Background: an optimization exercise with open tools, aiming at small area and a short achievable clock period. Do not read the settings as production practice. Where RTL was checked, it was by simulation tests only, not by an equivalence proof against the original. The series may have gaps, and a smaller design here may also do less where the tests do not look. The RTL of runs 1 to 3 and 10 to 13 was laid out without a check of its function. Power and IR drop assume default switching activity.

## flow/design.v in outline (module list and top-level ports)
// module Decoder: 17 lines
// module ARITHMETIC_UNIT: 1127 lines
// module lOGIC_UNIT: 32 lines
// module CMP_UNIT: 30 lines
// module SHIFT_UNIT: 32 lines
// module ALU_TOP: 21 lines
module ALU_TOP #(parameter width = 16)
(
    input wire [width-1:0] A, B,
    input wire [3:0] ALU_FUN,
    input wire CLK, RST,
    output wire [(width*2)-1:0] Arith_OUT,
    output wire [width-1:0] Logic_OUT, CMP_OUT,
    output wire [width:0] SHIFT_OUT,
    output wire Carry_OUT, Arith_Flag, Logic_Flag, CMP_Flag, SHIFT_Flag
);
  // ...
==> flow/flow/run.sh <==
#!/bin/bash
# The standard layout (standard.sh: ORFS synthesis through finish).
# The one change: every input and output port still gets its own buffer, but a
# plain sky130_fd_sc_hd__buf_1 instead of the delay cell buffer_ports picks by itself.
set -euo pipefail
export BUFFER_PORTS_ARGS="-buffer_cell sky130_fd_sc_hd__buf_1"
bash standard.sh > standard.log 2>&1
==> flow/standard.sh <==
#!/bin/bash
# synth_recipe.tcl (not shown) runs the flow's synth.tcl, then flattens the netlist and writes it again
# the make line also repeats each setting of config.mk as NAME=value (left out here)
make -C /OpenROAD-flow-scripts/flow DESIGN_CONFIG=/design/flow/config.mk WORK_HOME=/design/flow/orfs CLKGATE_MAP_FILE= SYNTH_SCRIPT=/design/flow/synth_recipe.tcl "${@:-finish}"
==> flow/config.mk <==
export PLATFORM = sky130hd
export DESIGN_NAME = ALU_TOP
export DESIGN_NICKNAME = ALU_TOP
export VERILOG_FILES = /design/flow/design.v
export SDC_FILE = /design/flow/constraint.sdc
export NUM_CORES = 4
export LEC_CHECK = 0
export ABC_AREA = 1
export ABC_CLOCK_PERIOD_IN_PS = 90000
export CAP_MARGIN = 20
export CORE_MARGIN = 2
export CORE_UTILIZATION = 40
export PLACE_DENSITY = 0.75
export SLEW_MARGIN = 20
==> flow/constraint.sdc <==
create_clock -name core_clock -period 90.0 [get_ports {CLK}]
set_input_delay 18.0000 -clock core_clock [delete_from_list [all_inputs] [get_ports {CLK}]]
set_output_delay 18.0000 -clock core_clock [all_outputs]
set_load 0.01 [all_outputs]
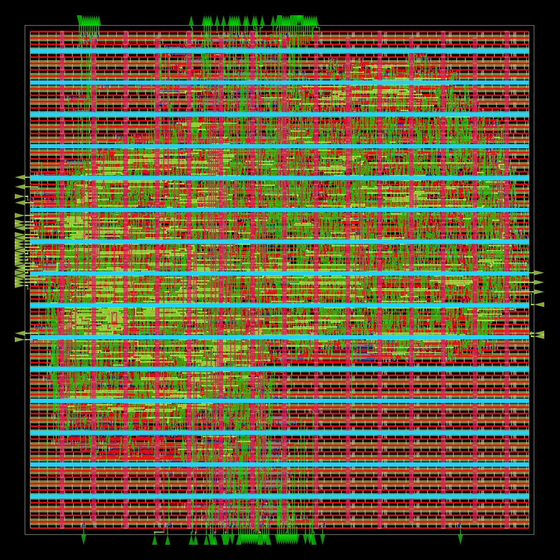
Figure 1: run 1, full-chip view from the flow's report step.
Routed WL: 62500 microns
Final Cell Area: 0.0191 sq mm
Chip Height: 218 microns

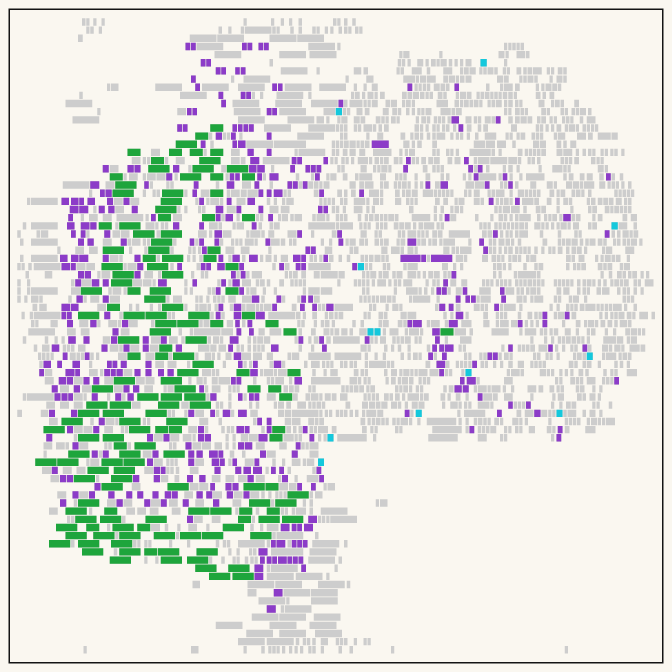
Figure 2: run 1, gate-type map.
Key: AND and OR gates = cyan [cells 12]; inverting AOI/OAI gates = purple [cells 440]; adder and majority cells = green [cells 159]
Post-Layout Cell Count: 3419
multi-input combinational area share: 73.0%
commonest non-fill, non-tap cell in the layout: nand2_1

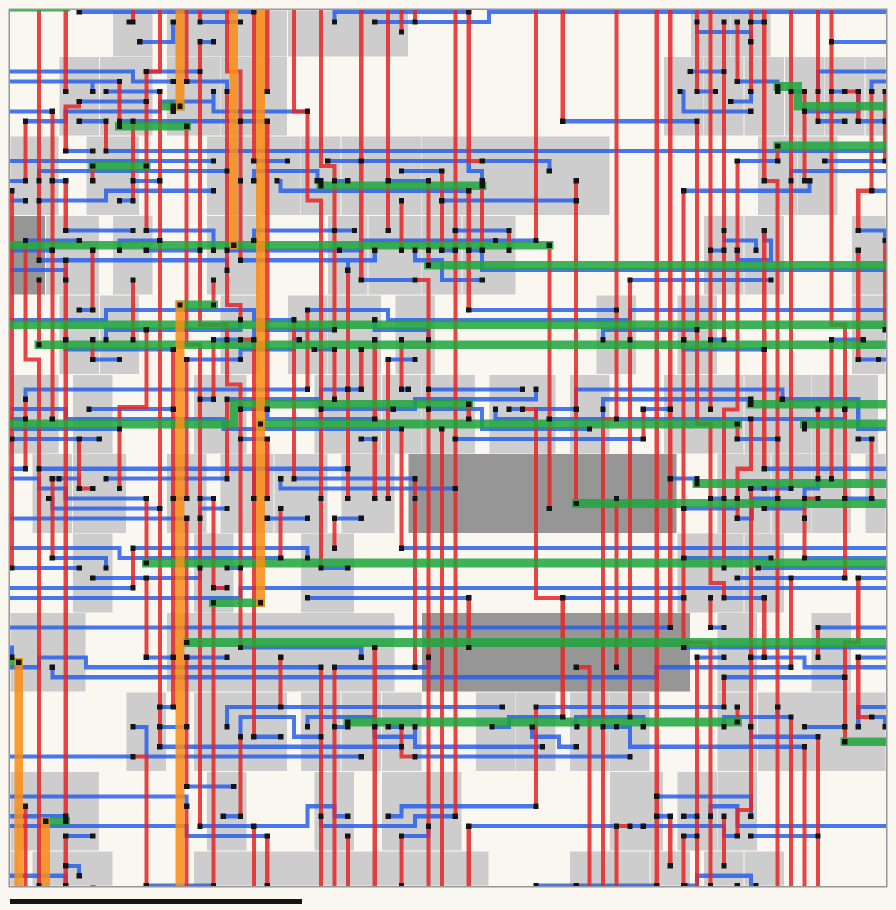
Figure 3: run 1, a small window of the routed layout.
Bar = 10 microns. Window x 94 to 124, y 94 to 124 microns. Cells in grey, sequential cells in the stronger grey; small squares are vias.
Key: metal 1 = blue; metal 3 = green; metal 4 = orange; metal 2 = red
Sequential cells in the window: 2. Most frequent: nand2_1 (26), inv_1 (17), nand3_1 (10). 90 logic cells have their middle in the window.

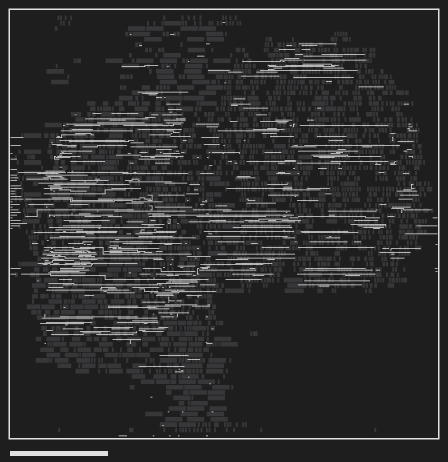
Figure 4: run 1, the metal 3 layer.
Bar = 50 microns.
The layer holds 9.5% of the routed length. 281 nets have wire on it. The layer carries 5960 microns of wire. The wires run mostly horizontal.

==> impl_metrics.toml, run 1 <==
[outcome]
status = "finished clean"

[timing]
period_needed_ps = 34860
relSlewSlack_pct = 32.7
finalHoldViolations = 0
setup_viol = 0
rsz0062_at_grt = "false"
slew_violations = 0

[placed_design]
dp_hpwl_microns = 46900
dp_cells = 3398
post_dp_cell_area_sq_mm = 0.0187
pre_cts_ws_ps = 55070

[layout]
drive_gt1_share_pct = 10.7
largestClassByArea = "multi-input combinational cells"
multi_input_cells = 2171
multi_input_area_sq_mm = 0.0139
synthToLayoutAreaGrowth_pct = 4.67
signal_buffer_area_fraction_pct = 3.88
seq_cell_count = 71
layout_common_cells = "nand2_1 (678), inv_1 (339), nand3_1 (239), xor2_1 (202), nor2_1 (156)"
num-clock-buffers = 9
final_nets = 3007
final-clk-cell-share_pct = 1.73

[setup_path]
criticalPathCategory = "in -> reg"
critPathRequiredTime_ps = 90240
slowest_delay_ps = 750
crit_family = "simple AND/OR/NAND/NOR gates"
cp.depth = 133
crit_path_max_fanout = 28
cpMostUsedCell = "nand2_1"

[synthesis]
ys_async_sr_fraction_pct = 100
synth.most_common_cell = "nand2_1"
yosys_register_bits = 71
synth_top_family_by_area = "simple AND/OR/NAND/NOR gates"
synth_common_cells = "nand2_1 (678), inv_1 (339), nand3_1 (239), xor2_1 (202), nor2_1 (158)"
synth_top_area_share_pct = 14.0
synth_ff_type = "dfrtp_1"
ys_top_cells_by_area = "nand2_1 (14%), fa_1 (12%), dfrtp_1 (9.7%), xor2_1 (9.7%), inv_1 (7.0%)"
synth_compound_area_share_pct = 14.8

[power_and_ir_drop]
switchingPower_mw = 0.240
internal-power_mw = 0.197
pwr-share-clk_pct = 9.5
p_seq_share_pct = 8.7
combPwrFrac_pct = 81.8
pg_clk_mw = 0.0414
pwr_density_cell_mw_per_mm2 = 22.9

[global_route]
use_met2_pct = 42.5
antenna_found_initial = 4
grt_pass1_wl_microns = 97100
use_met1_pct = 33.3

[detailed_routing]
wl_met2_microns = 28900
drc = 0
first_pass_iters = 6
wl_per_cell_microns = 18.3
route.vias.total = 19091
viasPerCell = 5.58

[clocking]
hold_buffers = 0
clockRootBuffer = "clkbuf_16"
clkTransAtPathRegs_ps = 90
post_cts_resized = 0

[die]
die_width_microns = 218
--- run 2 (diff from run 1) ---
--- a/flow/config.mk
+++ b/flow/config.mk
@@ -11,4 +11,6 @@
 export CORE_MARGIN = 2
 export CORE_UTILIZATION = 40
+export CTS_BUF_LIST = sky130_fd_sc_hd__clkbuf_8
+export CTS_CLUSTER_SIZE = 10
 export PLACE_DENSITY = 0.75
 export SLEW_MARGIN = 20
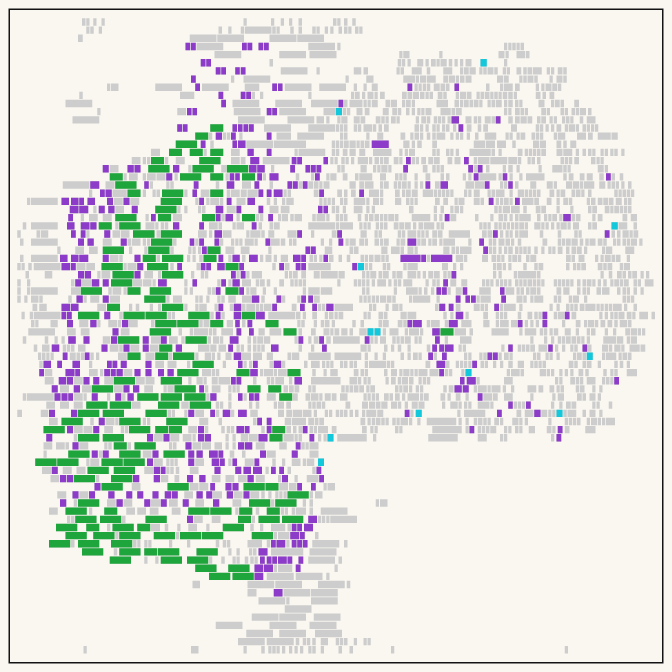
Figure 5: run 2, gate-type map.
Key: adder and majority cells = green [cells 159]; inverting AOI/OAI gates = purple [cells 440]; AND and OR gates = cyan [cells 12]

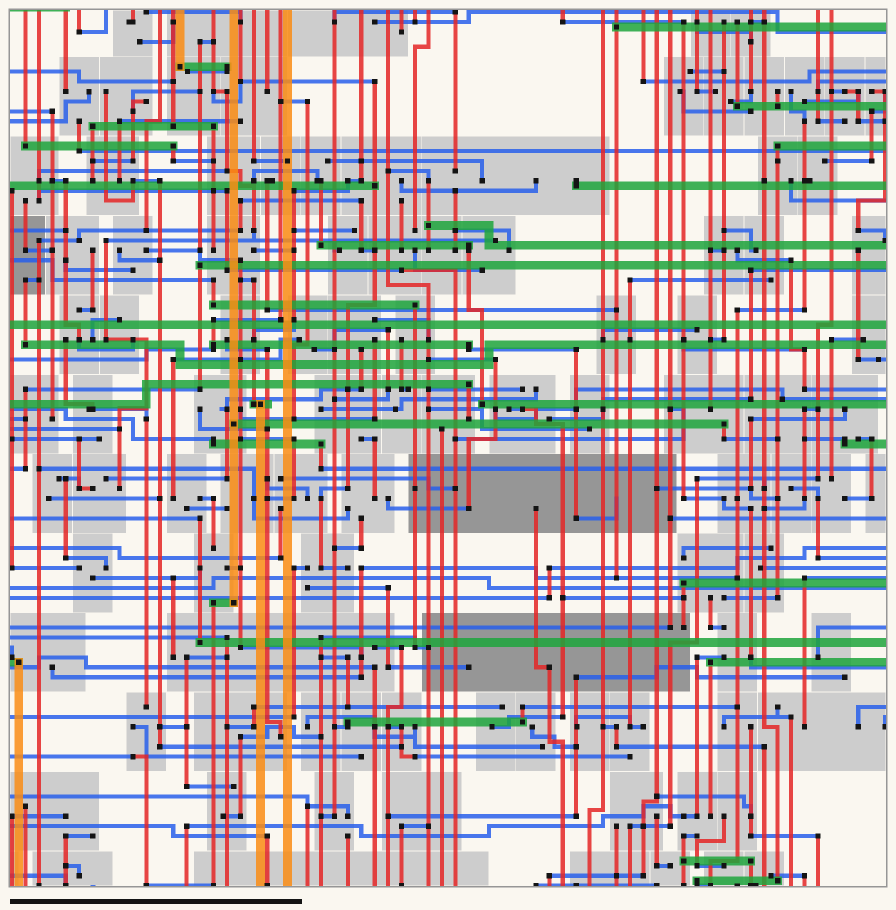
Figure 6: run 2, a small window of the routed layout.
Bar = 10 microns. Window x 94 to 124, y 94 to 124 microns. Cells in grey, sequential cells in the stronger grey; small squares are vias.
Key: metal 4 = orange; metal 3 = green; metal 1 = blue; metal 2 = red
90 logic cells have their middle in the window. Sequential cells in the window: 2. Most frequent: nand2_1 (26), inv_1 (17), nand3_1 (10).

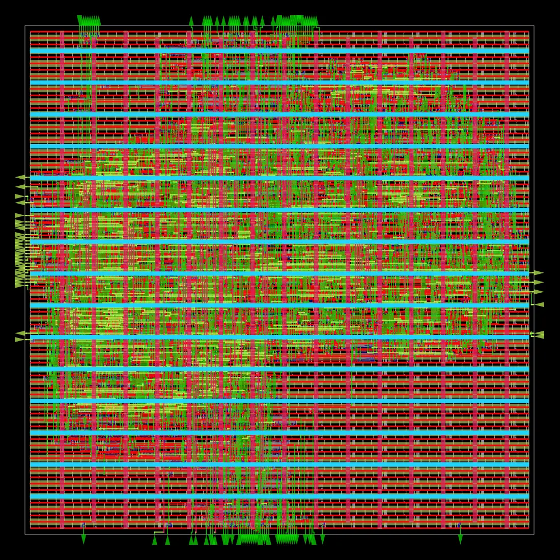
Figure 7: run 2, full-chip view from the flow's report step.
I/O pins: 124
Routed WL: 62400 microns
Die Area: 0.0473 sq mm

==> impl_metrics.toml, run 2 <==
[outcome]
status = "finished clean"

[setup_path]
crit_buf_inv = 14
cp-end-kind = "flip-flop"
critPathRequiredTime_ps = 90280
cp.depth = 133
criticalPathCategory = "in -> reg"
cpMostUsedCell = "nand2_1"
worstPathArrival_ps = 35190
slowest_delay_ps = 770
crit_path_max_fanout = 28
crit_family = "simple AND/OR/NAND/NOR gates"

[timing]
fmax_mhz = 28.6
rsz0062_at_grt = "false"
period_needed_ps = 34910
relSlewSlack_pct = 33.8
setup_viol = 0
slew_violations = 0
fin_hold_ws_ps = 17420
tns_ps = 0
finalHoldViolations = 0

[layout]
layout_common_cells = "nand2_1 (678), inv_1 (339), nand3_1 (239), xor2_1 (202), nor2_1 (156)"
final-clk-cell-share_pct = 1.21
largestClassByArea = "multi-input combinational cells"
num-clock-buffers = 9
signal_buffer_area_fraction_pct = 3.90
synthToLayoutAreaGrowth_pct = 4.12
postLayoutCoreUtil_pct = 42.0
largest_reg_flops = 32
layoutNonFillerInstCount = 3419
multi_input_cells = 2171
fillers = 4684
final_area_sq_mm = 0.0190
seq_share_pct = 9.36
area.sequential_sq_mm = 0.00178
seq_cell_count = 71
final_nets = 3007
final_common_cell = "nand2_1"
nonClockBufferCount = 152
multi_input_area_share_pct = 73.4
multi_input_area_sq_mm = 0.0139
drive_gt1_share_pct = 10.7

[global_route]
antenna_found_initial = 4
grt_pass1_wl_microns = 96800
use_met1_pct = 33.5
use_met2_pct = 42.5
grt-busiest-layer = "met2"

[synthesis]
synth_ff_type = "dfrtp_1"
synthMuxAreaShare_pct = 0.110
yosys_warnings = 5
synth.most_common_cell = "nand2_1"
synth_common_cells = "nand2_1 (678), inv_1 (339), nand3_1 (239), xor2_1 (202), nor2_1 (158)"
synth_edf_count = 0
yosys_register_bits = 71
synth_xor_xnor_area_share_pct = 11.0
synth_top_area_share_pct = 14.0
ys_top_cells_by_area = "nand2_1 (14%), fa_1 (12%), dfrtp_1 (9.7%), xor2_1 (9.7%), inv_1 (7.0%)"
synth_cell_types = 72
ys_async_sr_fraction_pct = 100
synthesis.area_sq_mm = 0.0182
synth_top_family_by_area = "simple AND/OR/NAND/NOR gates"
synth_compound_area_share_pct = 14.8
syn_avg_cell_area_sq_um = 6.52
synthAdderAreaFrac_pct = 15.5

[clocking]
h-tree-depth = 3
clock-sinks = 71
clkTransAtPathRegs_ps = 130
clockRootBuffer = "clkbuf_8"
hold_buffers = 0
clock_path_buffers = 2
cts_setup_buffers = 0
post_cts_resized = 0

[die]
start_util_pct = 40.4
die_height_microns = 218
die_width_microns = 218
num_tap_cells = 600
core_area_sq_mm = 0.0452

[placed_design]
gp_congestion = 0.967
numPortBuffers = 109
dp_hpwl_microns = 46900
post_dp_cell_area_sq_mm = 0.0187
pre_cts_ws_ps = 55070
dp_cells = 3398

[power_and_ir_drop]
pg_clk_mw = 0.0318
pg_comb_mw = 0.357
p_seq_share_pct = 8.9
combPwrFrac_pct = 83.7
pwr-share-clk_pct = 7.4
switchingPower_mw = 0.239
p_total_mw = 0.427
internal-power_mw = 0.188
pwr_density_cell_mw_per_mm2 = 22.5
switching_share_pct = 55.9
power.group.top = "combinational cells"

[detailed_routing]
route.vias.total = 19119
wl_met3_microns = 6090
ant_nets = 0
wl_met2_microns = 28700
first_pass_iters = 6
drc = 0
viasPerCell = 5.59
wl_met1_microns = 24200
wl_per_cell_microns = 18.2
drt-initial-drc-count = 2092

[run]
maxCapViolCount = 0

[hold_path]
hold_class = "in -> async"
--- run 3 (diff from run 2) ---
==> flow/flow/run.sh (replaced) <==
#!/bin/bash
# The standard layout (standard.sh) with two changes:
#  1. every input and output port still gets its own buffer, but a plain
#     sky130_fd_sc_hd__buf_1 instead of the delay cell buffer_ports picks by itself;
#  2. after the standard synthesis, fa_bubble.py moves inverters through full-adder
#     cells (FA(~a,~b,~c) = ~FA(a,b,c)) to drop inverters between them. It touches
#     only inverters and the inputs of full adders; the registers are unchanged.
set -euo pipefail
export BUFFER_PORTS_ARGS="-buffer_cell sky130_fd_sc_hd__buf_1"
R="$PWD/orfs/results/$FLOW_PLATFORM/ALU_TOP/base"
bash standard.sh "$R/1_2_yosys.v" > synth.log 2>&1
cp "$R/1_2_yosys.v" yosys_standard.v
if python3 flow/fa_bubble.py yosys_standard.v yosys_bubbled.v > bubble.log 2>&1; then
  cp yosys_bubbled.v "$R/1_2_yosys.v"
fi
bash standard.sh > standard.log 2>&1
==> flow/flow/fa_bubble.py (new file) <==
#!/usr/bin/env python3
"""Push inverters through full-adder cells in a flat gate-level netlist.

A full adder is self-dual: FA(~a, ~b, ~c) = (~SUM, ~COUT).  For each
sky130_fd_sc_hd__fa_* cell we may "flip" it: feed it the complements of its
inputs and take complemented outputs.  Flips are chosen greedily to lower the
number of inverters the netlist needs; the logic function is unchanged.

usage: fa_bubble.py IN.v OUT.v   (prints inverter counts before and after)
"""
import re
import sys
from collections import defaultdict

src = open(sys.argv[1]).read()

# ------------------------------------------------------------------ parse
mod_m = re.search(r"\bmodule\s+(\w+)", src)
endm = src.rindex("endmodule")
cell_re = re.compile(r"^\s*(sky130_fd_sc_hd__\w+)\s+(\S+)\s*\((.*?)\);\s*$", re.S | re.M)
pin_re = re.compile(r"\.(\w+)\(\s*(.*?)\s*\)\s*(?:,|$)", re.S)

OUTPINS = {"X", "Y", "SUM", "COUT", "Q", "Q_N", "HI", "LO"}

cells = []  # dicts: type, name, pins(list of (pin, net)), span
for m in cell_re.finditer(src):
    typ, name, body = m.group(1), m.group(2), m.group(3)
    pins = [(p, n.strip()) for p, n in pin_re.findall(body)]
    cells.append({"type": typ, "name": name, "pins": pins, "span": m.span()})

assigns = re.findall(r"^\s*assign\s+(.*?)\s*=\s*(.*?)\s*;\s*$", src, re.M)

driver = {}
loads = defaultdict(list)  # net -> list of (cell index, pin)
for ci, c in enumerate(cells):
    for p, n in c["pins"]:
        if p in OUTPINS:
            driver[n] = (ci, p)
        else:
            loads[n].append((ci, p))
# assign lhs = rhs : rhs is consumed by something we do not touch
fixed_loads = defaultdict(int)
for lhs, rhs in assigns:
    fixed_loads[rhs.strip()] += 1


def is_inv(c):
    return re.match(r"sky130_fd_sc_hd__(clk)?inv_\d+$", c["type"]) is not None


def is_fa(c):
    return re.match(r"sky130_fd_sc_hd__fa_\d+$", c["type"]) is not None


def pin(c, name):
    for p, n in c["pins"]:
        if p == name:
            return n
    return None


# base signal and polarity of every net: follow inverter chains back
def base_of(net, depth=0):
    d = driver.get(net)
    if d is not None and is_inv(cells[d[0]]) and depth < 50:
        b, pol = base_of(pin(cells[d[0]], "A"), depth + 1)
        return b, pol ^ 1
    return net, 0


# only rewrite inverters that drive nothing but cell pins (not ports)
port_nets = set()
hdr = src[: src.index(";", mod_m.end())]
for m in re.finditer(r"^\s*(input|output|inout)\s+(\[[^\]]*\]\s*)?(\w+)", src, re.M):
    port_nets.add(m.group(3))


def netname_root(n):
    return re.sub(r"\s*\[.*$", "", n)


inv_removable = set()
for ci, c in enumerate(cells):
    if is_inv(c):
        y = pin(c, "Y")
        if netname_root(y) not in port_nets and fixed_loads.get(y, 0) == 0:
            inv_removable.add(ci)

# consumers: every input pin of a kept cell, wanting (base, pol)
def drives_fixed(c):
    for p in ("SUM", "COUT"):
        n = pin(c, p)
        if fixed_loads.get(n, 0) or netname_root(n) in port_nets:
            return True
    return False


fa_ids = [ci for ci, c in enumerate(cells) if is_fa(c) and not drives_fixed(c)]
fa_set = set(fa_ids)
flip = {ci: 0 for ci in fa_ids}
# fa output base signals
fa_out = {}  # net -> ci
for ci in fa_ids:
    for p in ("SUM", "COUT"):
        fa_out[pin(cells[ci], p)] = ci

consumers = defaultdict(list)  # base -> list of (ci, pin, pol)
for ci, c in enumerate(cells):
    if ci in inv_removable:
        continue
    for p, n in c["pins"]:
        if p in OUTPINS:
            continue
        b, pol = base_of(n)
        consumers[b].append((ci, p, pol))
# nets with fixed loads (ports, assigns) and kept inverters' sources want their own net
extra_want = defaultdict(set)  # base -> set of pol needed regardless
for ci, c in enumerate(cells):
    if is_inv(c) and ci not in inv_removable:
        pass  # counted above as consumer of its input
for n in list(fixed_loads) + [n for n in driver if netname_root(n) in port_nets]:
    b, pol = base_of(n)
    extra_want[b].add(pol)


def phys(b):
    """polarity the physical net of base signal b carries"""
    ci = fa_out.get(b)
    return flip[ci] if ci is not None else 0


def need_inv(b):
    pb = phys(b)
    for ci, p, pol in consumers[b]:
        w = pol ^ (flip[ci] if ci in fa_set else 0)
        if w != pb:
            return 1
    for pol in extra_want.get(b, ()):
        if pol != pb:
            return 1
    return 0


def fa_bases(ci):
    c = cells[ci]
    bs = set()
    for p in ("A", "B", "CIN"):
        bs.add(base_of(pin(c, p))[0])
    for p in ("SUM", "COUT"):
        bs.add(pin(c, p))
    return bs


def local_cost(ci):
    return sum(need_inv(b) for b in fa_bases(ci))


before = sum(need_inv(b) for b in consumers)
# simulated annealing over the flips, deterministic seed
import random
import math
rng = random.Random(1)
touch = {ci: fa_bases(ci) for ci in fa_ids}
cur = before
best = before
best_flip = dict(flip)
T0 = 2.0
steps = 200 * max(1, len(fa_ids))
for step in range(steps):
    T = T0 * (1 - step / steps) + 0.01
    ci = rng.choice(fa_ids) if fa_ids else None
    if ci is None:
        break
    c0 = sum(need_inv(b) for b in touch[ci])
    flip[ci] ^= 1
    c1 = sum(need_inv(b) for b in touch[ci])
    d = c1 - c0
    if d <= 0 or rng.random() < math.exp(-d / T):
        cur += d
        if cur < best:
            best = cur
            best_flip = dict(flip)
    else:
        flip[ci] ^= 1
flip.update(best_flip)
after = sum(need_inv(b) for b in consumers)
n_inv_old = sum(1 for ci, c in enumerate(cells) if is_inv(c))
print("inverters: %d in netlist, model %d -> %d, flipped %d of %d full adders" % (
    n_inv_old, before, after, sum(flip.values()), len(fa_ids)))

# ------------------------------------------------------------------ rewrite
# complement net of base b (physical complement)
comp_net = {}
new_cells = []
new_wires = []
k = [0]


def complement(b):
    if b in comp_net:
        return comp_net[b]
    k[0] += 1
    n = "_fab_n%d_" % k[0]
    new_wires.append(n)
    new_cells.append("  sky130_fd_sc_hd__inv_1 _fab_i%d_ (\n    .A(%s%s),\n    .Y(%s)\n  );\n" % (k[0], b, " " if b.startswith("\\") else "", n))
    comp_net[b] = n
    return n


def net_for(b, want):
    return b if want == phys(b) else complement(b)


# extra wants keep their original nets: if a kept net must carry a polarity different
# from its physical one we still need that net driven: handle by driving it from an inverter.
out_parts = []
pos = 0
for ci, c in enumerate(cells):
    s, e = c["span"]
    out_parts.append(src[pos:s])
    pos = e
    if ci in inv_removable:
        continue
    pins = []
    for p, n in c["pins"]:
        if p in OUTPINS:
            pins.append((p, n))
        else:
            b, pol = base_of(n)
            w = pol ^ (flip[ci] if ci in fa_set else 0)
            pins.append((p, net_for(b, w)))
    body = ",\n".join("    .%s(%s%s)" % (pn[0], pn[1], " " if pn[1].startswith("\\") else "") for pn in pins)
    out_parts.append("  %s %s (\n%s\n  );" % (c["type"], c["name"], body))
out_parts.append(src[pos:])
text = "".join(out_parts)

# nets with fixed loads (ports / assigns) whose physical polarity changed: a flipped FA
# driving such a net directly now carries the complement.  Rename: give the FA a new
# output net and drive the old net through an inverter.
fixes = []
for b, pols in extra_want.items():
    pass
for ci in fa_ids:
    if not flip[ci]:
        continue
    for p in ("SUM", "COUT"):
        n = pin(cells[ci], p)
        if extra_want.get(n) or fixed_loads.get(n, 0) or netname_root(n) in port_nets:
            raise SystemExit("flipped FA drives a port net; not handled")

decl = "".join("  wire %s;\n" % w for w in new_wires)
idx = text.index(";", re.search(r"\bmodule\s+\w+", text).end()) + 1
text = text[:idx] + "\n" + decl + text[idx:]
idx = text.rindex("endmodule")
text = text[:idx] + "".join(new_cells) + text[idx:]
open(sys.argv[2], "w").write(text)
print("wrote %s: %d inverters now" % (sys.argv[2], len(re.findall(r"sky130_fd_sc_hd__(?:clk)?inv_\d+ ", text))))
--- a/flow/config.mk
+++ b/flow/config.mk
@@ -11,6 +11,4 @@
 export CORE_MARGIN = 2
 export CORE_UTILIZATION = 40
-export CTS_BUF_LIST = sky130_fd_sc_hd__clkbuf_8
-export CTS_CLUSTER_SIZE = 10
 export PLACE_DENSITY = 0.75
 export SLEW_MARGIN = 20
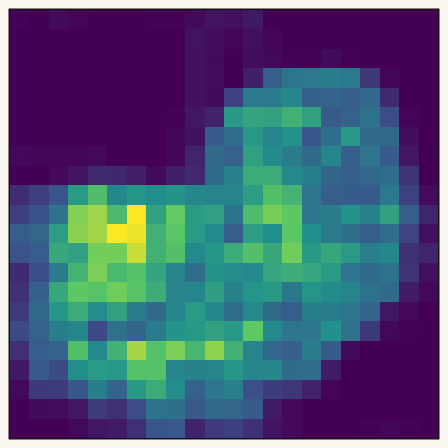
Figure 8: run 3, routed metal per tile.
The die is cut into 22 by 22 equal tiles; dark purple is low, yellow is high, scaled to the fullest tile. Values are wire area over tile area, all layers added.
21% of the tiles are over half the peak. The densest ninth of the die: centre. The emptiest ninth of the die: north-west.
Total GRT Usage: 25.7%
wire per inst: 18.3 microns
DR vias: 19.3k
Routed WL: 61300 microns

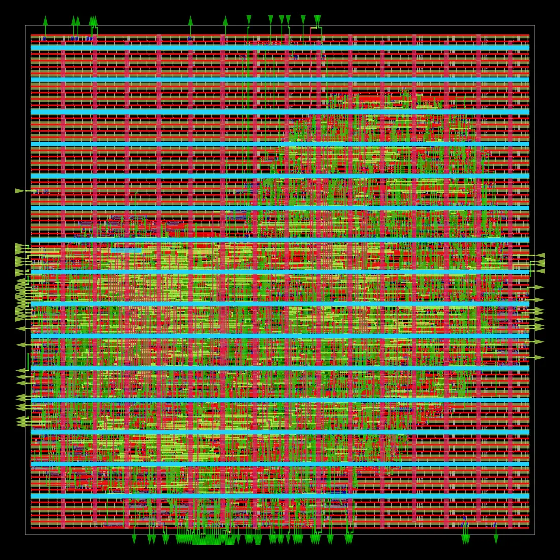
Figure 9: run 3, full-chip view from the flow's report step.
Die Area: 0.0467 sq mm
Final Cell Area: 0.0188 sq mm

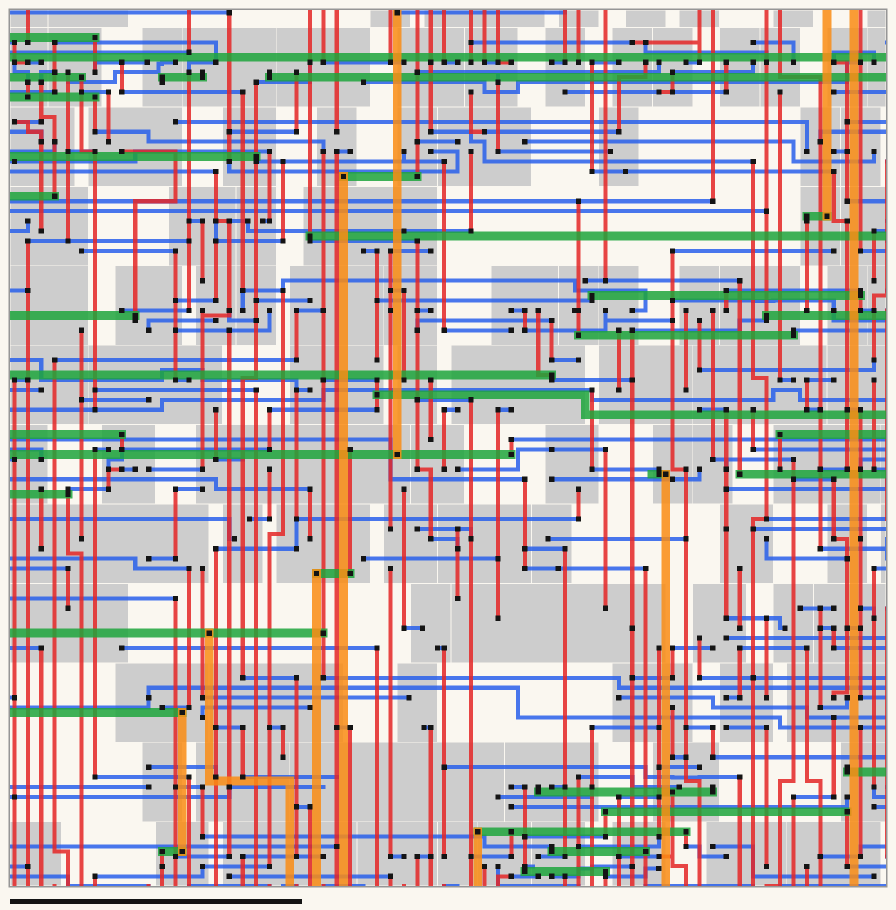
Figure 10: run 3, a small window of the routed layout.
Bar = 10 microns. Window x 93 to 123, y 93 to 123 microns. Cells in grey, sequential cells in the stronger grey; small squares are vias.
Key: metal 2 = red; metal 4 = orange; metal 1 = blue; metal 3 = green
Sequential cells in the window: 0. Most frequent: nand2_1 (15), xor2_1 (13). 88 logic cells have their middle in the window.

==> impl_metrics.toml, run 3 <==
[outcome]
status = "finished clean"

[timing]
fmax_mhz = 28.0
setup_viol = 0
period_needed_ps = 35660
tns_ps = 0
fin_hold_ws_ps = 17470

[layout]
synthToLayoutAreaGrowth_pct = 4.47
layout_common_cells = "nand2_1 (678), inv_1 (349), nand3_1 (239), xor2_1 (202), nor2_1 (158)"
multi_input_area_sq_mm = 0.0139
layoutNonFillerInstCount = 3354
final_common_cell = "nand2_1"
largest_reg_flops = 32
seq_share_pct = 9.44
num-clock-buffers = 9
area.sequential_sq_mm = 0.00178
postLayoutCoreUtil_pct = 42.5
multi_input_area_share_pct = 74.1
drive_gt1_share_pct = 8.99
multi_input_cells = 2171

[setup_path]
crit_family = "simple AND/OR/NAND/NOR gates"
cpMostUsedCell = "nand2_1"
worstPathArrival_ps = 35840
criticalPathCategory = "in -> reg"
cp.depth = 125
cp-end-kind = "flip-flop"
slowest_delay_ps = 770

[hold_path]
hold_class = "in -> async"

[placed_design]
post_dp_cell_area_sq_mm = 0.0185
pre_cts_ws_ps = 54420
gp_congestion = 0.962
dp_hpwl_microns = 45100
numPortBuffers = 109

[die]
die_height_microns = 216
die_width_microns = 216
core_area_sq_mm = 0.0443
start_util_pct = 40.6
num_tap_cells = 592
ios = 124

[detailed_routing]
wl_met1_microns = 23700
drt-initial-drc-count = 2217
viasPerCell = 5.74
first_pass_iters = 6

[power_and_ir_drop]
switching_share_pct = 55.4
internal-power_mw = 0.195
p_total_mw = 0.438
p_seq_share_pct = 8.5
switchingPower_mw = 0.242
power.group.top = "combinational cells"
pg_comb_mw = 0.362

[global_route]
use_met1_pct = 32.7
antenna_found_initial = 4
use_met2_pct = 41.0

[clocking]
clkTransAtPathRegs_ps = 70
cts_setup_buffers = 0
clock-sinks = 71
clock_path_buffers = 2
h-tree-depth = 3

[synthesis]
yosys_warnings = 5
synthesis.area_sq_mm = 0.0180

[run]
maxCapViolCount = 0
--- run 4: outline of the changes from run 3 ---
flow/design.v: 1259 -> 1151 lines; modules unchanged: 5
  ARITHMETIC_UNIT: edited, 1127 -> 1019 lines
==> flow/flow/run.sh (replaced) <==
#!/bin/bash
# The standard layout (standard.sh: ORFS synthesis through finish).
# The one change: every input and output port still gets its own buffer, but a
# plain sky130_fd_sc_hd__buf_1 instead of the delay cell buffer_ports picks by itself.
set -euo pipefail
export BUFFER_PORTS_ARGS="-buffer_cell sky130_fd_sc_hd__buf_1"
bash standard.sh > standard.log 2>&1
--- a/flow/config.mk
+++ b/flow/config.mk
@@ -10,5 +10,5 @@
 export CAP_MARGIN = 20
 export CORE_MARGIN = 2
-export CORE_UTILIZATION = 40
+export CORE_UTILIZATION = 55
 export PLACE_DENSITY = 0.75
 export SLEW_MARGIN = 20
removed: flow/flow/fa_bubble.py
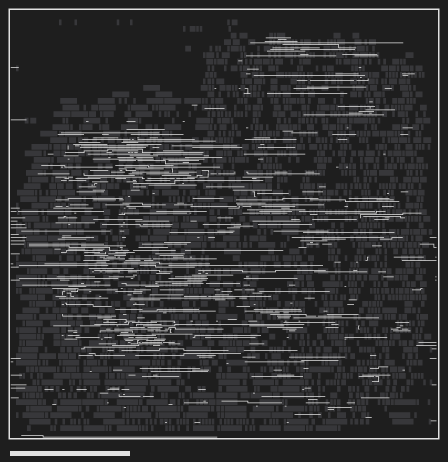
Figure 11: run 4, the metal 3 layer.
Bar = 50 microns.
The layer carries 5710 microns of wire. The layer holds 10% of the routed length. The wires run mostly horizontal. The longest straight run is 72.2 microns.
met3 GRT Util: 5.83%
Routed WL: 55700 microns

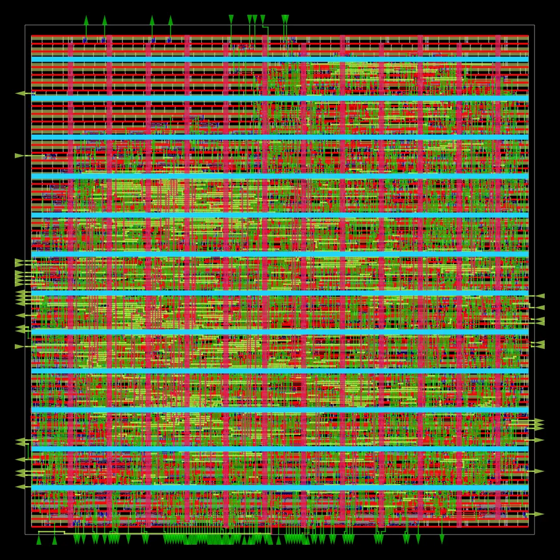
Figure 12: run 4, full-chip view from the flow's report step.
Final Cell Area: 0.0175 sq mm
Die Area: 0.0316 sq mm
final core occ: 58.8%
Post-Layout Cell Count: 2896

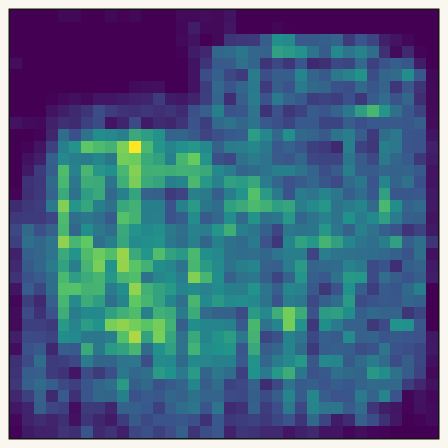
Figure 13: run 4, routed metal per tile.
The die is cut into 36 by 36 equal tiles; dark purple is low, yellow is high, scaled to the fullest tile. Values are wire area over tile area, all layers added.
16% of the tiles are over half the peak. The mean over all tiles is 0.30. The fullest tile reaches 1.0. 13% of the tiles are nearly empty.

==> impl_metrics.toml, run 4 <==
[outcome]
status = "finished clean"

[timing]
period_needed_ps = 36610
setup_viol = 0
tns_ps = 0
relSlewSlack_pct = 24.7
worstMarginPinSlew_ps = 1130
rsz0062_at_grt = "false"
fmax_mhz = 27.3
fin_hold_ws_ps = 17870
slew_violations = 0
period_share_pct = 40.7
setup_slack_ps = 53390
finalHoldViolations = 0

[synthesis]
yosys_warnings = 5
synth_top_area_cell = "fa_1"
synthMuxAreaShare_pct = 0.120
synthAdderAreaFrac_pct = 17.0
synth.most_common_cell = "nand2_1"
synth_top_family_by_area = "simple AND/OR/NAND/NOR gates"
synth_compound_area_share_pct = 15.3
synth_cell_types = 60
synthCells = 2482
synth_ff_type = "dfrtp_1"
yosys_register_bits = 71
synth_xor_xnor_area_share_pct = 14.1
synthSimpleGateAreaFrac_pct = 30.1
synth_common_cells = "nand2_1 (568), inv_1 (315), xor2_1 (241), nand3_1 (136), o22ai_1 (135)"
ys_async_sr_fraction_pct = 100
synthesis.area_sq_mm = 0.0166
ys_top_cells_by_area = "fa_1 (13%), nand2_1 (13%), xor2_1 (13%), dfrtp_1 (11%), inv_1 (7.1%)"
synth_top_area_share_pct = 13.4
synth_edf_count = 0
yosysSeqAreaShare_pct = 10.7
syn_avg_cell_area_sq_um = 6.70

[global_route]
grt_pass1_wl_microns = 86600
use_met2_pct = 58.1
grt_max_degree = 72
use_met1_pct = 44.2
antenna_found_initial = 0
grt_usage_pct = 35.0
grt_pass1_vias = 16362
grt-busiest-layer = "met2"
grt_overflow = 0

[die]
die_height_microns = 178
num_tap_cells = 390
start_util_pct = 56.0
rows = 63
core_area_sq_mm = 0.0297
ios = 124
die_width_microns = 178

[hold_path]
hold_class = "in -> async"

[setup_path]
startpoint_type = "input pin"
criticalPathCategory = "in -> reg"
critPathRequiredTime_ps = 90200
crit_path_max_fanout = 22
cp.depth = 175
crit_buf_inv = 20
crit_family = "simple AND/OR/NAND/NOR gates"
cpMostUsedCell = "nand3_2"
worstPathArrival_ps = 36810
slowest_delay_ps = 660
cp_slowest_cell = "nand3_1"
cp-end-kind = "flip-flop"

[clocking]
clkTransAtPathRegs_ps = 70
clockRootBuffer = "clkbuf_16"
post_cts_resized = 0
clock_path_buffers = 2
hold_buffers = 0
tritoncts = "built"
clock-sinks = 71
numCtsBuffers = 9
h-tree-depth = 3
cts_setup_buffers = 0

[power_and_ir_drop]
combPwrFrac_pct = 83.3
pg_clk_mw = 0.0380
pg_comb_mw = 0.374
p_seq_share_pct = 8.3
p_leak_nw = 8.92
powerSeq_mw = 0.0370
switchingPower_mw = 0.250
internal-power_mw = 0.199
switching_share_pct = 55.7
pwr-share-clk_pct = 8.5
power.group.top = "combinational cells"
p_total_mw = 0.449
pwr_density_cell_mw_per_mm2 = 25.7
irDropWorstVdd_mv = 0.0524

[detailed_routing]
drc = 0
wl_met3_microns = 5710
first_pass_iters = 7
wl_per_cell_microns = 19.2
drt-initial-drc-count = 2058
wl_met2_microns = 25700
viasPerCell = 5.99
routed.top_layer = "met4"
route.vias.total = 17340
ant_nets = 0
wl_met1_microns = 21300

[run]
maxCapViolCount = 0

[layout]
drive_gt1_share_pct = 10.3
layout_common_cells = "nand2_1 (568), inv_1 (315), xor2_1 (241), nand3_1 (136), o22ai_1 (135)"
largestClassByArea = "multi-input combinational cells"
synthToLayoutAreaGrowth_pct = 4.99
final_common_cell = "nand2_1"
fillers = 2832
nonClockBufferCount = 150
multi_input_cells = 1906
antenna_cells = 0
signal_buffer_area_fraction_pct = 4.13
multi_input_area_share_pct = 73.2
final_nets = 2698
num-clock-buffers = 9
final-clk-cell-share_pct = 1.78
largest_reg_flops = 32
seq_share_pct = 10.2
multi_input_area_sq_mm = 0.0128
seq_cell_count = 71
area.sequential_sq_mm = 0.00178
num-nonclk-inverters = 363

[placed_design]
gp_congestion = 0.977
dp_hpwl_microns = 41300
numPortBuffers = 109
pre_cts_ws_ps = 53480
post_dp_cell_area_sq_mm = 0.0172
dp_cells = 2880
--- run 5 (diff from run 4) ---
--- a/flow/config.mk
+++ b/flow/config.mk
@@ -10,5 +10,5 @@
 export CAP_MARGIN = 20
 export CORE_MARGIN = 2
-export CORE_UTILIZATION = 55
+export CORE_UTILIZATION = 40
 export PLACE_DENSITY = 0.75
 export SLEW_MARGIN = 20
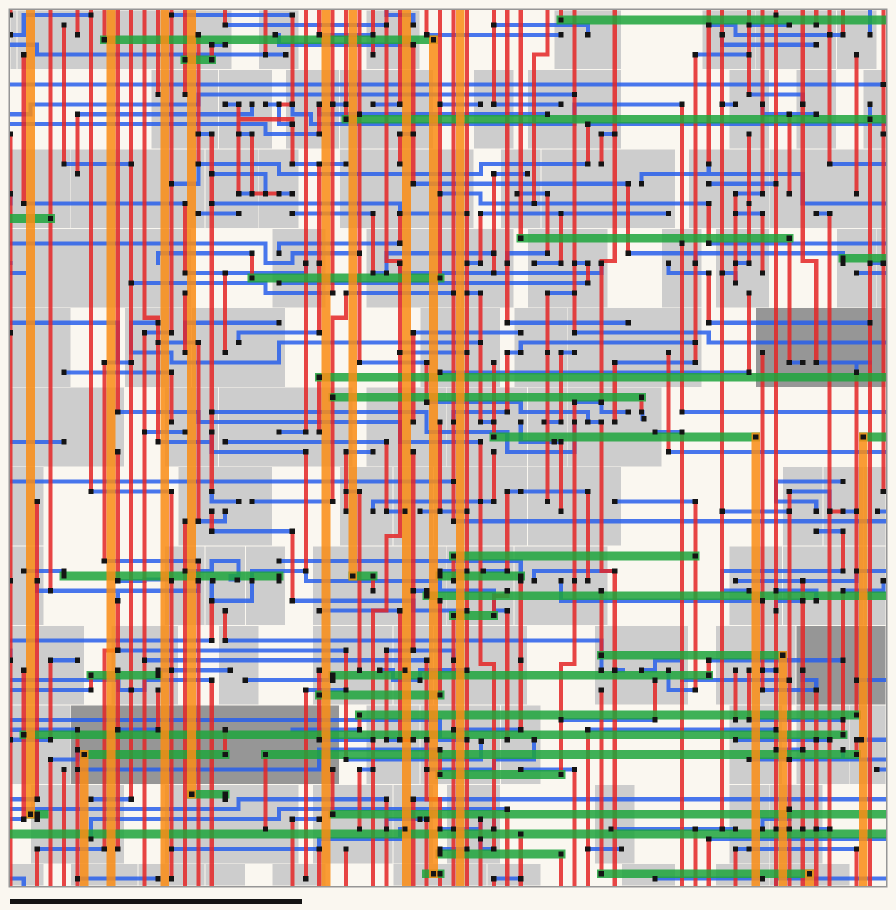
Figure 14: run 5, a small window of the routed layout.
Bar = 10 microns. Window x 89 to 119, y 89 to 119 microns. Cells in grey, sequential cells in the stronger grey; small squares are vias.
Key: metal 1 = blue; metal 4 = orange; metal 3 = green; metal 2 = red
Sequential cells in the window: 1. Most frequent: nand2_1 (12), inv_1 (10), xor2_1 (9). 86 logic cells have their middle in the window.

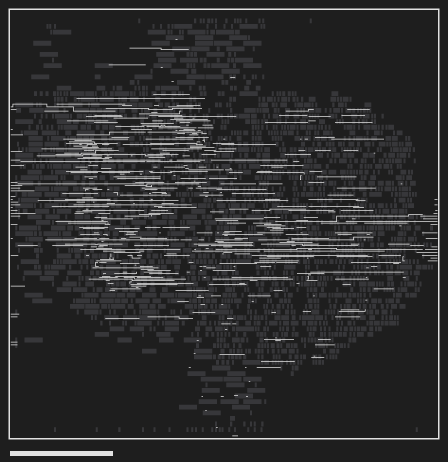
Figure 15: run 5, the metal 3 layer.
Bar = 50 microns.
The layer carries 5190 microns of wire. The layer holds 9.8% of the routed length. 269 nets have wire on it. The wires run mostly horizontal. The longest straight run is 68.1 microns.
met3 GRT Util: 4.82%
DR vias: 16.6k

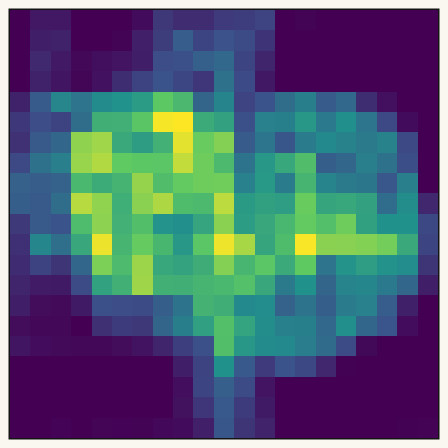
Figure 16: run 5, routed metal per tile.
The die is cut into 21 by 21 equal tiles; dark purple is low, yellow is high, scaled to the fullest tile. Values are wire area over tile area, all layers added.
The emptiest ninth of the die: south-west. 27% of the tiles are over half the peak. The densest ninth of the die: centre. The fullest tile reaches 0.70. 26% of the tiles are nearly empty.

==> impl_metrics.toml, run 5 <==
[synthesis]
synthAdderAreaFrac_pct = 17.0
ys_async_sr_fraction_pct = 100
ys_top_cells_by_area = "fa_1 (13%), nand2_1 (13%), xor2_1 (13%), dfrtp_1 (11%), inv_1 (7.1%)"
synth_cell_types = 60
synth.most_common_cell = "nand2_1"
synth_top_family_by_area = "simple AND/OR/NAND/NOR gates"
synth_compound_area_share_pct = 15.3
yosysSeqAreaShare_pct = 10.7
yosys_warnings = 5
yosys_register_bits = 71
synth_xor_xnor_area_share_pct = 14.1
synth_top_area_share_pct = 13.4
synth_top_area_cell = "fa_1"
synthMuxAreaShare_pct = 0.120
synthCells = 2482
synth_ff_type = "dfrtp_1"
synth_common_cells = "nand2_1 (568), inv_1 (315), xor2_1 (241), nand3_1 (136), o22ai_1 (135)"
synthesis.area_sq_mm = 0.0166
synth_edf_count = 0

[layout]
final_area_sq_mm = 0.0176
nonClockBufferCount = 144
layout_common_cells = "nand2_1 (568), inv_1 (315), xor2_1 (241), nand3_1 (136), o22ai_1 (135)"
final_common_cell = "nand2_1"
postLayoutCoreUtil_pct = 43.1
largest_reg_flops = 32
seq_share_pct = 10.1
layoutNonFillerInstCount = 3033
num-clock-buffers = 9
final_nets = 2692
drive_gt1_share_pct = 10.1
area.sequential_sq_mm = 0.00178
signal_buffer_area_fraction_pct = 3.97
num-nonclk-inverters = 363
multi_input_area_share_pct = 72.6
multi_input_area_sq_mm = 0.0128
final-clk-cell-share_pct = 1.77
multi_input_cells = 1906
seq_cell_count = 71
largestClassByArea = "multi-input combinational cells"
synthToLayoutAreaGrowth_pct = 5.94

[timing]
finalHoldViolations = 0
slew_violations = 0
worstMarginPinSlew_ps = 1100
fin_hold_ws_ps = 17520
tns_ps = 0
relSlewSlack_pct = 26.5
rsz0062_at_grt = "false"
fmax_mhz = 27.6
setup_viol = 0
period_share_pct = 40.2
setup_slack_ps = 53830
period_needed_ps = 36170

[power_and_ir_drop]
combPwrFrac_pct = 80.1
pg_comb_mw = 0.309
p_total_mw = 0.386
pg_clk_mw = 0.0394
p_seq_share_pct = 9.7
pwr_density_cell_mw_per_mm2 = 21.9
pwr-share-clk_pct = 10.2
internal-power_mw = 0.182
switching_share_pct = 52.9
p_leak_nw = 8.90
irDropWorstVdd_mv = 0.0358
powerSeq_mw = 0.0375
switchingPower_mw = 0.204
power.group.top = "combinational cells"

[setup_path]
cp-end-kind = "flip-flop"
cpMostUsedCell = "nand3_2"
crit_path_max_fanout = 27
worstPathArrival_ps = 36400
criticalPathCategory = "in -> reg"
critPathRequiredTime_ps = 90230
cp_slowest_cell = "buf_4"
slowest_delay_ps = 470
crit_buf_inv = 17
crit_family = "simple AND/OR/NAND/NOR gates"
cp.depth = 184

[run]
maxCapViolCount = 0

[hold_path]
hold_class = "in -> async"

[detailed_routing]
viasPerCell = 5.48
wl_met1_microns = 21100
routed.top_layer = "met5"
wl_met2_microns = 24100
first_pass_iters = 7
ant_nets = 0
wl_microns = 53100
wl_met3_microns = 5190
drt-initial-drc-count = 1696
wl_per_cell_microns = 17.5
drc = 0

[clocking]
clkTransAtPathRegs_ps = 70
h-tree-depth = 3
clock-sinks = 71
cts_setup_buffers = 0
numCtsBuffers = 9
clock_path_buffers = 2
post_cts_resized = 0
hold_buffers = 0
clockRootBuffer = "clkbuf_16"

[die]
die_height_microns = 208
dieArea_sq_mm = 0.0432
ios = 124
num_tap_cells = 532
core_area_sq_mm = 0.0409
start_util_pct = 40.6
rows = 74
die_width_microns = 208

[global_route]
grt_overflow = 0
grt_usage_pct = 24.3
grt_max_degree = 72
grt-busiest-layer = "met2"
grt_pass1_wl_microns = 84600
antenna_found_initial = 4
grt_pass1_vias = 15870
use_met2_pct = 39.4
use_met1_pct = 30.9

[outcome]
status = "finished clean"

[placed_design]
numPortBuffers = 109
post_dp_cell_area_sq_mm = 0.0173
gp_congestion = 1.01
pre_cts_ws_ps = 53680
--- run 6 (diff from run 5) ---
--- a/flow/config.mk
+++ b/flow/config.mk
@@ -11,4 +11,4 @@
 export CORE_MARGIN = 2
 export CORE_UTILIZATION = 40
-export PLACE_DENSITY = 0.75
+export PLACE_DENSITY = 0.85
 export SLEW_MARGIN = 20
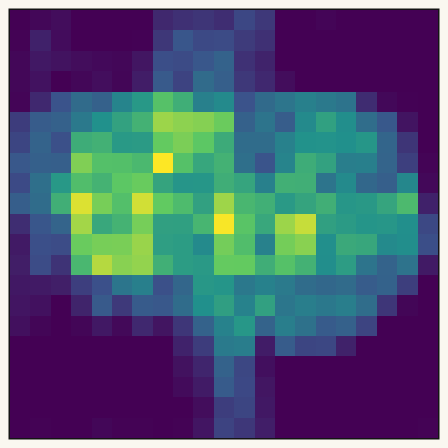
Figure 17: run 6, routed metal per tile.
The die is cut into 21 by 21 equal tiles; dark purple is low, yellow is high, scaled to the fullest tile. Values are wire area over tile area, all layers added.
The emptiest ninth of the die: south-west. The mean over all tiles is 0.22. The densest ninth of the die: centre. The fullest tile reaches 0.79. 25% of the tiles are over half the peak. 32% of the tiles are nearly empty.
Routed WL: 53400 microns
wire per inst: 17.6 microns
Total GRT Usage: 24.1%

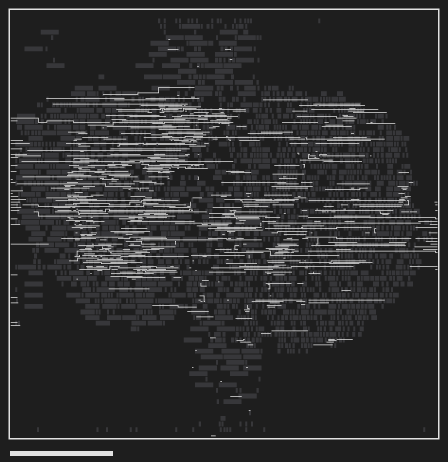
Figure 18: run 6, the metal 3 layer.
Bar = 50 microns.
The wires run mostly horizontal. 296 nets have wire on it. The longest straight run is 74.5 microns. The layer carries 6050 microns of wire. The layer holds 11% of the routed length.
DR vias: 17.1k
met3 GRT Util: 4.18%

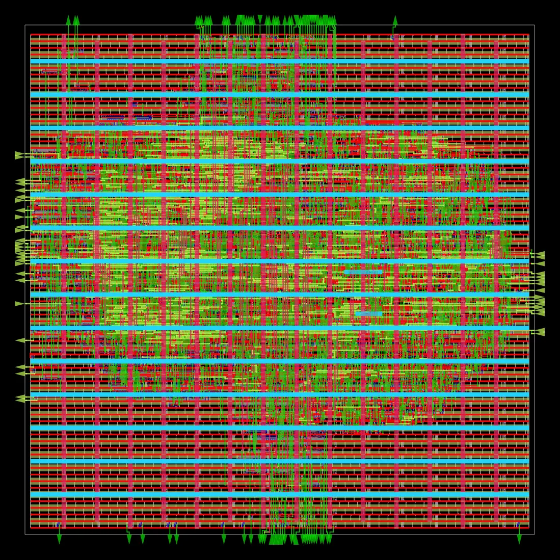
Figure 19: run 6, full-chip view from the flow's report step.
final core occ: 43.0%
Chip Height: 208 microns
Die Area: 0.0432 sq mm

==> impl_metrics.toml, run 6 <==
[outcome]
status = "finished clean"

[setup_path]
crit_buf_inv = 22
crit_family = "simple AND/OR/NAND/NOR gates"
worstPathArrival_ps = 36340
crit_path_max_fanout = 26
cp.depth = 184
cp-end-kind = "flip-flop"
startpoint_type = "input pin"
criticalPathCategory = "in -> reg"
critPathRequiredTime_ps = 90220
slowest_delay_ps = 550
cp_slowest_cell = "nand3_1"
cpMostUsedCell = "nand3_2"

[global_route]
antenna_found_initial = 2
grt_max_degree = 72
use_met1_pct = 30.6
use_met2_pct = 39.7
grt_overflow = 0
grt_pass1_wl_microns = 84200
grt_pass1_vias = 15817
grt-busiest-layer = "met2"

[layout]
final_nets = 2691
multi_input_cells = 1906
final_common_cell = "nand2_1"
num-clock-buffers = 9
multi_input_area_share_pct = 72.7
fillers = 4200
final-clk-cell-share_pct = 1.77
layoutNonFillerInstCount = 3031
largestClassByArea = "multi-input combinational cells"
area.sequential_sq_mm = 0.00178
layout_common_cells = "nand2_1 (568), inv_1 (315), xor2_1 (241), nand3_1 (136), o22ai_1 (135)"
num-nonclk-inverters = 363
synthToLayoutAreaGrowth_pct = 5.76
signal_buffer_area_fraction_pct = 3.81
drive_gt1_share_pct = 10.0
largest_reg_flops = 32
seq_cell_count = 71
nonClockBufferCount = 143
multi_input_area_sq_mm = 0.0128
antenna_cells = 0
seq_share_pct = 10.1
final_area_sq_mm = 0.0176

[placed_design]
dp_hpwl_microns = 40000
dp_cells = 3014
post_dp_cell_area_sq_mm = 0.0173
pre_cts_ws_ps = 53850
gp_congestion = 1.01
numPortBuffers = 109

[power_and_ir_drop]
powerSeq_mw = 0.0376
pg_comb_mw = 0.309
power.group.top = "combinational cells"
pwr-share-clk_pct = 9.9
p_seq_share_pct = 9.8
irDropWorstVdd_mv = 0.0372
p_total_mw = 0.385
switchingPower_mw = 0.203
pg_clk_mw = 0.0383
pwr_density_cell_mw_per_mm2 = 21.9
internal-power_mw = 0.182
combPwrFrac_pct = 80.3
p_leak_nw = 8.89
switching_share_pct = 52.7

[synthesis]
synthMuxAreaShare_pct = 0.120
yosys_warnings = 5
synth_top_family_by_area = "simple AND/OR/NAND/NOR gates"
yosys_register_bits = 71
synthAdderAreaFrac_pct = 17.0
synth_top_area_share_pct = 13.4
synth_common_cells = "nand2_1 (568), inv_1 (315), xor2_1 (241), nand3_1 (136), o22ai_1 (135)"
ys_async_sr_fraction_pct = 100
synth_top_area_cell = "fa_1"
synth_compound_area_share_pct = 15.3
synth.most_common_cell = "nand2_1"
synth_cell_types = 60
synth_ff_type = "dfrtp_1"
synthSimpleGateAreaFrac_pct = 30.1
synth_xor_xnor_area_share_pct = 14.1
synth_edf_count = 0
ys_top_cells_by_area = "fa_1 (13%), nand2_1 (13%), xor2_1 (13%), dfrtp_1 (11%), inv_1 (7.1%)"
syn_avg_cell_area_sq_um = 6.70
synthCells = 2482
synthesis.area_sq_mm = 0.0166
yosysSeqAreaShare_pct = 10.7

[clocking]
cts_setup_buffers = 0
hold_buffers = 0
numCtsBuffers = 9
clock-sinks = 71
clock_path_buffers = 2
post_cts_resized = 0
clockRootBuffer = "clkbuf_16"
clkTransAtPathRegs_ps = 70
h-tree-depth = 3
tritoncts = "built"

[detailed_routing]
wl_met1_microns = 20000
viasPerCell = 5.63
wl_met3_microns = 6050
first_pass_iters = 6
ant_nets = 0
routed.top_layer = "met5"
wl_met2_microns = 24600
drt-initial-drc-count = 1955
drc = 0

[die]
start_util_pct = 40.6
ios = 124
core_area_sq_mm = 0.0409
rows = 74
die_width_microns = 208
num_tap_cells = 532

[timing]
period_share_pct = 40.1
tns_ps = 0
fmax_mhz = 27.7
relSlewSlack_pct = 23.9
period_needed_ps = 36120
rsz0062_at_grt = "false"
worstMarginPinSlew_ps = 1140
setup_viol = 0
slew_violations = 0
fin_hold_ws_ps = 17770
finalHoldViolations = 0
setup_slack_ps = 53880

[run]
maxCapViolCount = 0

[hold_path]
hold_class = "in -> async"
--- run 7 (diff from run 6) ---
--- a/flow/config.mk
+++ b/flow/config.mk
@@ -11,4 +11,6 @@
 export CORE_MARGIN = 2
 export CORE_UTILIZATION = 40
-export PLACE_DENSITY = 0.85
+export CTS_BUF_LIST = sky130_fd_sc_hd__clkbuf_8
+export CTS_CLUSTER_SIZE = 8
+export PLACE_DENSITY = 0.75
 export SLEW_MARGIN = 20
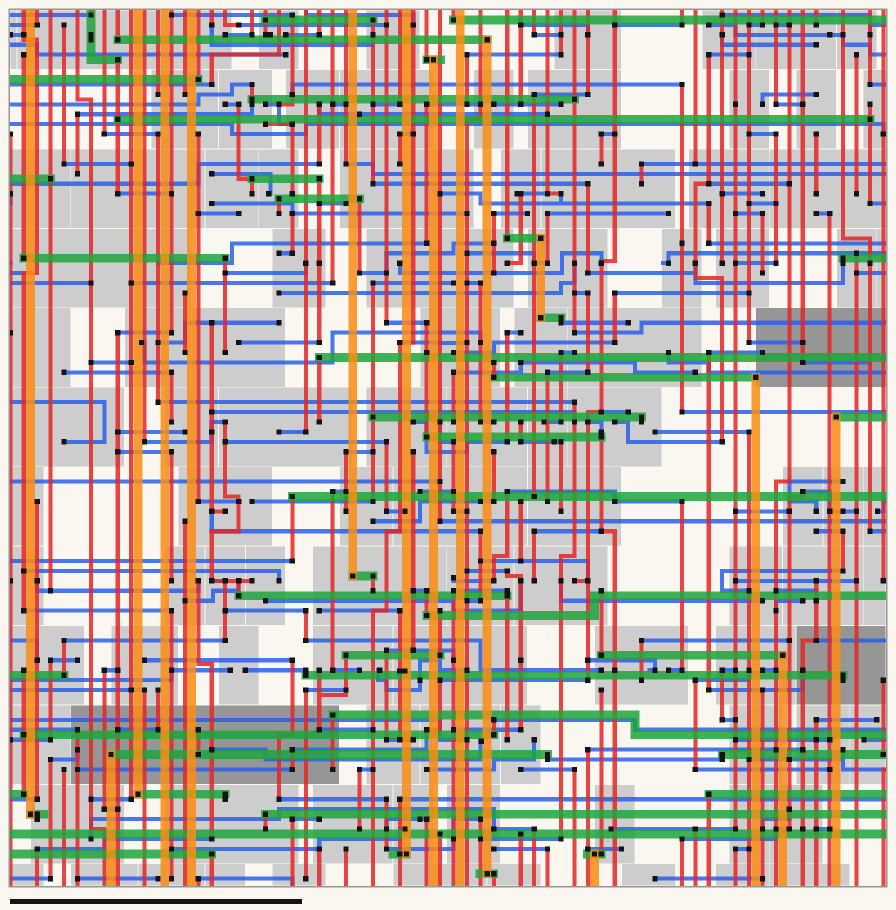
Figure 20: run 7, a small window of the routed layout.
Bar = 10 microns. Window x 89 to 119, y 89 to 119 microns. Cells in grey, sequential cells in the stronger grey; small squares are vias.
Key: metal 2 = red; metal 1 = blue; metal 4 = orange; metal 3 = green
86 logic cells have their middle in the window. Sequential cells in the window: 1. Most frequent: nand2_1 (12), inv_1 (10), xor2_1 (9).

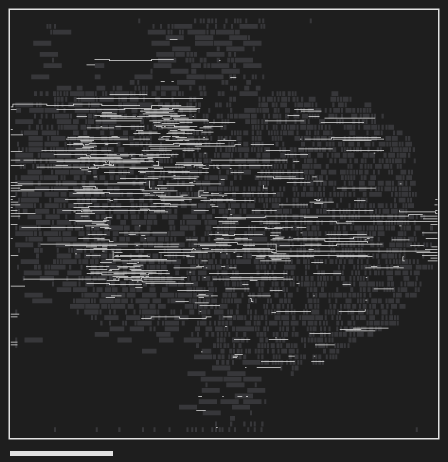
Figure 21: run 7, the metal 3 layer.
Bar = 50 microns.
The longest straight run is 74.8 microns. The wires run mostly horizontal. The layer carries 5220 microns of wire. The layer holds 9.8% of the routed length.
Routed WL: 53100 microns
met3 GRT Util: 4.95%

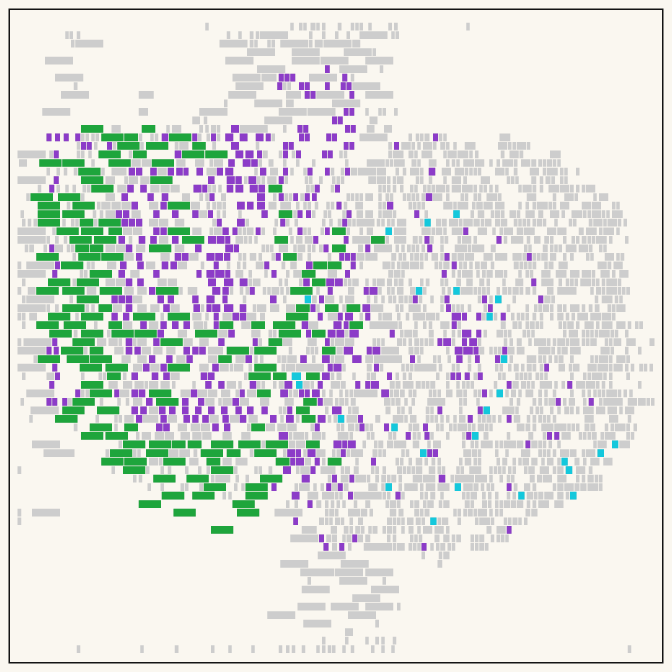
Figure 22: run 7, gate-type map.
Key: inverting AOI/OAI gates = purple [cells 423]; AND and OR gates = cyan [cells 26]; adder and majority cells = green [cells 159]

==> impl_metrics.toml, run 7 <==
[outcome]
status = "finished clean"

[global_route]
grt_pass1_wl_microns = 84300
grt_usage_pct = 24.2
use_met2_pct = 39.6
grt_pass1_vias = 15798
grt-busiest-layer = "met2"

[clocking]
numCtsBuffers = 9
clockRootBuffer = "clkbuf_8"
clock_path_buffers = 2
post_cts_resized = 0
tritoncts = "built"

[synthesis]
synth_top_area_share_pct = 13.4
synth_edf_count = 0
synth_ff_type = "dfrtp_1"
synth_top_family_by_area = "simple AND/OR/NAND/NOR gates"
synthesis.area_sq_mm = 0.0166
ys_top_cells_by_area = "fa_1 (13%), nand2_1 (13%), xor2_1 (13%), dfrtp_1 (11%), inv_1 (7.1%)"
synthMuxAreaShare_pct = 0.120
syn_avg_cell_area_sq_um = 6.70
synth_common_cells = "nand2_1 (568), inv_1 (315), xor2_1 (241), nand3_1 (136), o22ai_1 (135)"
synth_compound_area_share_pct = 15.3
yosysSeqAreaShare_pct = 10.7

[timing]
setup_viol = 0
setup_slack_ps = 53870
fmax_mhz = 27.7
period_needed_ps = 36130
tns_ps = 0
worstMarginPinSlew_ps = 1070

[power_and_ir_drop]
p_total_mw = 0.376
p_leak_nw = 8.86
internal-power_mw = 0.173
pg_comb_mw = 0.309
pwr_density_cell_mw_per_mm2 = 21.5
pwr-share-clk_pct = 7.8
pg_clk_mw = 0.0293
switchingPower_mw = 0.203

[layout]
multi_input_area_sq_mm = 0.0128
num-clock-buffers = 9
final_nets = 2692
layoutNonFillerInstCount = 3032
multi_input_area_share_pct = 73.0
signal_buffer_area_fraction_pct = 3.99
postLayoutCoreUtil_pct = 42.8
seq_cell_count = 71
nonClockBufferCount = 144
final-clk-cell-share_pct = 1.20
final_area_sq_mm = 0.0175

[detailed_routing]
wl_met3_microns = 5220
drc = 0
first_pass_iters = 6
route.vias.total = 16587
wl_met2_microns = 24300
ant_nets = 0

[die]
start_util_pct = 40.6
num_tap_cells = 532
ios = 124
core_area_sq_mm = 0.0409
die_width_microns = 208

[placed_design]
post_dp_cell_area_sq_mm = 0.0173
gp_congestion = 1.01
dp_cells = 3015

[setup_path]
cpMostUsedCell = "nand3_2"
critPathRequiredTime_ps = 90270
criticalPathCategory = "in -> reg"
crit_family = "simple AND/OR/NAND/NOR gates"

[hold_path]
hold_class = "in -> async"

[run]
maxCapViolCount = 0
--- run 8 (diff from run 7) ---
==> flow/run.sh (new file) <==
#!/bin/bash
# synth_recipe.tcl (not shown) runs the flow's synth.tcl, then flattens the netlist and writes it again
# the make line also repeats each setting of config.mk as NAME=value (left out here)
make -C /OpenROAD-flow-scripts/flow DESIGN_CONFIG=/design/flow/config.mk WORK_HOME=/design/flow/orfs CLKGATE_MAP_FILE= SYNTH_SCRIPT=/design/flow/synth_recipe.tcl finish
--- a/flow/config.mk
+++ b/flow/config.mk
@@ -11,6 +11,4 @@
 export CORE_MARGIN = 2
 export CORE_UTILIZATION = 40
-export CTS_BUF_LIST = sky130_fd_sc_hd__clkbuf_8
-export CTS_CLUSTER_SIZE = 8
 export PLACE_DENSITY = 0.75
 export SLEW_MARGIN = 20
removed: flow/flow/run.sh
removed: flow/standard.sh
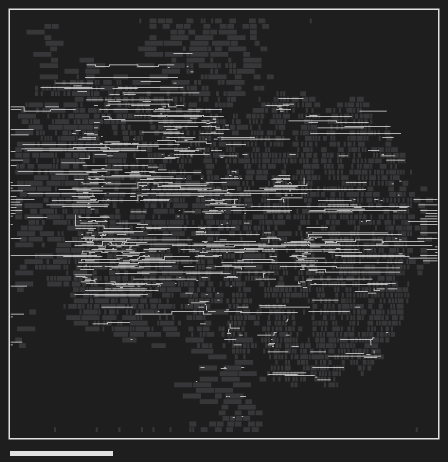
Figure 23: run 8, the metal 3 layer.
Bar = 50 microns.
The layer holds 10% of the routed length. 300 nets have wire on it. The longest straight run is 87.9 microns. The wires run mostly horizontal. The layer carries 5890 microns of wire.
Routed WL: 56600 microns
met3 GRT Util: 4.27%
DR vias: 17.3k

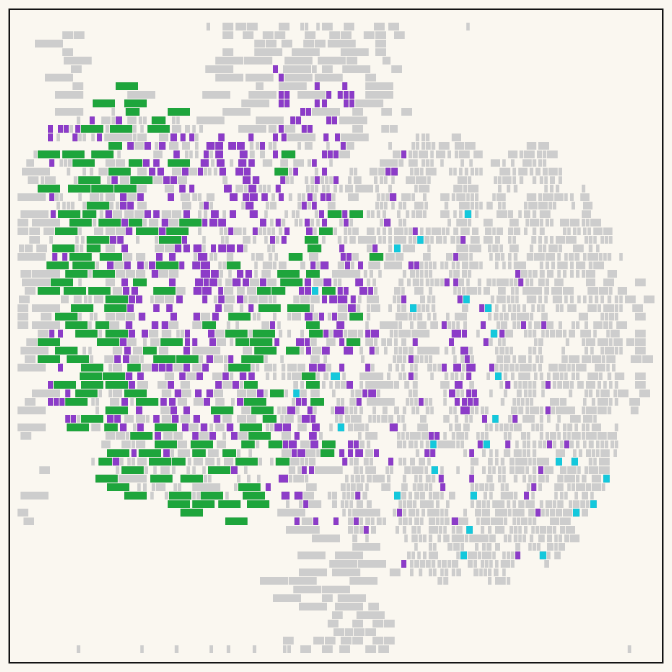
Figure 24: run 8, gate-type map.
Key: inverting AOI/OAI gates = purple [cells 423]; adder and majority cells = green [cells 159]; AND and OR gates = cyan [cells 26]
Post-Layout Cell Count: 3029
multi-input combinational area share: 70.1%

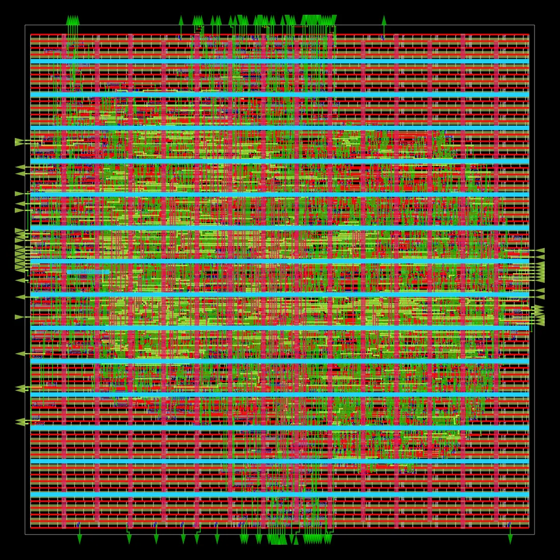
Figure 25: run 8, full-chip view from the flow's report step.
Die X: 208 microns
final core occ: 44.6%
Final Cell Area: 0.0182 sq mm

==> impl_metrics.toml, run 8 <==
[die]
rows = 74
dieArea_sq_mm = 0.0432
core_area_sq_mm = 0.0409
start_util_pct = 40.6
ios = 124
num_tap_cells = 532

[clocking]
clock-sinks = 71
clkTransAtPathRegs_ps = 70
clock_path_buffers = 2
cts_setup_buffers = 0
h-tree-depth = 3
post_cts_resized = 0
tritoncts = "built"
clockRootBuffer = "clkbuf_16"
hold_buffers = 0
numCtsBuffers = 9

[detailed_routing]
wl_met2_microns = 26600
first_pass_iters = 7
viasPerCell = 5.70
wl_met1_microns = 20800
wl_per_cell_microns = 18.7
ant_nets = 0
drt-initial-drc-count = 1880
wl_met3_microns = 5890
routed.top_layer = "met5"
drc = 0

[hold_path]
hold_class = "in -> async"

[layout]
antenna_cells = 0
fillers = 4176
layout_common_cells = "nand2_1 (568), inv_1 (315), xor2_1 (241), nand3_1 (136), o22ai_1 (135)"
seq_cell_count = 71
multi_input_area_sq_mm = 0.0128
largestClassByArea = "multi-input combinational cells"
synthToLayoutAreaGrowth_pct = 9.67
area.sequential_sq_mm = 0.00178
nonClockBufferCount = 141
seq_share_pct = 9.74
drive_gt1_share_pct = 9.97
multi_input_cells = 1906
signal_buffer_area_fraction_pct = 7.23
num-nonclk-inverters = 363
final_common_cell = "nand2_1"
final_nets = 2689
final-clk-cell-share_pct = 1.71
largest_reg_flops = 32
num-clock-buffers = 9

[global_route]
antenna_found_initial = 1
use_met2_pct = 43.5
grt_pass1_vias = 17105
use_met1_pct = 30.8
grt_usage_pct = 25.8
grt-busiest-layer = "met2"
grt_pass1_wl_microns = 89700
grt_max_degree = 72
grt_overflow = 0

[synthesis]
synth_cell_types = 60
synth_common_cells = "nand2_1 (568), inv_1 (315), xor2_1 (241), nand3_1 (136), o22ai_1 (135)"
synthSimpleGateAreaFrac_pct = 30.1
synth_xor_xnor_area_share_pct = 14.1
synth_compound_area_share_pct = 15.3
yosys_register_bits = 71
synth_ff_type = "dfrtp_1"
synth.most_common_cell = "nand2_1"
synthesis.area_sq_mm = 0.0166
synthAdderAreaFrac_pct = 17.0
synth_top_area_cell = "fa_1"
yosys_warnings = 5
synthMuxAreaShare_pct = 0.120
synth_edf_count = 0
synthCells = 2482
synth_top_area_share_pct = 13.4
ys_async_sr_fraction_pct = 100
ys_top_cells_by_area = "fa_1 (13%), nand2_1 (13%), xor2_1 (13%), dfrtp_1 (11%), inv_1 (7.1%)"
synth_top_family_by_area = "simple AND/OR/NAND/NOR gates"
yosysSeqAreaShare_pct = 10.7
syn_avg_cell_area_sq_um = 6.70

[outcome]
status = "finished clean"

[placed_design]
post_dp_cell_area_sq_mm = 0.0179
dp_hpwl_microns = 42400
dp_cells = 3013
numPortBuffers = 109
pre_cts_ws_ps = 53240
gp_congestion = 1.04

[timing]
relSlewSlack_pct = 28.6
setup_slack_ps = 53370
finalHoldViolations = 0
period_needed_ps = 36630
period_share_pct = 40.7
fmax_mhz = 27.3
tns_ps = 0
slew_violations = 0
fin_hold_ws_ps = 17770
setup_viol = 0
rsz0062_at_grt = "false"
worstMarginPinSlew_ps = 1070

[setup_path]
crit_family = "simple AND/OR/NAND/NOR gates"
criticalPathCategory = "in -> reg"
critPathRequiredTime_ps = 90230
crit_path_max_fanout = 20
cp_slowest_cell = "clkdlybuf4s50_1"
cp-end-kind = "flip-flop"
slowest_delay_ps = 1010
startpoint_type = "input pin"
crit_buf_inv = 21
cpMostUsedCell = "nand3_2"
worstPathArrival_ps = 36860
cp.depth = 184

[power_and_ir_drop]
combPwrFrac_pct = 80.6
pwr_density_cell_mw_per_mm2 = 21.6
pg_comb_mw = 0.317
powerSeq_mw = 0.0374
switchingPower_mw = 0.206
p_leak_nw = 9.14
pg_clk_mw = 0.0389
p_seq_share_pct = 9.5
pwr-share-clk_pct = 9.9
p_total_mw = 0.393
internal-power_mw = 0.188
power.group.top = "combinational cells"
switching_share_pct = 52.3
irDropWorstVdd_mv = 0.0376

[run]
maxCapViolCount = 0
--- run 9 (diff from run 8) ---
==> flow/flow/run.sh (new file) <==
#!/bin/bash
# The standard layout (standard.sh) with two changes:
#  1. every input and output port still gets its own buffer, but a plain
#     sky130_fd_sc_hd__buf_1 instead of the delay cell buffer_ports picks by itself;
#  2. after the standard synthesis, fa_bubble.py moves inverters through full-adder
#     cells (FA(~a,~b,~c) = ~FA(a,b,c)) to drop inverters between them. It touches
#     only inverters and the inputs of full adders; the registers are unchanged.
set -euo pipefail
export BUFFER_PORTS_ARGS="-buffer_cell sky130_fd_sc_hd__buf_1"
R="$PWD/orfs/results/$FLOW_PLATFORM/ALU_TOP/base"
bash standard.sh "$R/1_2_yosys.v" > synth.log 2>&1
cp "$R/1_2_yosys.v" yosys_standard.v
if python3 flow/fa_bubble.py yosys_standard.v yosys_bubbled.v > bubble.log 2>&1; then
  cp yosys_bubbled.v "$R/1_2_yosys.v"
fi
bash standard.sh > standard.log 2>&1
==> flow/flow/fa_bubble.py (new file) <==
#!/usr/bin/env python3
"""Push inverters through full-adder cells in a flat gate-level netlist.

A full adder is self-dual: FA(~a, ~b, ~c) = (~SUM, ~COUT).  For each
sky130_fd_sc_hd__fa_* cell we may "flip" it: feed it the complements of its
inputs and take complemented outputs.  Flips are chosen greedily to lower the
number of inverters the netlist needs; the logic function is unchanged.

usage: fa_bubble.py IN.v OUT.v   (prints inverter counts before and after)
"""
import re
import sys
from collections import defaultdict

src = open(sys.argv[1]).read()

# ------------------------------------------------------------------ parse
mod_m = re.search(r"\bmodule\s+(\w+)", src)
endm = src.rindex("endmodule")
cell_re = re.compile(r"^\s*(sky130_fd_sc_hd__\w+)\s+(\S+)\s*\((.*?)\);\s*$", re.S | re.M)
pin_re = re.compile(r"\.(\w+)\(\s*(.*?)\s*\)\s*(?:,|$)", re.S)

OUTPINS = {"X", "Y", "SUM", "COUT", "Q", "Q_N", "HI", "LO"}

cells = []  # dicts: type, name, pins(list of (pin, net)), span
for m in cell_re.finditer(src):
    typ, name, body = m.group(1), m.group(2), m.group(3)
    pins = [(p, n.strip()) for p, n in pin_re.findall(body)]
    cells.append({"type": typ, "name": name, "pins": pins, "span": m.span()})

assigns = re.findall(r"^\s*assign\s+(.*?)\s*=\s*(.*?)\s*;\s*$", src, re.M)

driver = {}
loads = defaultdict(list)  # net -> list of (cell index, pin)
for ci, c in enumerate(cells):
    for p, n in c["pins"]:
        if p in OUTPINS:
            driver[n] = (ci, p)
        else:
            loads[n].append((ci, p))
# assign lhs = rhs : rhs is consumed by something we do not touch
fixed_loads = defaultdict(int)
for lhs, rhs in assigns:
    fixed_loads[rhs.strip()] += 1


def is_inv(c):
    return re.match(r"sky130_fd_sc_hd__(clk)?inv_\d+$", c["type"]) is not None


def is_fa(c):
    return re.match(r"sky130_fd_sc_hd__fa_\d+$", c["type"]) is not None


def pin(c, name):
    for p, n in c["pins"]:
        if p == name:
            return n
    return None


# base signal and polarity of every net: follow inverter chains back
def base_of(net, depth=0):
    d = driver.get(net)
    if d is not None and is_inv(cells[d[0]]) and depth < 50:
        b, pol = base_of(pin(cells[d[0]], "A"), depth + 1)
        return b, pol ^ 1
    return net, 0


# only rewrite inverters that drive nothing but cell pins (not ports)
port_nets = set()
hdr = src[: src.index(";", mod_m.end())]
for m in re.finditer(r"^\s*(input|output|inout)\s+(\[[^\]]*\]\s*)?(\w+)", src, re.M):
    port_nets.add(m.group(3))


def netname_root(n):
    return re.sub(r"\s*\[.*$", "", n)


inv_removable = set()
for ci, c in enumerate(cells):
    if is_inv(c):
        y = pin(c, "Y")
        if netname_root(y) not in port_nets and fixed_loads.get(y, 0) == 0:
            inv_removable.add(ci)

# consumers: every input pin of a kept cell, wanting (base, pol)
def drives_fixed(c):
    for p in ("SUM", "COUT"):
        n = pin(c, p)
        if fixed_loads.get(n, 0) or netname_root(n) in port_nets:
            return True
    return False


fa_ids = [ci for ci, c in enumerate(cells) if is_fa(c) and not drives_fixed(c)]
fa_set = set(fa_ids)
flip = {ci: 0 for ci in fa_ids}
# fa output base signals
fa_out = {}  # net -> ci
for ci in fa_ids:
    for p in ("SUM", "COUT"):
        fa_out[pin(cells[ci], p)] = ci

consumers = defaultdict(list)  # base -> list of (ci, pin, pol)
for ci, c in enumerate(cells):
    if ci in inv_removable:
        continue
    for p, n in c["pins"]:
        if p in OUTPINS:
            continue
        b, pol = base_of(n)
        consumers[b].append((ci, p, pol))
# nets with fixed loads (ports, assigns) and kept inverters' sources want their own net
extra_want = defaultdict(set)  # base -> set of pol needed regardless
for ci, c in enumerate(cells):
    if is_inv(c) and ci not in inv_removable:
        pass  # counted above as consumer of its input
for n in list(fixed_loads) + [n for n in driver if netname_root(n) in port_nets]:
    b, pol = base_of(n)
    extra_want[b].add(pol)


def phys(b):
    """polarity the physical net of base signal b carries"""
    ci = fa_out.get(b)
    return flip[ci] if ci is not None else 0


def need_inv(b):
    pb = phys(b)
    for ci, p, pol in consumers[b]:
        w = pol ^ (flip[ci] if ci in fa_set else 0)
        if w != pb:
            return 1
    for pol in extra_want.get(b, ()):
        if pol != pb:
            return 1
    return 0


def fa_bases(ci):
    c = cells[ci]
    bs = set()
    for p in ("A", "B", "CIN"):
        bs.add(base_of(pin(c, p))[0])
    for p in ("SUM", "COUT"):
        bs.add(pin(c, p))
    return bs


def local_cost(ci):
    return sum(need_inv(b) for b in fa_bases(ci))


before = sum(need_inv(b) for b in consumers)
# simulated annealing over the flips, deterministic seed
import random
import math
rng = random.Random(1)
touch = {ci: fa_bases(ci) for ci in fa_ids}
cur = before
best = before
best_flip = dict(flip)
T0 = 2.0
steps = 200 * max(1, len(fa_ids))
for step in range(steps):
    T = T0 * (1 - step / steps) + 0.01
    ci = rng.choice(fa_ids) if fa_ids else None
    if ci is None:
        break
    c0 = sum(need_inv(b) for b in touch[ci])
    flip[ci] ^= 1
    c1 = sum(need_inv(b) for b in touch[ci])
    d = c1 - c0
    if d <= 0 or rng.random() < math.exp(-d / T):
        cur += d
        if cur < best:
            best = cur
            best_flip = dict(flip)
    else:
        flip[ci] ^= 1
flip.update(best_flip)
after = sum(need_inv(b) for b in consumers)
n_inv_old = sum(1 for ci, c in enumerate(cells) if is_inv(c))
print("inverters: %d in netlist, model %d -> %d, flipped %d of %d full adders" % (
    n_inv_old, before, after, sum(flip.values()), len(fa_ids)))

# ------------------------------------------------------------------ rewrite
# complement net of base b (physical complement)
comp_net = {}
new_cells = []
new_wires = []
k = [0]


def complement(b):
    if b in comp_net:
        return comp_net[b]
    k[0] += 1
    n = "_fab_n%d_" % k[0]
    new_wires.append(n)
    new_cells.append("  sky130_fd_sc_hd__inv_1 _fab_i%d_ (\n    .A(%s%s),\n    .Y(%s)\n  );\n" % (k[0], b, " " if b.startswith("\\") else "", n))
    comp_net[b] = n
    return n


def net_for(b, want):
    return b if want == phys(b) else complement(b)


# extra wants keep their original nets: if a kept net must carry a polarity different
# from its physical one we still need that net driven: handle by driving it from an inverter.
out_parts = []
pos = 0
for ci, c in enumerate(cells):
    s, e = c["span"]
    out_parts.append(src[pos:s])
    pos = e
    if ci in inv_removable:
        continue
    pins = []
    for p, n in c["pins"]:
        if p in OUTPINS:
            pins.append((p, n))
        else:
            b, pol = base_of(n)
            w = pol ^ (flip[ci] if ci in fa_set else 0)
            pins.append((p, net_for(b, w)))
    body = ",\n".join("    .%s(%s%s)" % (pn[0], pn[1], " " if pn[1].startswith("\\") else "") for pn in pins)
    out_parts.append("  %s %s (\n%s\n  );" % (c["type"], c["name"], body))
out_parts.append(src[pos:])
text = "".join(out_parts)

# nets with fixed loads (ports / assigns) whose physical polarity changed: a flipped FA
# driving such a net directly now carries the complement.  Rename: give the FA a new
# output net and drive the old net through an inverter.
fixes = []
for b, pols in extra_want.items():
    pass
for ci in fa_ids:
    if not flip[ci]:
        continue
    for p in ("SUM", "COUT"):
        n = pin(cells[ci], p)
        if extra_want.get(n) or fixed_loads.get(n, 0) or netname_root(n) in port_nets:
            raise SystemExit("flipped FA drives a port net; not handled")

decl = "".join("  wire %s;\n" % w for w in new_wires)
idx = text.index(";", re.search(r"\bmodule\s+\w+", text).end()) + 1
text = text[:idx] + "\n" + decl + text[idx:]
idx = text.rindex("endmodule")
text = text[:idx] + "".join(new_cells) + text[idx:]
open(sys.argv[2], "w").write(text)
print("wrote %s: %d inverters now" % (sys.argv[2], len(re.findall(r"sky130_fd_sc_hd__(?:clk)?inv_\d+ ", text))))
==> flow/standard.sh (new file) <==
#!/bin/bash
# synth_recipe.tcl (not shown) runs the flow's synth.tcl, then flattens the netlist and writes it again
# the make line also repeats each setting of config.mk as NAME=value (left out here)
make -C /OpenROAD-flow-scripts/flow DESIGN_CONFIG=/design/flow/config.mk WORK_HOME=/design/flow/orfs CLKGATE_MAP_FILE= SYNTH_SCRIPT=/design/flow/synth_recipe.tcl "${@:-finish}"
removed: flow/run.sh
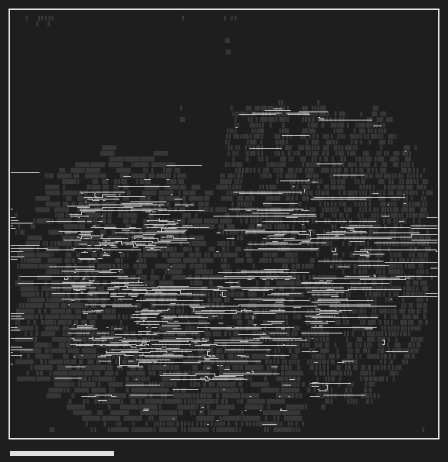
Figure 26: run 9, the metal 3 layer.
Bar = 50 microns.
The wires run mostly horizontal. 266 nets have wire on it.
met3 GRT Util: 4.02%
Routed WL: 55900 microns
DR vias: 17.1k

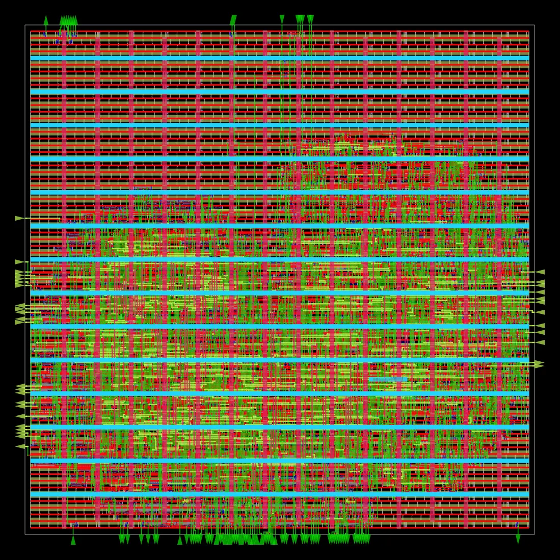
Figure 27: run 9, full-chip view from the flow's report step.
# rows: 74
final core occ: 42.9%

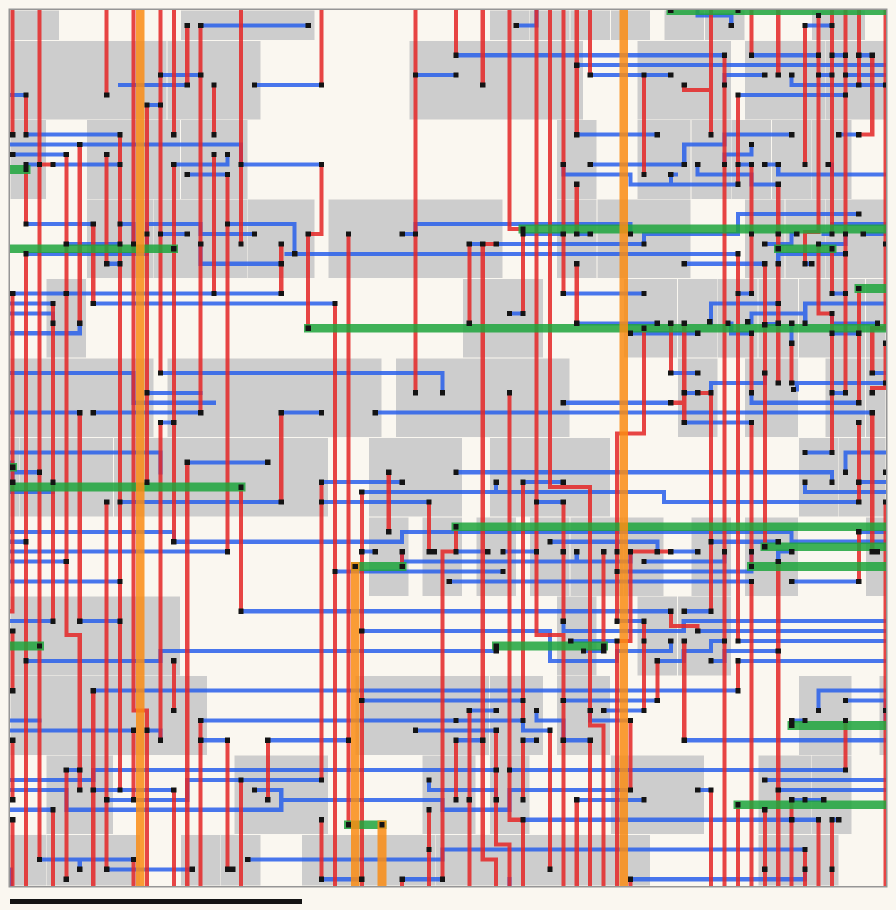
Figure 28: run 9, a small window of the routed layout.
Bar = 10 microns. Window x 88 to 118, y 88 to 118 microns. Cells in grey, sequential cells in the stronger grey; small squares are vias.
Key: metal 1 = blue; metal 3 = green; metal 4 = orange; metal 2 = red
76 logic cells have their middle in the window. Most frequent: nand2_1 (17), inv_1 (10), xor2_1 (8). Sequential cells in the window: 0.

==> impl_metrics.toml, run 9 <==
[outcome]
status = "finished clean"

[detailed_routing]
routed.top_layer = "met5"
wl_per_cell_microns = 18.7
viasPerCell = 5.71
wl_met2_microns = 26400
wl_met1_microns = 21500
wl_met3_microns = 5570
ant_nets = 0
first_pass_iters = 7
drc = 0
drt-initial-drc-count = 2101

[setup_path]
crit_buf_inv = 22
cpMostUsedCell = "nand2_1"
criticalPathCategory = "in -> reg"
startpoint_type = "input pin"
cp.depth = 183
cp-end-kind = "flip-flop"
cp_slowest_cell = "a221oi_1"
slowest_delay_ps = 550
critPathRequiredTime_ps = 90180
crit_path_max_fanout = 27
crit_family = "simple AND/OR/NAND/NOR gates"
worstPathArrival_ps = 37560

[power_and_ir_drop]
combPwrFrac_pct = 82.7
power.group.top = "combinational cells"
switching_share_pct = 54.6
pg_clk_mw = 0.0350
pg_comb_mw = 0.344
switchingPower_mw = 0.227
p_total_mw = 0.416
irDropWorstVdd_mv = 0.0481
p_seq_share_pct = 8.9
powerSeq_mw = 0.0372
internal-power_mw = 0.189
p_leak_nw = 8.74
pwr_density_cell_mw_per_mm2 = 23.9
pwr-share-clk_pct = 8.4

[die]
die_height_microns = 207
dieArea_sq_mm = 0.0427
num_tap_cells = 532
die_width_microns = 207
core_area_sq_mm = 0.0406
ios = 124
start_util_pct = 40.4

[timing]
slew_violations = 0
setup_slack_ps = 52620
fin_hold_ws_ps = 17850
worstMarginPinSlew_ps = 1090
setup_viol = 0
tns_ps = 0
finalHoldViolations = 0
relSlewSlack_pct = 27.3
period_needed_ps = 37380
rsz0062_at_grt = "false"
period_share_pct = 41.5
fmax_mhz = 26.7

[layout]
num-nonclk-inverters = 308
final_common_cell = "nand2_1"
drive_gt1_share_pct = 9.05
final-clk-cell-share_pct = 1.67
final_area_sq_mm = 0.0174
area.sequential_sq_mm = 0.00178
layoutNonFillerInstCount = 2987
seq_share_pct = 10.2
largest_reg_flops = 32
signal_buffer_area_fraction_pct = 4.25
multi_input_cells = 1906
multi_input_area_share_pct = 73.4
num-clock-buffers = 9
antenna_cells = 2
largestClassByArea = "multi-input combinational cells"
layout_common_cells = "nand2_1 (568), inv_1 (308), xor2_1 (241), nand3_1 (136), o22ai_1 (135)"
multi_input_area_sq_mm = 0.0128
nonClockBufferCount = 152
final_nets = 2645
fillers = 4150
synthToLayoutAreaGrowth_pct = 6.16
seq_cell_count = 71

[placed_design]
dp_cells = 2969
numPortBuffers = 109
post_dp_cell_area_sq_mm = 0.0171
pre_cts_ws_ps = 52570
gp_congestion = 0.967
dp_hpwl_microns = 41600

[clocking]
numCtsBuffers = 9
h-tree-depth = 3
clock-sinks = 71
clock_path_buffers = 2
clockRootBuffer = "clkbuf_16"
clkTransAtPathRegs_ps = 70
cts_setup_buffers = 0
post_cts_resized = 0
tritoncts = "built"
hold_buffers = 0

[global_route]
grt-busiest-layer = "met2"
grt_pass1_wl_microns = 88000
grt_usage_pct = 26.1
antenna_found_initial = 3
grt_pass1_vias = 16599
grt_overflow = 0
use_met1_pct = 33.1
use_met2_pct = 43.8
grt_max_degree = 72

[synthesis]
syn_avg_cell_area_sq_um = 6.76
synthCells = 2427
yosys_warnings = 5
synthesis.area_sq_mm = 0.0164

[run]
maxCapViolCount = 0

[hold_path]
hold_class = "in -> async"
## Run 10: large edit since run 9, in outline
flow/design.v: 1151 -> 1301 lines; modules unchanged: 5
  ARITHMETIC_UNIT: edited, 1019 -> 1169 lines
==> flow/flow/run.sh (replaced) <==
#!/bin/bash
# The standard layout (standard.sh: ORFS synthesis through finish).
# The one change: every input and output port still gets its own buffer, but a
# plain sky130_fd_sc_hd__buf_1 instead of the delay cell buffer_ports picks by itself.
set -euo pipefail
export BUFFER_PORTS_ARGS="-buffer_cell sky130_fd_sc_hd__buf_1"
bash standard.sh > standard.log 2>&1
--- a/flow/config.mk
+++ b/flow/config.mk
@@ -11,4 +11,6 @@
 export CORE_MARGIN = 2
 export CORE_UTILIZATION = 40
+export CTS_BUF_LIST = sky130_fd_sc_hd__clkbuf_8
+export CTS_CLUSTER_SIZE = 10
 export PLACE_DENSITY = 0.75
 export SLEW_MARGIN = 20
removed: flow/flow/fa_bubble.py
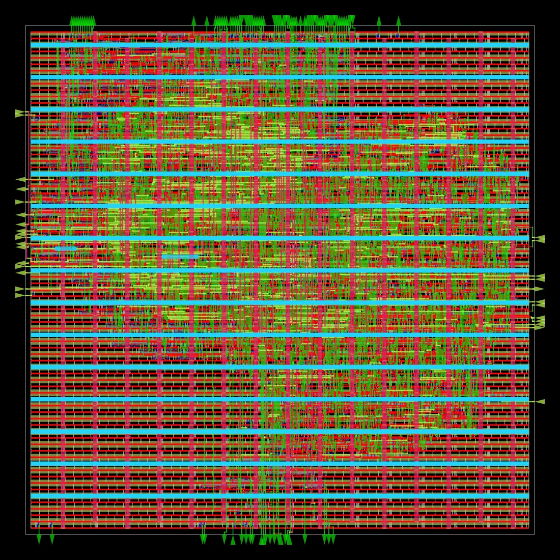
Figure 29: run 10, full-chip view from the flow's report step.
final core occ: 42.4%
Routed WL: 57600 microns
Die Area: 0.0462 sq mm
Chip Height: 215 microns

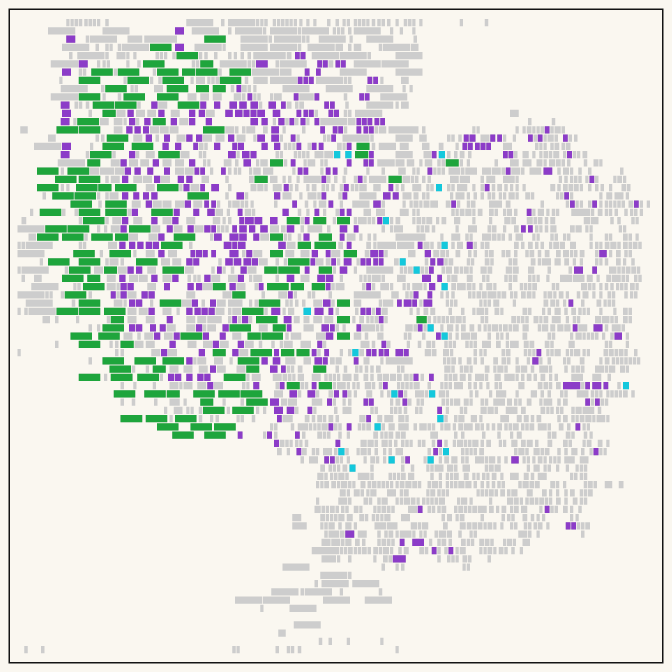
Figure 30: run 10, gate-type map.
Key: AND and OR gates = cyan [cells 23]; inverting AOI/OAI gates = purple [cells 432]; adder and majority cells = green [cells 160]
multi-input combinational area share: 73.0%
Post-Layout Cell Count: 3402

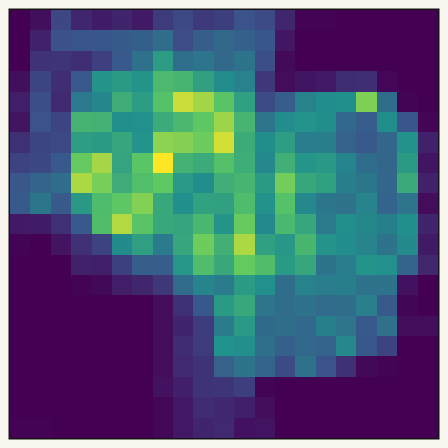
Figure 31: run 10, routed metal per tile.
The die is cut into 21 by 21 equal tiles; dark purple is low, yellow is high, scaled to the fullest tile. Values are wire area over tile area, all layers added.
The mean over all tiles is 0.21. 23% of the tiles are over half the peak. The fullest tile reaches 0.76. The emptiest ninth of the die: south-west.

==> impl_metrics.toml, run 10 <==
[outcome]
status = "finished clean"

[placed_design]
post_dp_cell_area_sq_mm = 0.0184
pre_cts_ws_ps = 54280
gp_congestion = 0.987
dp_cells = 3381
numPortBuffers = 109
dp_hpwl_microns = 43700

[setup_path]
crit_buf_inv = 21
cp.depth = 135
worstPathArrival_ps = 35910
cp-end-kind = "flip-flop"
critPathRequiredTime_ps = 90260
startpoint_type = "input pin"
slowest_delay_ps = 560
cp_slowest_cell = "nor2_1"
crit_family = "simple AND/OR/NAND/NOR gates"
crit_path_max_fanout = 26
cpMostUsedCell = "nand2_1"
criticalPathCategory = "in -> reg"

[layout]
num-nonclk-inverters = 404
largest_reg_flops = 32
final-clk-cell-share_pct = 1.21
seq_cell_count = 71
drive_gt1_share_pct = 7.99
nonClockBufferCount = 151
fillers = 4683
num-clock-buffers = 9
final_nets = 2997
final_area_sq_mm = 0.0187
antenna_cells = 5
signal_buffer_area_fraction_pct = 3.93
layout_common_cells = "nand2_1 (674), inv_1 (359), nand3_1 (262), xor2_1 (201), nor2_1 (175)"
multi_input_area_sq_mm = 0.0136
largestClassByArea = "multi-input combinational cells"
multi_input_cells = 2163

[die]
num_tap_cells = 592
die_width_microns = 215
rows = 77
core_area_sq_mm = 0.0440
start_util_pct = 40.4

[power_and_ir_drop]
irDropWorstVdd_mv = 0.0623
combPwrFrac_pct = 83.0
switching_share_pct = 55.5
p_total_mw = 0.406
p_seq_share_pct = 9.3
power.group.top = "combinational cells"
switchingPower_mw = 0.225
powerSeq_mw = 0.0377
pg_clk_mw = 0.0313

[hold_path]
hold_class = "in -> async"

[synthesis]
yosysSeqAreaShare_pct = 9.98
synthMuxAreaShare_pct = 0.112
synth_common_cells = "nand2_1 (674), inv_1 (359), nand3_1 (262), xor2_1 (202), nor2_1 (175)"
synth_xor_xnor_area_share_pct = 11.6
synthAdderAreaFrac_pct = 15.9
synth_ff_type = "dfrtp_1"
synth_top_family_by_area = "simple AND/OR/NAND/NOR gates"
syn_avg_cell_area_sq_um = 6.38
ys_async_sr_fraction_pct = 100
yosys_warnings = 5
synthSimpleGateAreaFrac_pct = 33.5
synth_top_area_share_pct = 14.2
synthCells = 2792
ys_top_cells_by_area = "nand2_1 (14%), fa_1 (12%), dfrtp_1 (10%), xor2_1 (9.9%), inv_1 (7.6%)"
synth_cell_types = 71

[timing]
tns_ps = 0
slew_violations = 0
fmax_mhz = 28.1
period_needed_ps = 35650
fin_hold_ws_ps = 17390
relSlewSlack_pct = 31.5
setup_viol = 0
rsz0062_at_grt = "false"
finalHoldViolations = 0

[global_route]
grt_overflow = 0
grt-busiest-layer = "met2"
use_met1_pct = 31.3
antenna_found_initial = 3
grtUsageMet3_pct = 4.22
grt_pass1_vias = 17629
use_met2_pct = 40.2
grt_usage_pct = 24.7

[clocking]
clock-sinks = 71
tritoncts = "built"
numCtsBuffers = 9
hold_buffers = 0
post_cts_resized = 0
h-tree-depth = 3

[detailed_routing]
drc = 0
wl_met2_microns = 26300
ant_nets = 0
first_pass_iters = 8
route.vias.total = 18787
drt-initial-drc-count = 2015
wl_met3_microns = 5290
wl_met1_microns = 23000
wl_per_cell_microns = 16.9
viasPerCell = 5.52

[run]
maxCapViolCount = 0
## Run 11: large edit since run 10, in outline
flow/design.v: 1301 -> 1322 lines; modules unchanged: 5
  ARITHMETIC_UNIT: edited, 1169 -> 1190 lines
==> flow/run.sh (new file) <==
#!/bin/bash
# synth_recipe.tcl (not shown) runs the flow's synth.tcl, then flattens the netlist and writes it again
# the make line also repeats each setting of config.mk as NAME=value (left out here)
make -C /OpenROAD-flow-scripts/flow DESIGN_CONFIG=/design/flow/config.mk WORK_HOME=/design/flow/orfs CLKGATE_MAP_FILE= SYNTH_SCRIPT=/design/flow/synth_recipe.tcl finish
--- a/flow/config.mk
+++ b/flow/config.mk
@@ -11,6 +11,3 @@
 export CORE_MARGIN = 2
 export CORE_UTILIZATION = 40
-export CTS_BUF_LIST = sky130_fd_sc_hd__clkbuf_8
-export CTS_CLUSTER_SIZE = 10
-export PLACE_DENSITY = 0.75
 export SLEW_MARGIN = 20
removed: flow/flow/run.sh
removed: flow/standard.sh
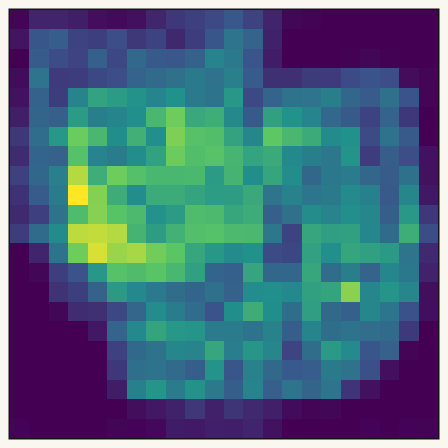
Figure 32: run 11, routed metal per tile.
The die is cut into 22 by 22 equal tiles; dark purple is low, yellow is high, scaled to the fullest tile. Values are wire area over tile area, all layers added.
The fullest tile reaches 0.71. The mean over all tiles is 0.23. 23% of the tiles are over half the peak. The emptiest ninth of the die: south-west. The densest ninth of the die: centre. 19% of the tiles are nearly empty.
DR vias: 19.1k
Total GRT Usage: 27.3%

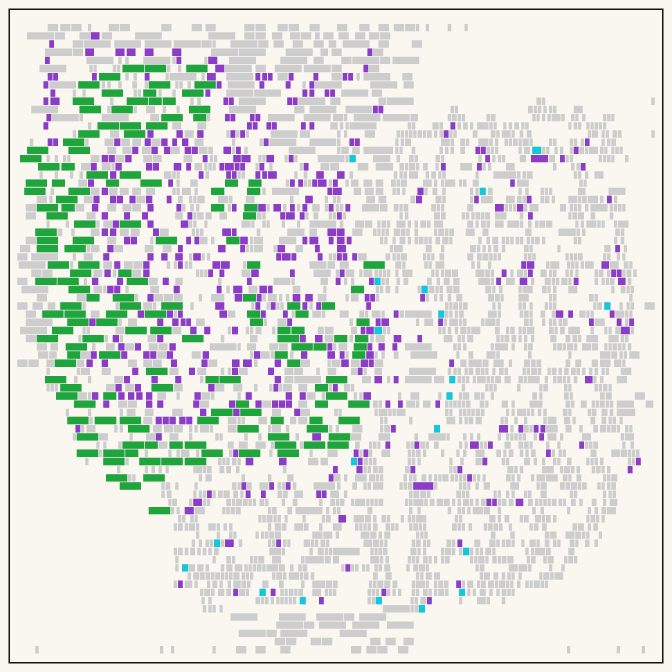
Figure 33: run 11, gate-type map.
Key: adder and majority cells = green [cells 159]; inverting AOI/OAI gates = purple [cells 419]; AND and OR gates = cyan [cells 20]

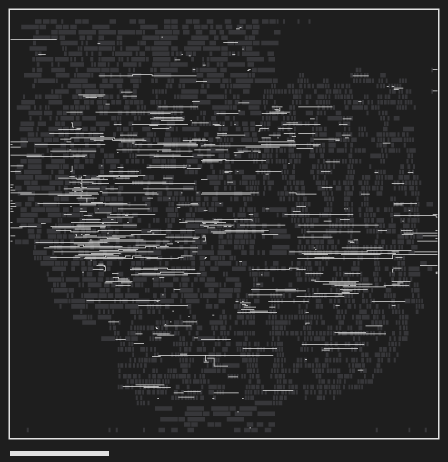
Figure 34: run 11, the metal 3 layer.
Bar = 50 microns.
The longest straight run is 58.0 microns. The layer holds 7.0% of the routed length. The wires run mostly horizontal.
Routed WL: 64200 microns
met3 GRT Util: 2.85%

==> impl_metrics.toml, run 11 <==
[global_route]
antenna_found_initial = 2
grt-busiest-layer = "met2"
use_met1_pct = 34.6
grt_overflow = 0
grt_pass1_vias = 18361
grt_pass1_wl_microns = 101000
grt_max_degree = 72
use_met2_pct = 45.7

[synthesis]
synth_top_area_cell = "nand2_1"
yosysSeqAreaShare_pct = 9.82
ys_top_cells_by_area = "nand2_1 (15%), fa_1 (12%), xor2_1 (10%), dfrtp_1 (9.8%), inv_1 (6.9%)"
synthSimpleGateAreaFrac_pct = 34.3
yosys_register_bits = 71
synth_xor_xnor_area_share_pct = 11.8
synth.most_common_cell = "nand2_1"
synth_compound_area_share_pct = 14.2
synth_top_area_share_pct = 15.1
synthMuxAreaShare_pct = 0.111
synth_common_cells = "nand2_1 (730), inv_1 (333), nand3_1 (237), xor2_1 (214), nor2_1 (144)"
syn_avg_cell_area_sq_um = 6.44
synthesis.area_sq_mm = 0.0181
synthAdderAreaFrac_pct = 15.6
synth_edf_count = 0
synthCells = 2809
synth_top_family_by_area = "simple AND/OR/NAND/NOR gates"
ys_async_sr_fraction_pct = 100
yosys_warnings = 5
synth_ff_type = "dfrtp_1"
synth_cell_types = 72

[power_and_ir_drop]
irDropWorstVdd_mv = 0.0539
powerSeq_mw = 0.0373
internal-power_mw = 0.199
p_seq_share_pct = 8.3
p_total_mw = 0.448
switching_share_pct = 55.5
p_leak_nw = 10.0
switchingPower_mw = 0.248
power.group.top = "combinational cells"
combPwrFrac_pct = 83.9
pwr_density_cell_mw_per_mm2 = 22.9
pg_clk_mw = 0.0349
pwr-share-clk_pct = 7.8
pg_comb_mw = 0.376

[timing]
relSlewSlack_pct = 24.2
setup_slack_ps = 51140
finalHoldViolations = 0
slew_violations = 0
tns_ps = 0
rsz0062_at_grt = "false"
period_needed_ps = 38860
worstMarginPinSlew_ps = 1130
period_share_pct = 43.2
setup_viol = 0
fmax_mhz = 25.7
fin_hold_ws_ps = 17780

[placed_design]
dp_cells = 3396
pre_cts_ws_ps = 51110
dp_hpwl_microns = 48400
post_dp_cell_area_sq_mm = 0.0193
numPortBuffers = 109
gp_congestion = 0.950

[clocking]
clock-sinks = 71
clockRootBuffer = "clkbuf_16"
h-tree-depth = 3
tritoncts = "built"
clock_path_buffers = 2
numCtsBuffers = 9
clkTransAtPathRegs_ps = 60
hold_buffers = 0
cts_setup_buffers = 0
post_cts_resized = 0

[detailed_routing]
drt-initial-drc-count = 1800
drc = 0
routed.top_layer = "met5"
wl_met1_microns = 26200
wl_met3_microns = 4460
viasPerCell = 5.58
ant_nets = 0
first_pass_iters = 6
wl_per_cell_microns = 18.8
wl_met2_microns = 30200

[setup_path]
cp-end-kind = "flip-flop"
cpMostUsedCell = "nand2_1"
criticalPathCategory = "in -> reg"
cp_slowest_cell = "clkinv_1"
critPathRequiredTime_ps = 90210
slowest_delay_ps = 930
crit_path_max_fanout = 25
crit_buf_inv = 17
cp.depth = 145
worstPathArrival_ps = 39070
crit_family = "simple AND/OR/NAND/NOR gates"
startpoint_type = "input pin"

[die]
num_tap_cells = 592
die_height_microns = 217
rows = 77
core_area_sq_mm = 0.0444
ios = 124
start_util_pct = 40.7
die_width_microns = 217
dieArea_sq_mm = 0.0469

[layout]
final-clk-cell-share_pct = 1.40
fillers = 4699
postLayoutCoreUtil_pct = 44.0
nonClockBufferCount = 148
multi_input_cells = 2184
synthToLayoutAreaGrowth_pct = 8.07
largestClassByArea = "multi-input combinational cells"
largest_reg_flops = 32
final_nets = 3013
final_common_cell = "nand2_1"
final_area_sq_mm = 0.0196
layout_common_cells = "nand2_1 (730), inv_1 (333), nand3_1 (237), xor2_1 (214), nor2_1 (143)"
drive_gt1_share_pct = 10.0
area.sequential_sq_mm = 0.00178
signal_buffer_area_fraction_pct = 7.01
layoutNonFillerInstCount = 3415
multi_input_area_share_pct = 70.8
multi_input_area_sq_mm = 0.0138
seq_cell_count = 71
num-nonclk-inverters = 402
antenna_cells = 2
seq_share_pct = 9.09
num-clock-buffers = 10

[hold_path]
hold_class = "in -> async"

[run]
maxCapViolCount = 0

[outcome]
status = "finished clean"
==> run 12: too many edits to list; what changed since run 11 <==
flow/design.v: 1322 -> 1204 lines; modules unchanged: 5
  ARITHMETIC_UNIT: edited, 1190 -> 1072 lines
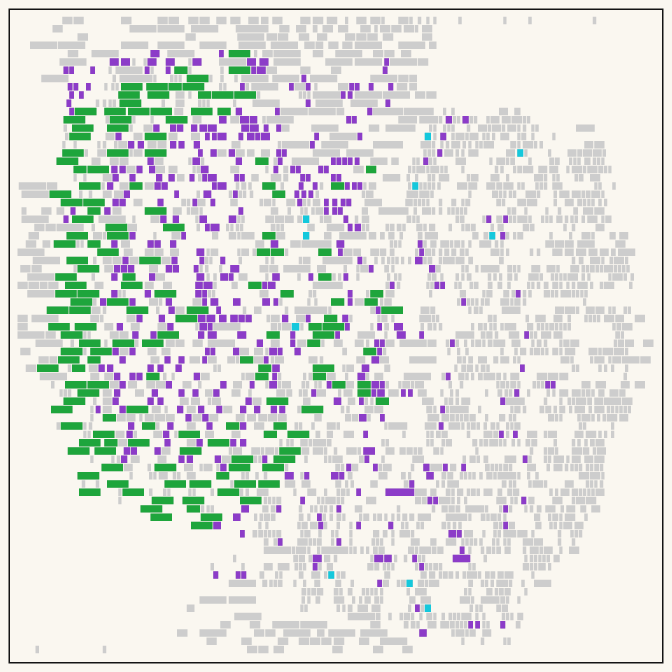
Figure 35: run 12, gate-type map.
Key: inverting AOI/OAI gates = purple [cells 401]; AND and OR gates = cyan [cells 10]; adder and majority cells = green [cells 160]
Post-Layout Cell Count: 3120
multi-input combinational area share: 69.2%

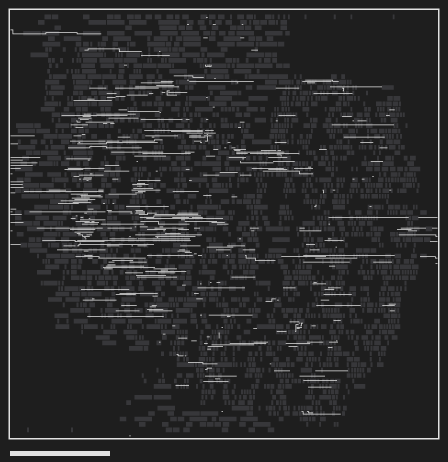
Figure 36: run 12, the metal 3 layer.
Bar = 50 microns.
The longest straight run is 56.6 microns. The wires run mostly horizontal. 221 nets have wire on it. The layer holds 5.8% of the routed length.
Routed WL: 60300 microns
DR vias: 17.1k
met3 GRT Util: 2.26%

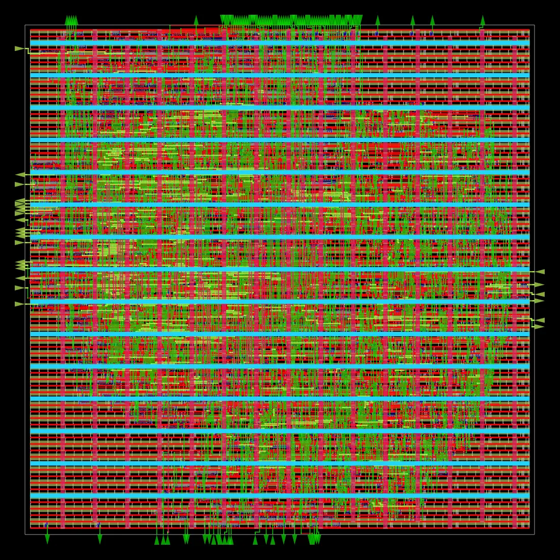
Figure 37: run 12, full-chip view from the flow's report step.
final core occ: 43.7%
Die Area: 0.0459 sq mm
# rows: 77
Chip Height: 214 microns
Die X: 214 microns

==> impl_metrics.toml, run 12 <==
[power_and_ir_drop]
p_seq_share_pct = 8.6
powerSeq_mw = 0.0373
irDropWorstVdd_mv = 0.0341
pg_comb_mw = 0.354
switchingPower_mw = 0.230
pwr_density_cell_mw_per_mm2 = 22.7

[timing]
rsz0062_at_grt = "false"
relSlewSlack_pct = 29.0
setup_slack_ps = 51250
finalHoldViolations = 0
period_share_pct = 43.1

[placed_design]
post_dp_cell_area_sq_mm = 0.0188
gp_congestion = 0.991

[detailed_routing]
drt-initial-drc-count = 1606
ant_nets = 0
wl_met1_microns = 24600
wl_met3_microns = 3470
wl_per_cell_microns = 19.3
first_pass_iters = 5
drc = 0

[synthesis]
synthSimpleGateAreaFrac_pct = 29.1
synth_compound_area_share_pct = 14.1
syn_avg_cell_area_sq_um = 7.10
synthCells = 2491
yosys_warnings = 5
yosysSeqAreaShare_pct = 10.0
synth_top_area_cell = "fa_1"
synth_top_family_by_area = "simple AND/OR/NAND/NOR gates"
synth_xor_xnor_area_share_pct = 15.5
ys_top_cells_by_area = "fa_1 (13%), xor2_1 (12%), nand2_1 (11%), dfrtp_1 (10%), inv_1 (7.2%)"
synth_edf_count = 0
synth_cell_types = 71
ys_async_sr_fraction_pct = 100

[global_route]
grt-busiest-layer = "met2"
grt_max_degree = 72
grt_usage_pct = 26.0
use_met1_pct = 32.4

[layout]
drive_gt1_share_pct = 13.7
num-nonclk-inverters = 396
final_common_cell = "nand2_1"
multi_input_cells = 1882
largest_reg_flops = 32
signal_buffer_area_fraction_pct = 7.65
final-clk-cell-share_pct = 1.82
num-clock-buffers = 9
fillers = 4598

[setup_path]
cp_slowest_cell = "o2111ai_4"
worstPathArrival_ps = 38950
critPathRequiredTime_ps = 90200
slowest_delay_ps = 650
crit_buf_inv = 26

[clocking]
clockRootBuffer = "clkbuf_16"
clock-sinks = 71
cts_setup_buffers = 0
clkTransAtPathRegs_ps = 80
hold_buffers = 0
tritoncts = "built"
h-tree-depth = 3

[outcome]
status = "finished clean"

[hold_path]
hold_class = "in -> async"

[die]
start_util_pct = 40.3
num_tap_cells = 592

[run]
maxCapViolCount = 0
## Run 13: large edit since run 12, in outline
flow/design.v: 1204 -> 1944 lines; modules unchanged: 3
  ARITHMETIC_UNIT: edited, 1072 -> 1796 lines
  CMP_UNIT: edited, 30 -> 47 lines
  ALU_TOP: edited, 21 -> 20 lines
==> module CMP_UNIT as of run 13 <==
module CMP_UNIT #(parameter width = 16)
(
    input wire [width-1:0] A, B,
    input wire [1:0] ALU_FUN_Lower,
    input wire CMP_Enable, CLK, RST,
    output reg [width-1:0] CMP_OUT,
    output reg CMP_Flag
);
    reg [width-1:0] CMP_OUT_Comb;
    always @(*) begin
        if (CMP_Enable) begin
            CMP_OUT_Comb = 'b0;
            case (ALU_FUN_Lower)
                2'b00: CMP_OUT_Comb = 'b0;
                2'b01: begin
                    if (A == B)
                        CMP_OUT_Comb = 'b1;
                    else
                        CMP_OUT_Comb = 'b0;
                end
                2'b10: begin
                    if (A > B)
                        CMP_OUT_Comb = 'b10;
                    else
                        CMP_OUT_Comb = 'b0;
                end
                2'b11: begin
                    if (A < B)
                        CMP_OUT_Comb = 'b11;
                    else
                        CMP_OUT_Comb = 'b0;
                end
            endcase
        end else begin
            CMP_OUT_Comb = 'b0;
        end
    end
    always @(posedge CLK, negedge RST) begin
        if (!RST) begin
            CMP_OUT <= 'b0;
            CMP_Flag <= 1'b0;
        end else begin
            CMP_OUT <= CMP_OUT_Comb;
            CMP_Flag <= CMP_Enable;
        end
    end
endmodule
==> module ALU_TOP as of run 13 <==
module ALU_TOP #(parameter width = 16)
(
    input wire [width-1:0] A, B,
    input wire [3:0] ALU_FUN,
    input wire CLK, RST,
    output wire [(width*2)-1:0] Arith_OUT,
    output wire [width-1:0] Logic_OUT, CMP_OUT,
    output wire [width:0] SHIFT_OUT,
    output wire Carry_OUT, Arith_Flag, Logic_Flag, CMP_Flag, SHIFT_Flag
);
    wire Arith_Enable, Logic_Enable, CMP_Enable, SHIFT_Enable;
    wire [1:0] ALU_FUN_Upper, ALU_FUN_Lower;
    assign ALU_FUN_Upper = ALU_FUN[3:2];
    assign ALU_FUN_Lower = ALU_FUN[1:0];
    Decoder Decoder(.ALU_FUN_Upper(ALU_FUN_Upper), .Arith_Enable(Arith_Enable), .Logic_Enable(Logic_Enable), .CMP_Enable(CMP_Enable), .SHIFT_Enable(SHIFT_Enable));
    ARITHMETIC_UNIT #(.width(width)) ARITHMETIC_UNIT(.A(A), .B(B), .ALU_FUN_Lower(ALU_FUN_Lower), .Arith_Enable(Arith_Enable), .CLK(CLK), .RST(RST), .Arith_OUT(Arith_OUT), .Carry_OUT(Carry_OUT), .Arith_Flag(Arith_Flag));
    lOGIC_UNIT #(.width(width)) lOGIC_UNIT(.A(A), .B(B), .ALU_FUN_Lower(ALU_FUN_Lower), .Logic_Enable(Logic_Enable), .CLK(CLK), .RST(RST), .Logic_OUT(Logic_OUT), .Logic_Flag(Logic_Flag));
    CMP_UNIT #(.width(width)) CMP_UNIT(.A(A), .B(B), .ALU_FUN_Lower(ALU_FUN_Lower), .CMP_Enable(CMP_Enable), .CLK(CLK), .RST(RST), .CMP_OUT(CMP_OUT), .CMP_Flag(CMP_Flag));
    SHIFT_UNIT #(.width(width)) SHIFT_UNIT(.A(A), .B(B), .ALU_FUN_Lower(ALU_FUN_Lower), .SHIFT_Enable(SHIFT_Enable), .CLK(CLK), .RST(RST), .SHIFT_OUT(SHIFT_OUT), .SHIFT_Flag(SHIFT_Flag));
endmodule
--- a/flow/config.mk
+++ b/flow/config.mk
@@ -6,5 +6,4 @@
 export NUM_CORES = 4
 export LEC_CHECK = 0
-export ABC_AREA = 1
 export ABC_CLOCK_PERIOD_IN_PS = 90000
 export CAP_MARGIN = 20
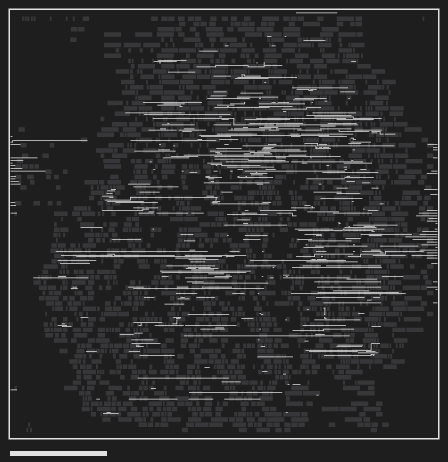
Figure 38: run 13, the metal 3 layer.
Bar = 50 microns.
The longest straight run is 85.3 microns. The layer holds 8.2% of the routed length. The wires run mostly horizontal. 244 nets have wire on it.

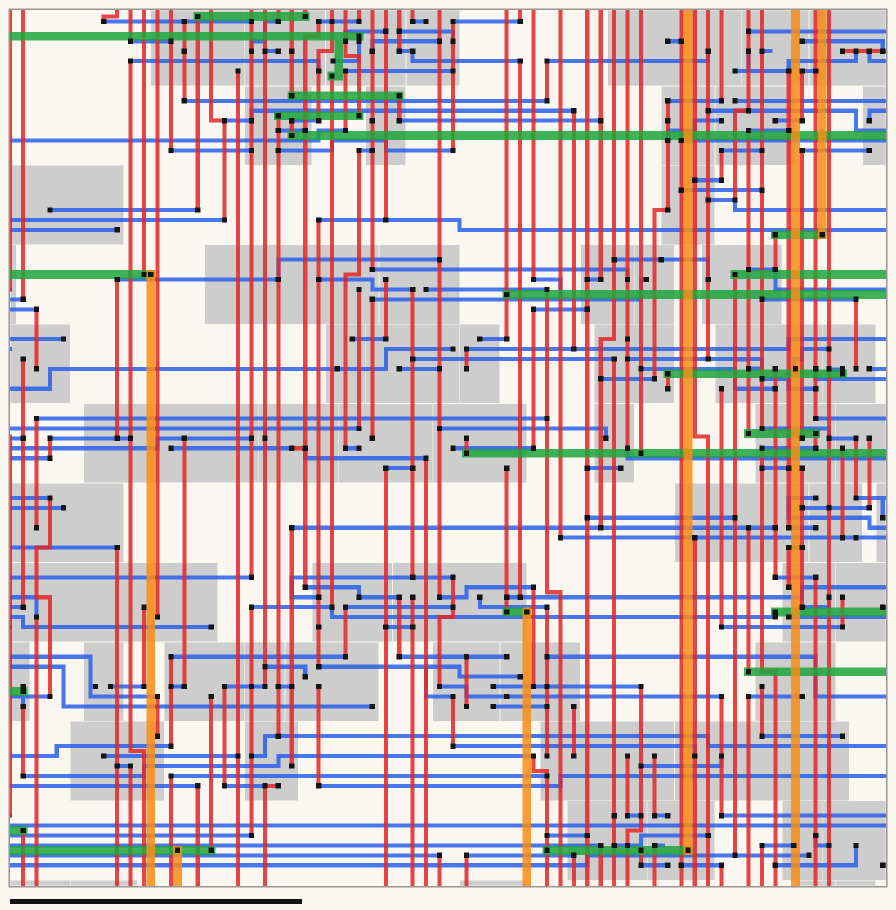
Figure 39: run 13, a small window of the routed layout.
Bar = 10 microns. Window x 95 to 125, y 95 to 125 microns. Cells in grey, sequential cells in the stronger grey; small squares are vias.
Key: metal 2 = red; metal 3 = green; metal 4 = orange; metal 1 = blue
Most frequent: or4_1 (6). Sequential cells in the window: 0. 54 logic cells have their middle in the window.

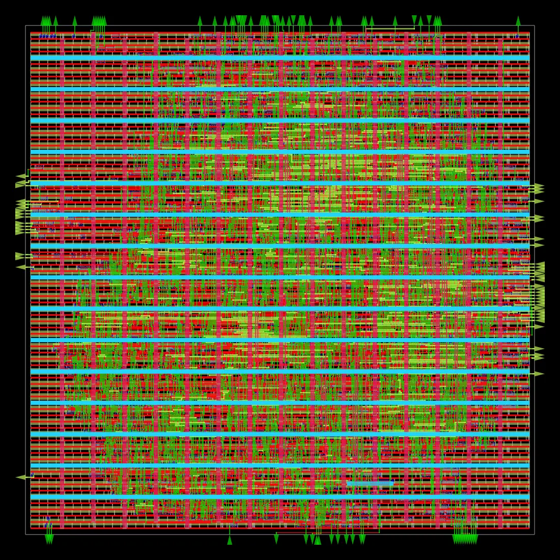
Figure 40: run 13, full-chip view from the flow's report step.
Final Cell Area: 0.0209 sq mm
Post-Layout Cell Count: 2854
Routed WL: 66000 microns
Chip Height: 221 microns

==> impl_metrics.toml, run 13 <==
[setup_path]
cp.depth = 120
criticalPathCategory = "in -> reg"
slowest_delay_ps = 890
worstPathArrival_ps = 52960
crit_family = "compound AO/OA/AOI/OAI gates"
critPathRequiredTime_ps = 90210
crit_buf_inv = 8
startpoint_type = "input pin"
cp-end-kind = "flip-flop"
cpMostUsedCell = "ha_1"

[synthesis]
synth_edf_count = 0
synth_compound_area_share_pct = 14.9
ys_top_cells_by_area = "fa_1 (29%), ha_1 (11%), dfrtp_1 (9.5%), nor2_1 (5.3%), inv_1 (5.2%)"
synth_top_area_share_pct = 28.9
syn_avg_cell_area_sq_um = 8.61
synthSimpleGateAreaFrac_pct = 15.5
ys_async_sr_fraction_pct = 100
yosysSeqAreaShare_pct = 9.46
synth_common_cells = "fa_1 (271), nor2_1 (265), inv_1 (258), nand2_1 (201), ha_1 (167)"
synthAdderAreaFrac_pct = 40.0
yosys_register_bits = 71
synth_cell_types = 93
synth.most_common_cell = "fa_1"
synth_top_family_by_area = "adder cells"
synthMuxAreaShare_pct = 5.77
synth_xor_xnor_area_share_pct = 5.87

[power_and_ir_drop]
switchingPower_mw = 0.235
combPwrFrac_pct = 83.0
pwr-share-clk_pct = 8.7
pg_comb_mw = 0.377
irDropWorstVdd_mv = 0.0248
p_seq_share_pct = 8.3

[global_route]
use_met1_pct = 36.7
grt-busiest-layer = "met2"
grt_pass1_vias = 17098
grt_pass1_wl_microns = 101000
grt_overflow = 0
antenna_found_initial = 1

[timing]
tns_ps = 0
setup_slack_ps = 37250
period_share_pct = 58.6
fin_hold_ws_ps = 17780
period_needed_ps = 52750
slew_violations = 0
relSlewSlack_pct = 29.0
worstMarginPinSlew_ps = 1060
finalHoldViolations = 0

[layout]
final_nets = 2718
multi_input_cells = 1726
largest_reg_flops = 32
signal_buffer_area_fraction_pct = 7.06
num-nonclk-inverters = 272
seq_cell_count = 71
multi_input_area_share_pct = 74.4
fillers = 4570
synthToLayoutAreaGrowth_pct = 11.0
drive_gt1_share_pct = 8.14
final-clk-cell-share_pct = 1.47
seq_share_pct = 8.52
multi_input_area_sq_mm = 0.0155
antenna_cells = 0
num-clock-buffers = 9
area.sequential_sq_mm = 0.00178
final_common_cell = "fa_1"

[detailed_routing]
drc = 0
wl_met2_microns = 30600
wl_per_cell_microns = 23.1
drt-initial-drc-count = 1441
ant_nets = 0
routed.top_layer = "met5"
wl_met1_microns = 27600
viasPerCell = 5.80

[clocking]
clock-sinks = 71
h-tree-depth = 3
clkTransAtPathRegs_ps = 70
post_cts_resized = 0
cts_setup_buffers = 0
numCtsBuffers = 9
hold_buffers = 0

[placed_design]
post_dp_cell_area_sq_mm = 0.0205
numPortBuffers = 109
pre_cts_ws_ps = 37110
dp_cells = 2837
dp_hpwl_microns = 50600

[die]
ios = 124
die_width_microns = 221
rows = 79
start_util_pct = 40.4
dieArea_sq_mm = 0.0487
num_tap_cells = 607

[hold_path]
hold_class = "in -> async"

[run]
maxCapViolCount = 0

[outcome]
status = "finished clean"

==> what the ideal ports hide <==
The flow's constraints put no driver on any port. The routed layouts listed below were extracted and timed again, unchanged, in two steps. Step 1 (the two cells are an assumption about what drives the block):
set clk [get_ports {CLK}]
set_driving_cell -lib_cell sky130_fd_sc_hd__clkbuf_16 $clk
set_driving_cell -lib_cell sky130_fd_sc_hd__buf_2 [delete_from_list [all_inputs] $clk]
Step 2 also shifts input and output timing later by t, the mid clock arrival at the registers, as if the neighbouring blocks saw the same clock. a / b / c = ideal ports / drivers / drivers and shift; a / b = the first two.
| run | t (ns) | slack for setup (ns) | hold slack, ns | worst register clock-pin slew, ns | pins driven straight from the clock port |
|---|---|---|---|---|---|
| run 1 | 0.406 | 55.142 / 55.166 / 54.759 | 17.480 / 17.457 / 17.863 | 0.09 / 0.09 | 1 |
| run 2 | 0.442 | 55.091 / 55.109 / 54.667 | 17.420 / 17.403 / 17.845 | 0.13 / 0.13 | 1 |
| run 3 | 0.407 | 54.337 / 54.338 / 53.931 | 17.470 / 17.441 / 17.848 | 0.08 / 0.08 | 1 |
| run 4 | 0.378 | 53.387 / 53.407 / 53.029 | 17.867 / 17.846 / 18.224 | 0.07 / 0.07 | 1 |
| run 5 | 0.412 | 53.831 / 53.854 / 53.442 | 17.515 / 17.490 / 17.902 | 0.07 / 0.07 | 1 |
| run 6 | 0.394 | 53.880 / 53.897 / 53.503 | 17.773 / 17.758 / 18.152 | 0.07 / 0.07 | 1 |
| run 7 | 0.433 | 53.868 / 53.884 / 53.451 | 17.478 / 17.460 / 17.893 | 0.10 / 0.10 | 1 |
| run 8 | 0.406 | 53.368 / 53.356 / 52.950 | 17.767 / 17.745 / 18.151 | 0.07 / 0.07 | 1 |
| run 9 | 0.386 | 52.616 / 52.630 / 52.244 | 17.847 / 17.823 / 18.209 | 0.07 / 0.07 | 1 |
| run 10 | 0.451 | 54.351 / 54.364 / 53.913 | 17.389 / 17.374 / 17.824 | 0.12 / 0.12 | 1 |
| run 11 | 0.412 | 51.139 / 51.154 / 50.742 | 17.775 / 17.756 / 18.168 | 0.08 / 0.08 | 1 |
| run 12 | 0.422 | 51.250 / 51.282 / 50.860 | 17.784 / 17.756 / 18.178 | 0.08 / 0.08 | 1 |
| run 13 | 0.419 | 37.247 / 37.273 / 36.853 | 17.776 / 17.754 / 18.173 | 0.07 / 0.07 | 1 |
After both steps every run listed still meets setup and hold. The setup slack of run 10, which loses most, moves by +0.013 ns with the drivers and by -0.438 ns with both steps.
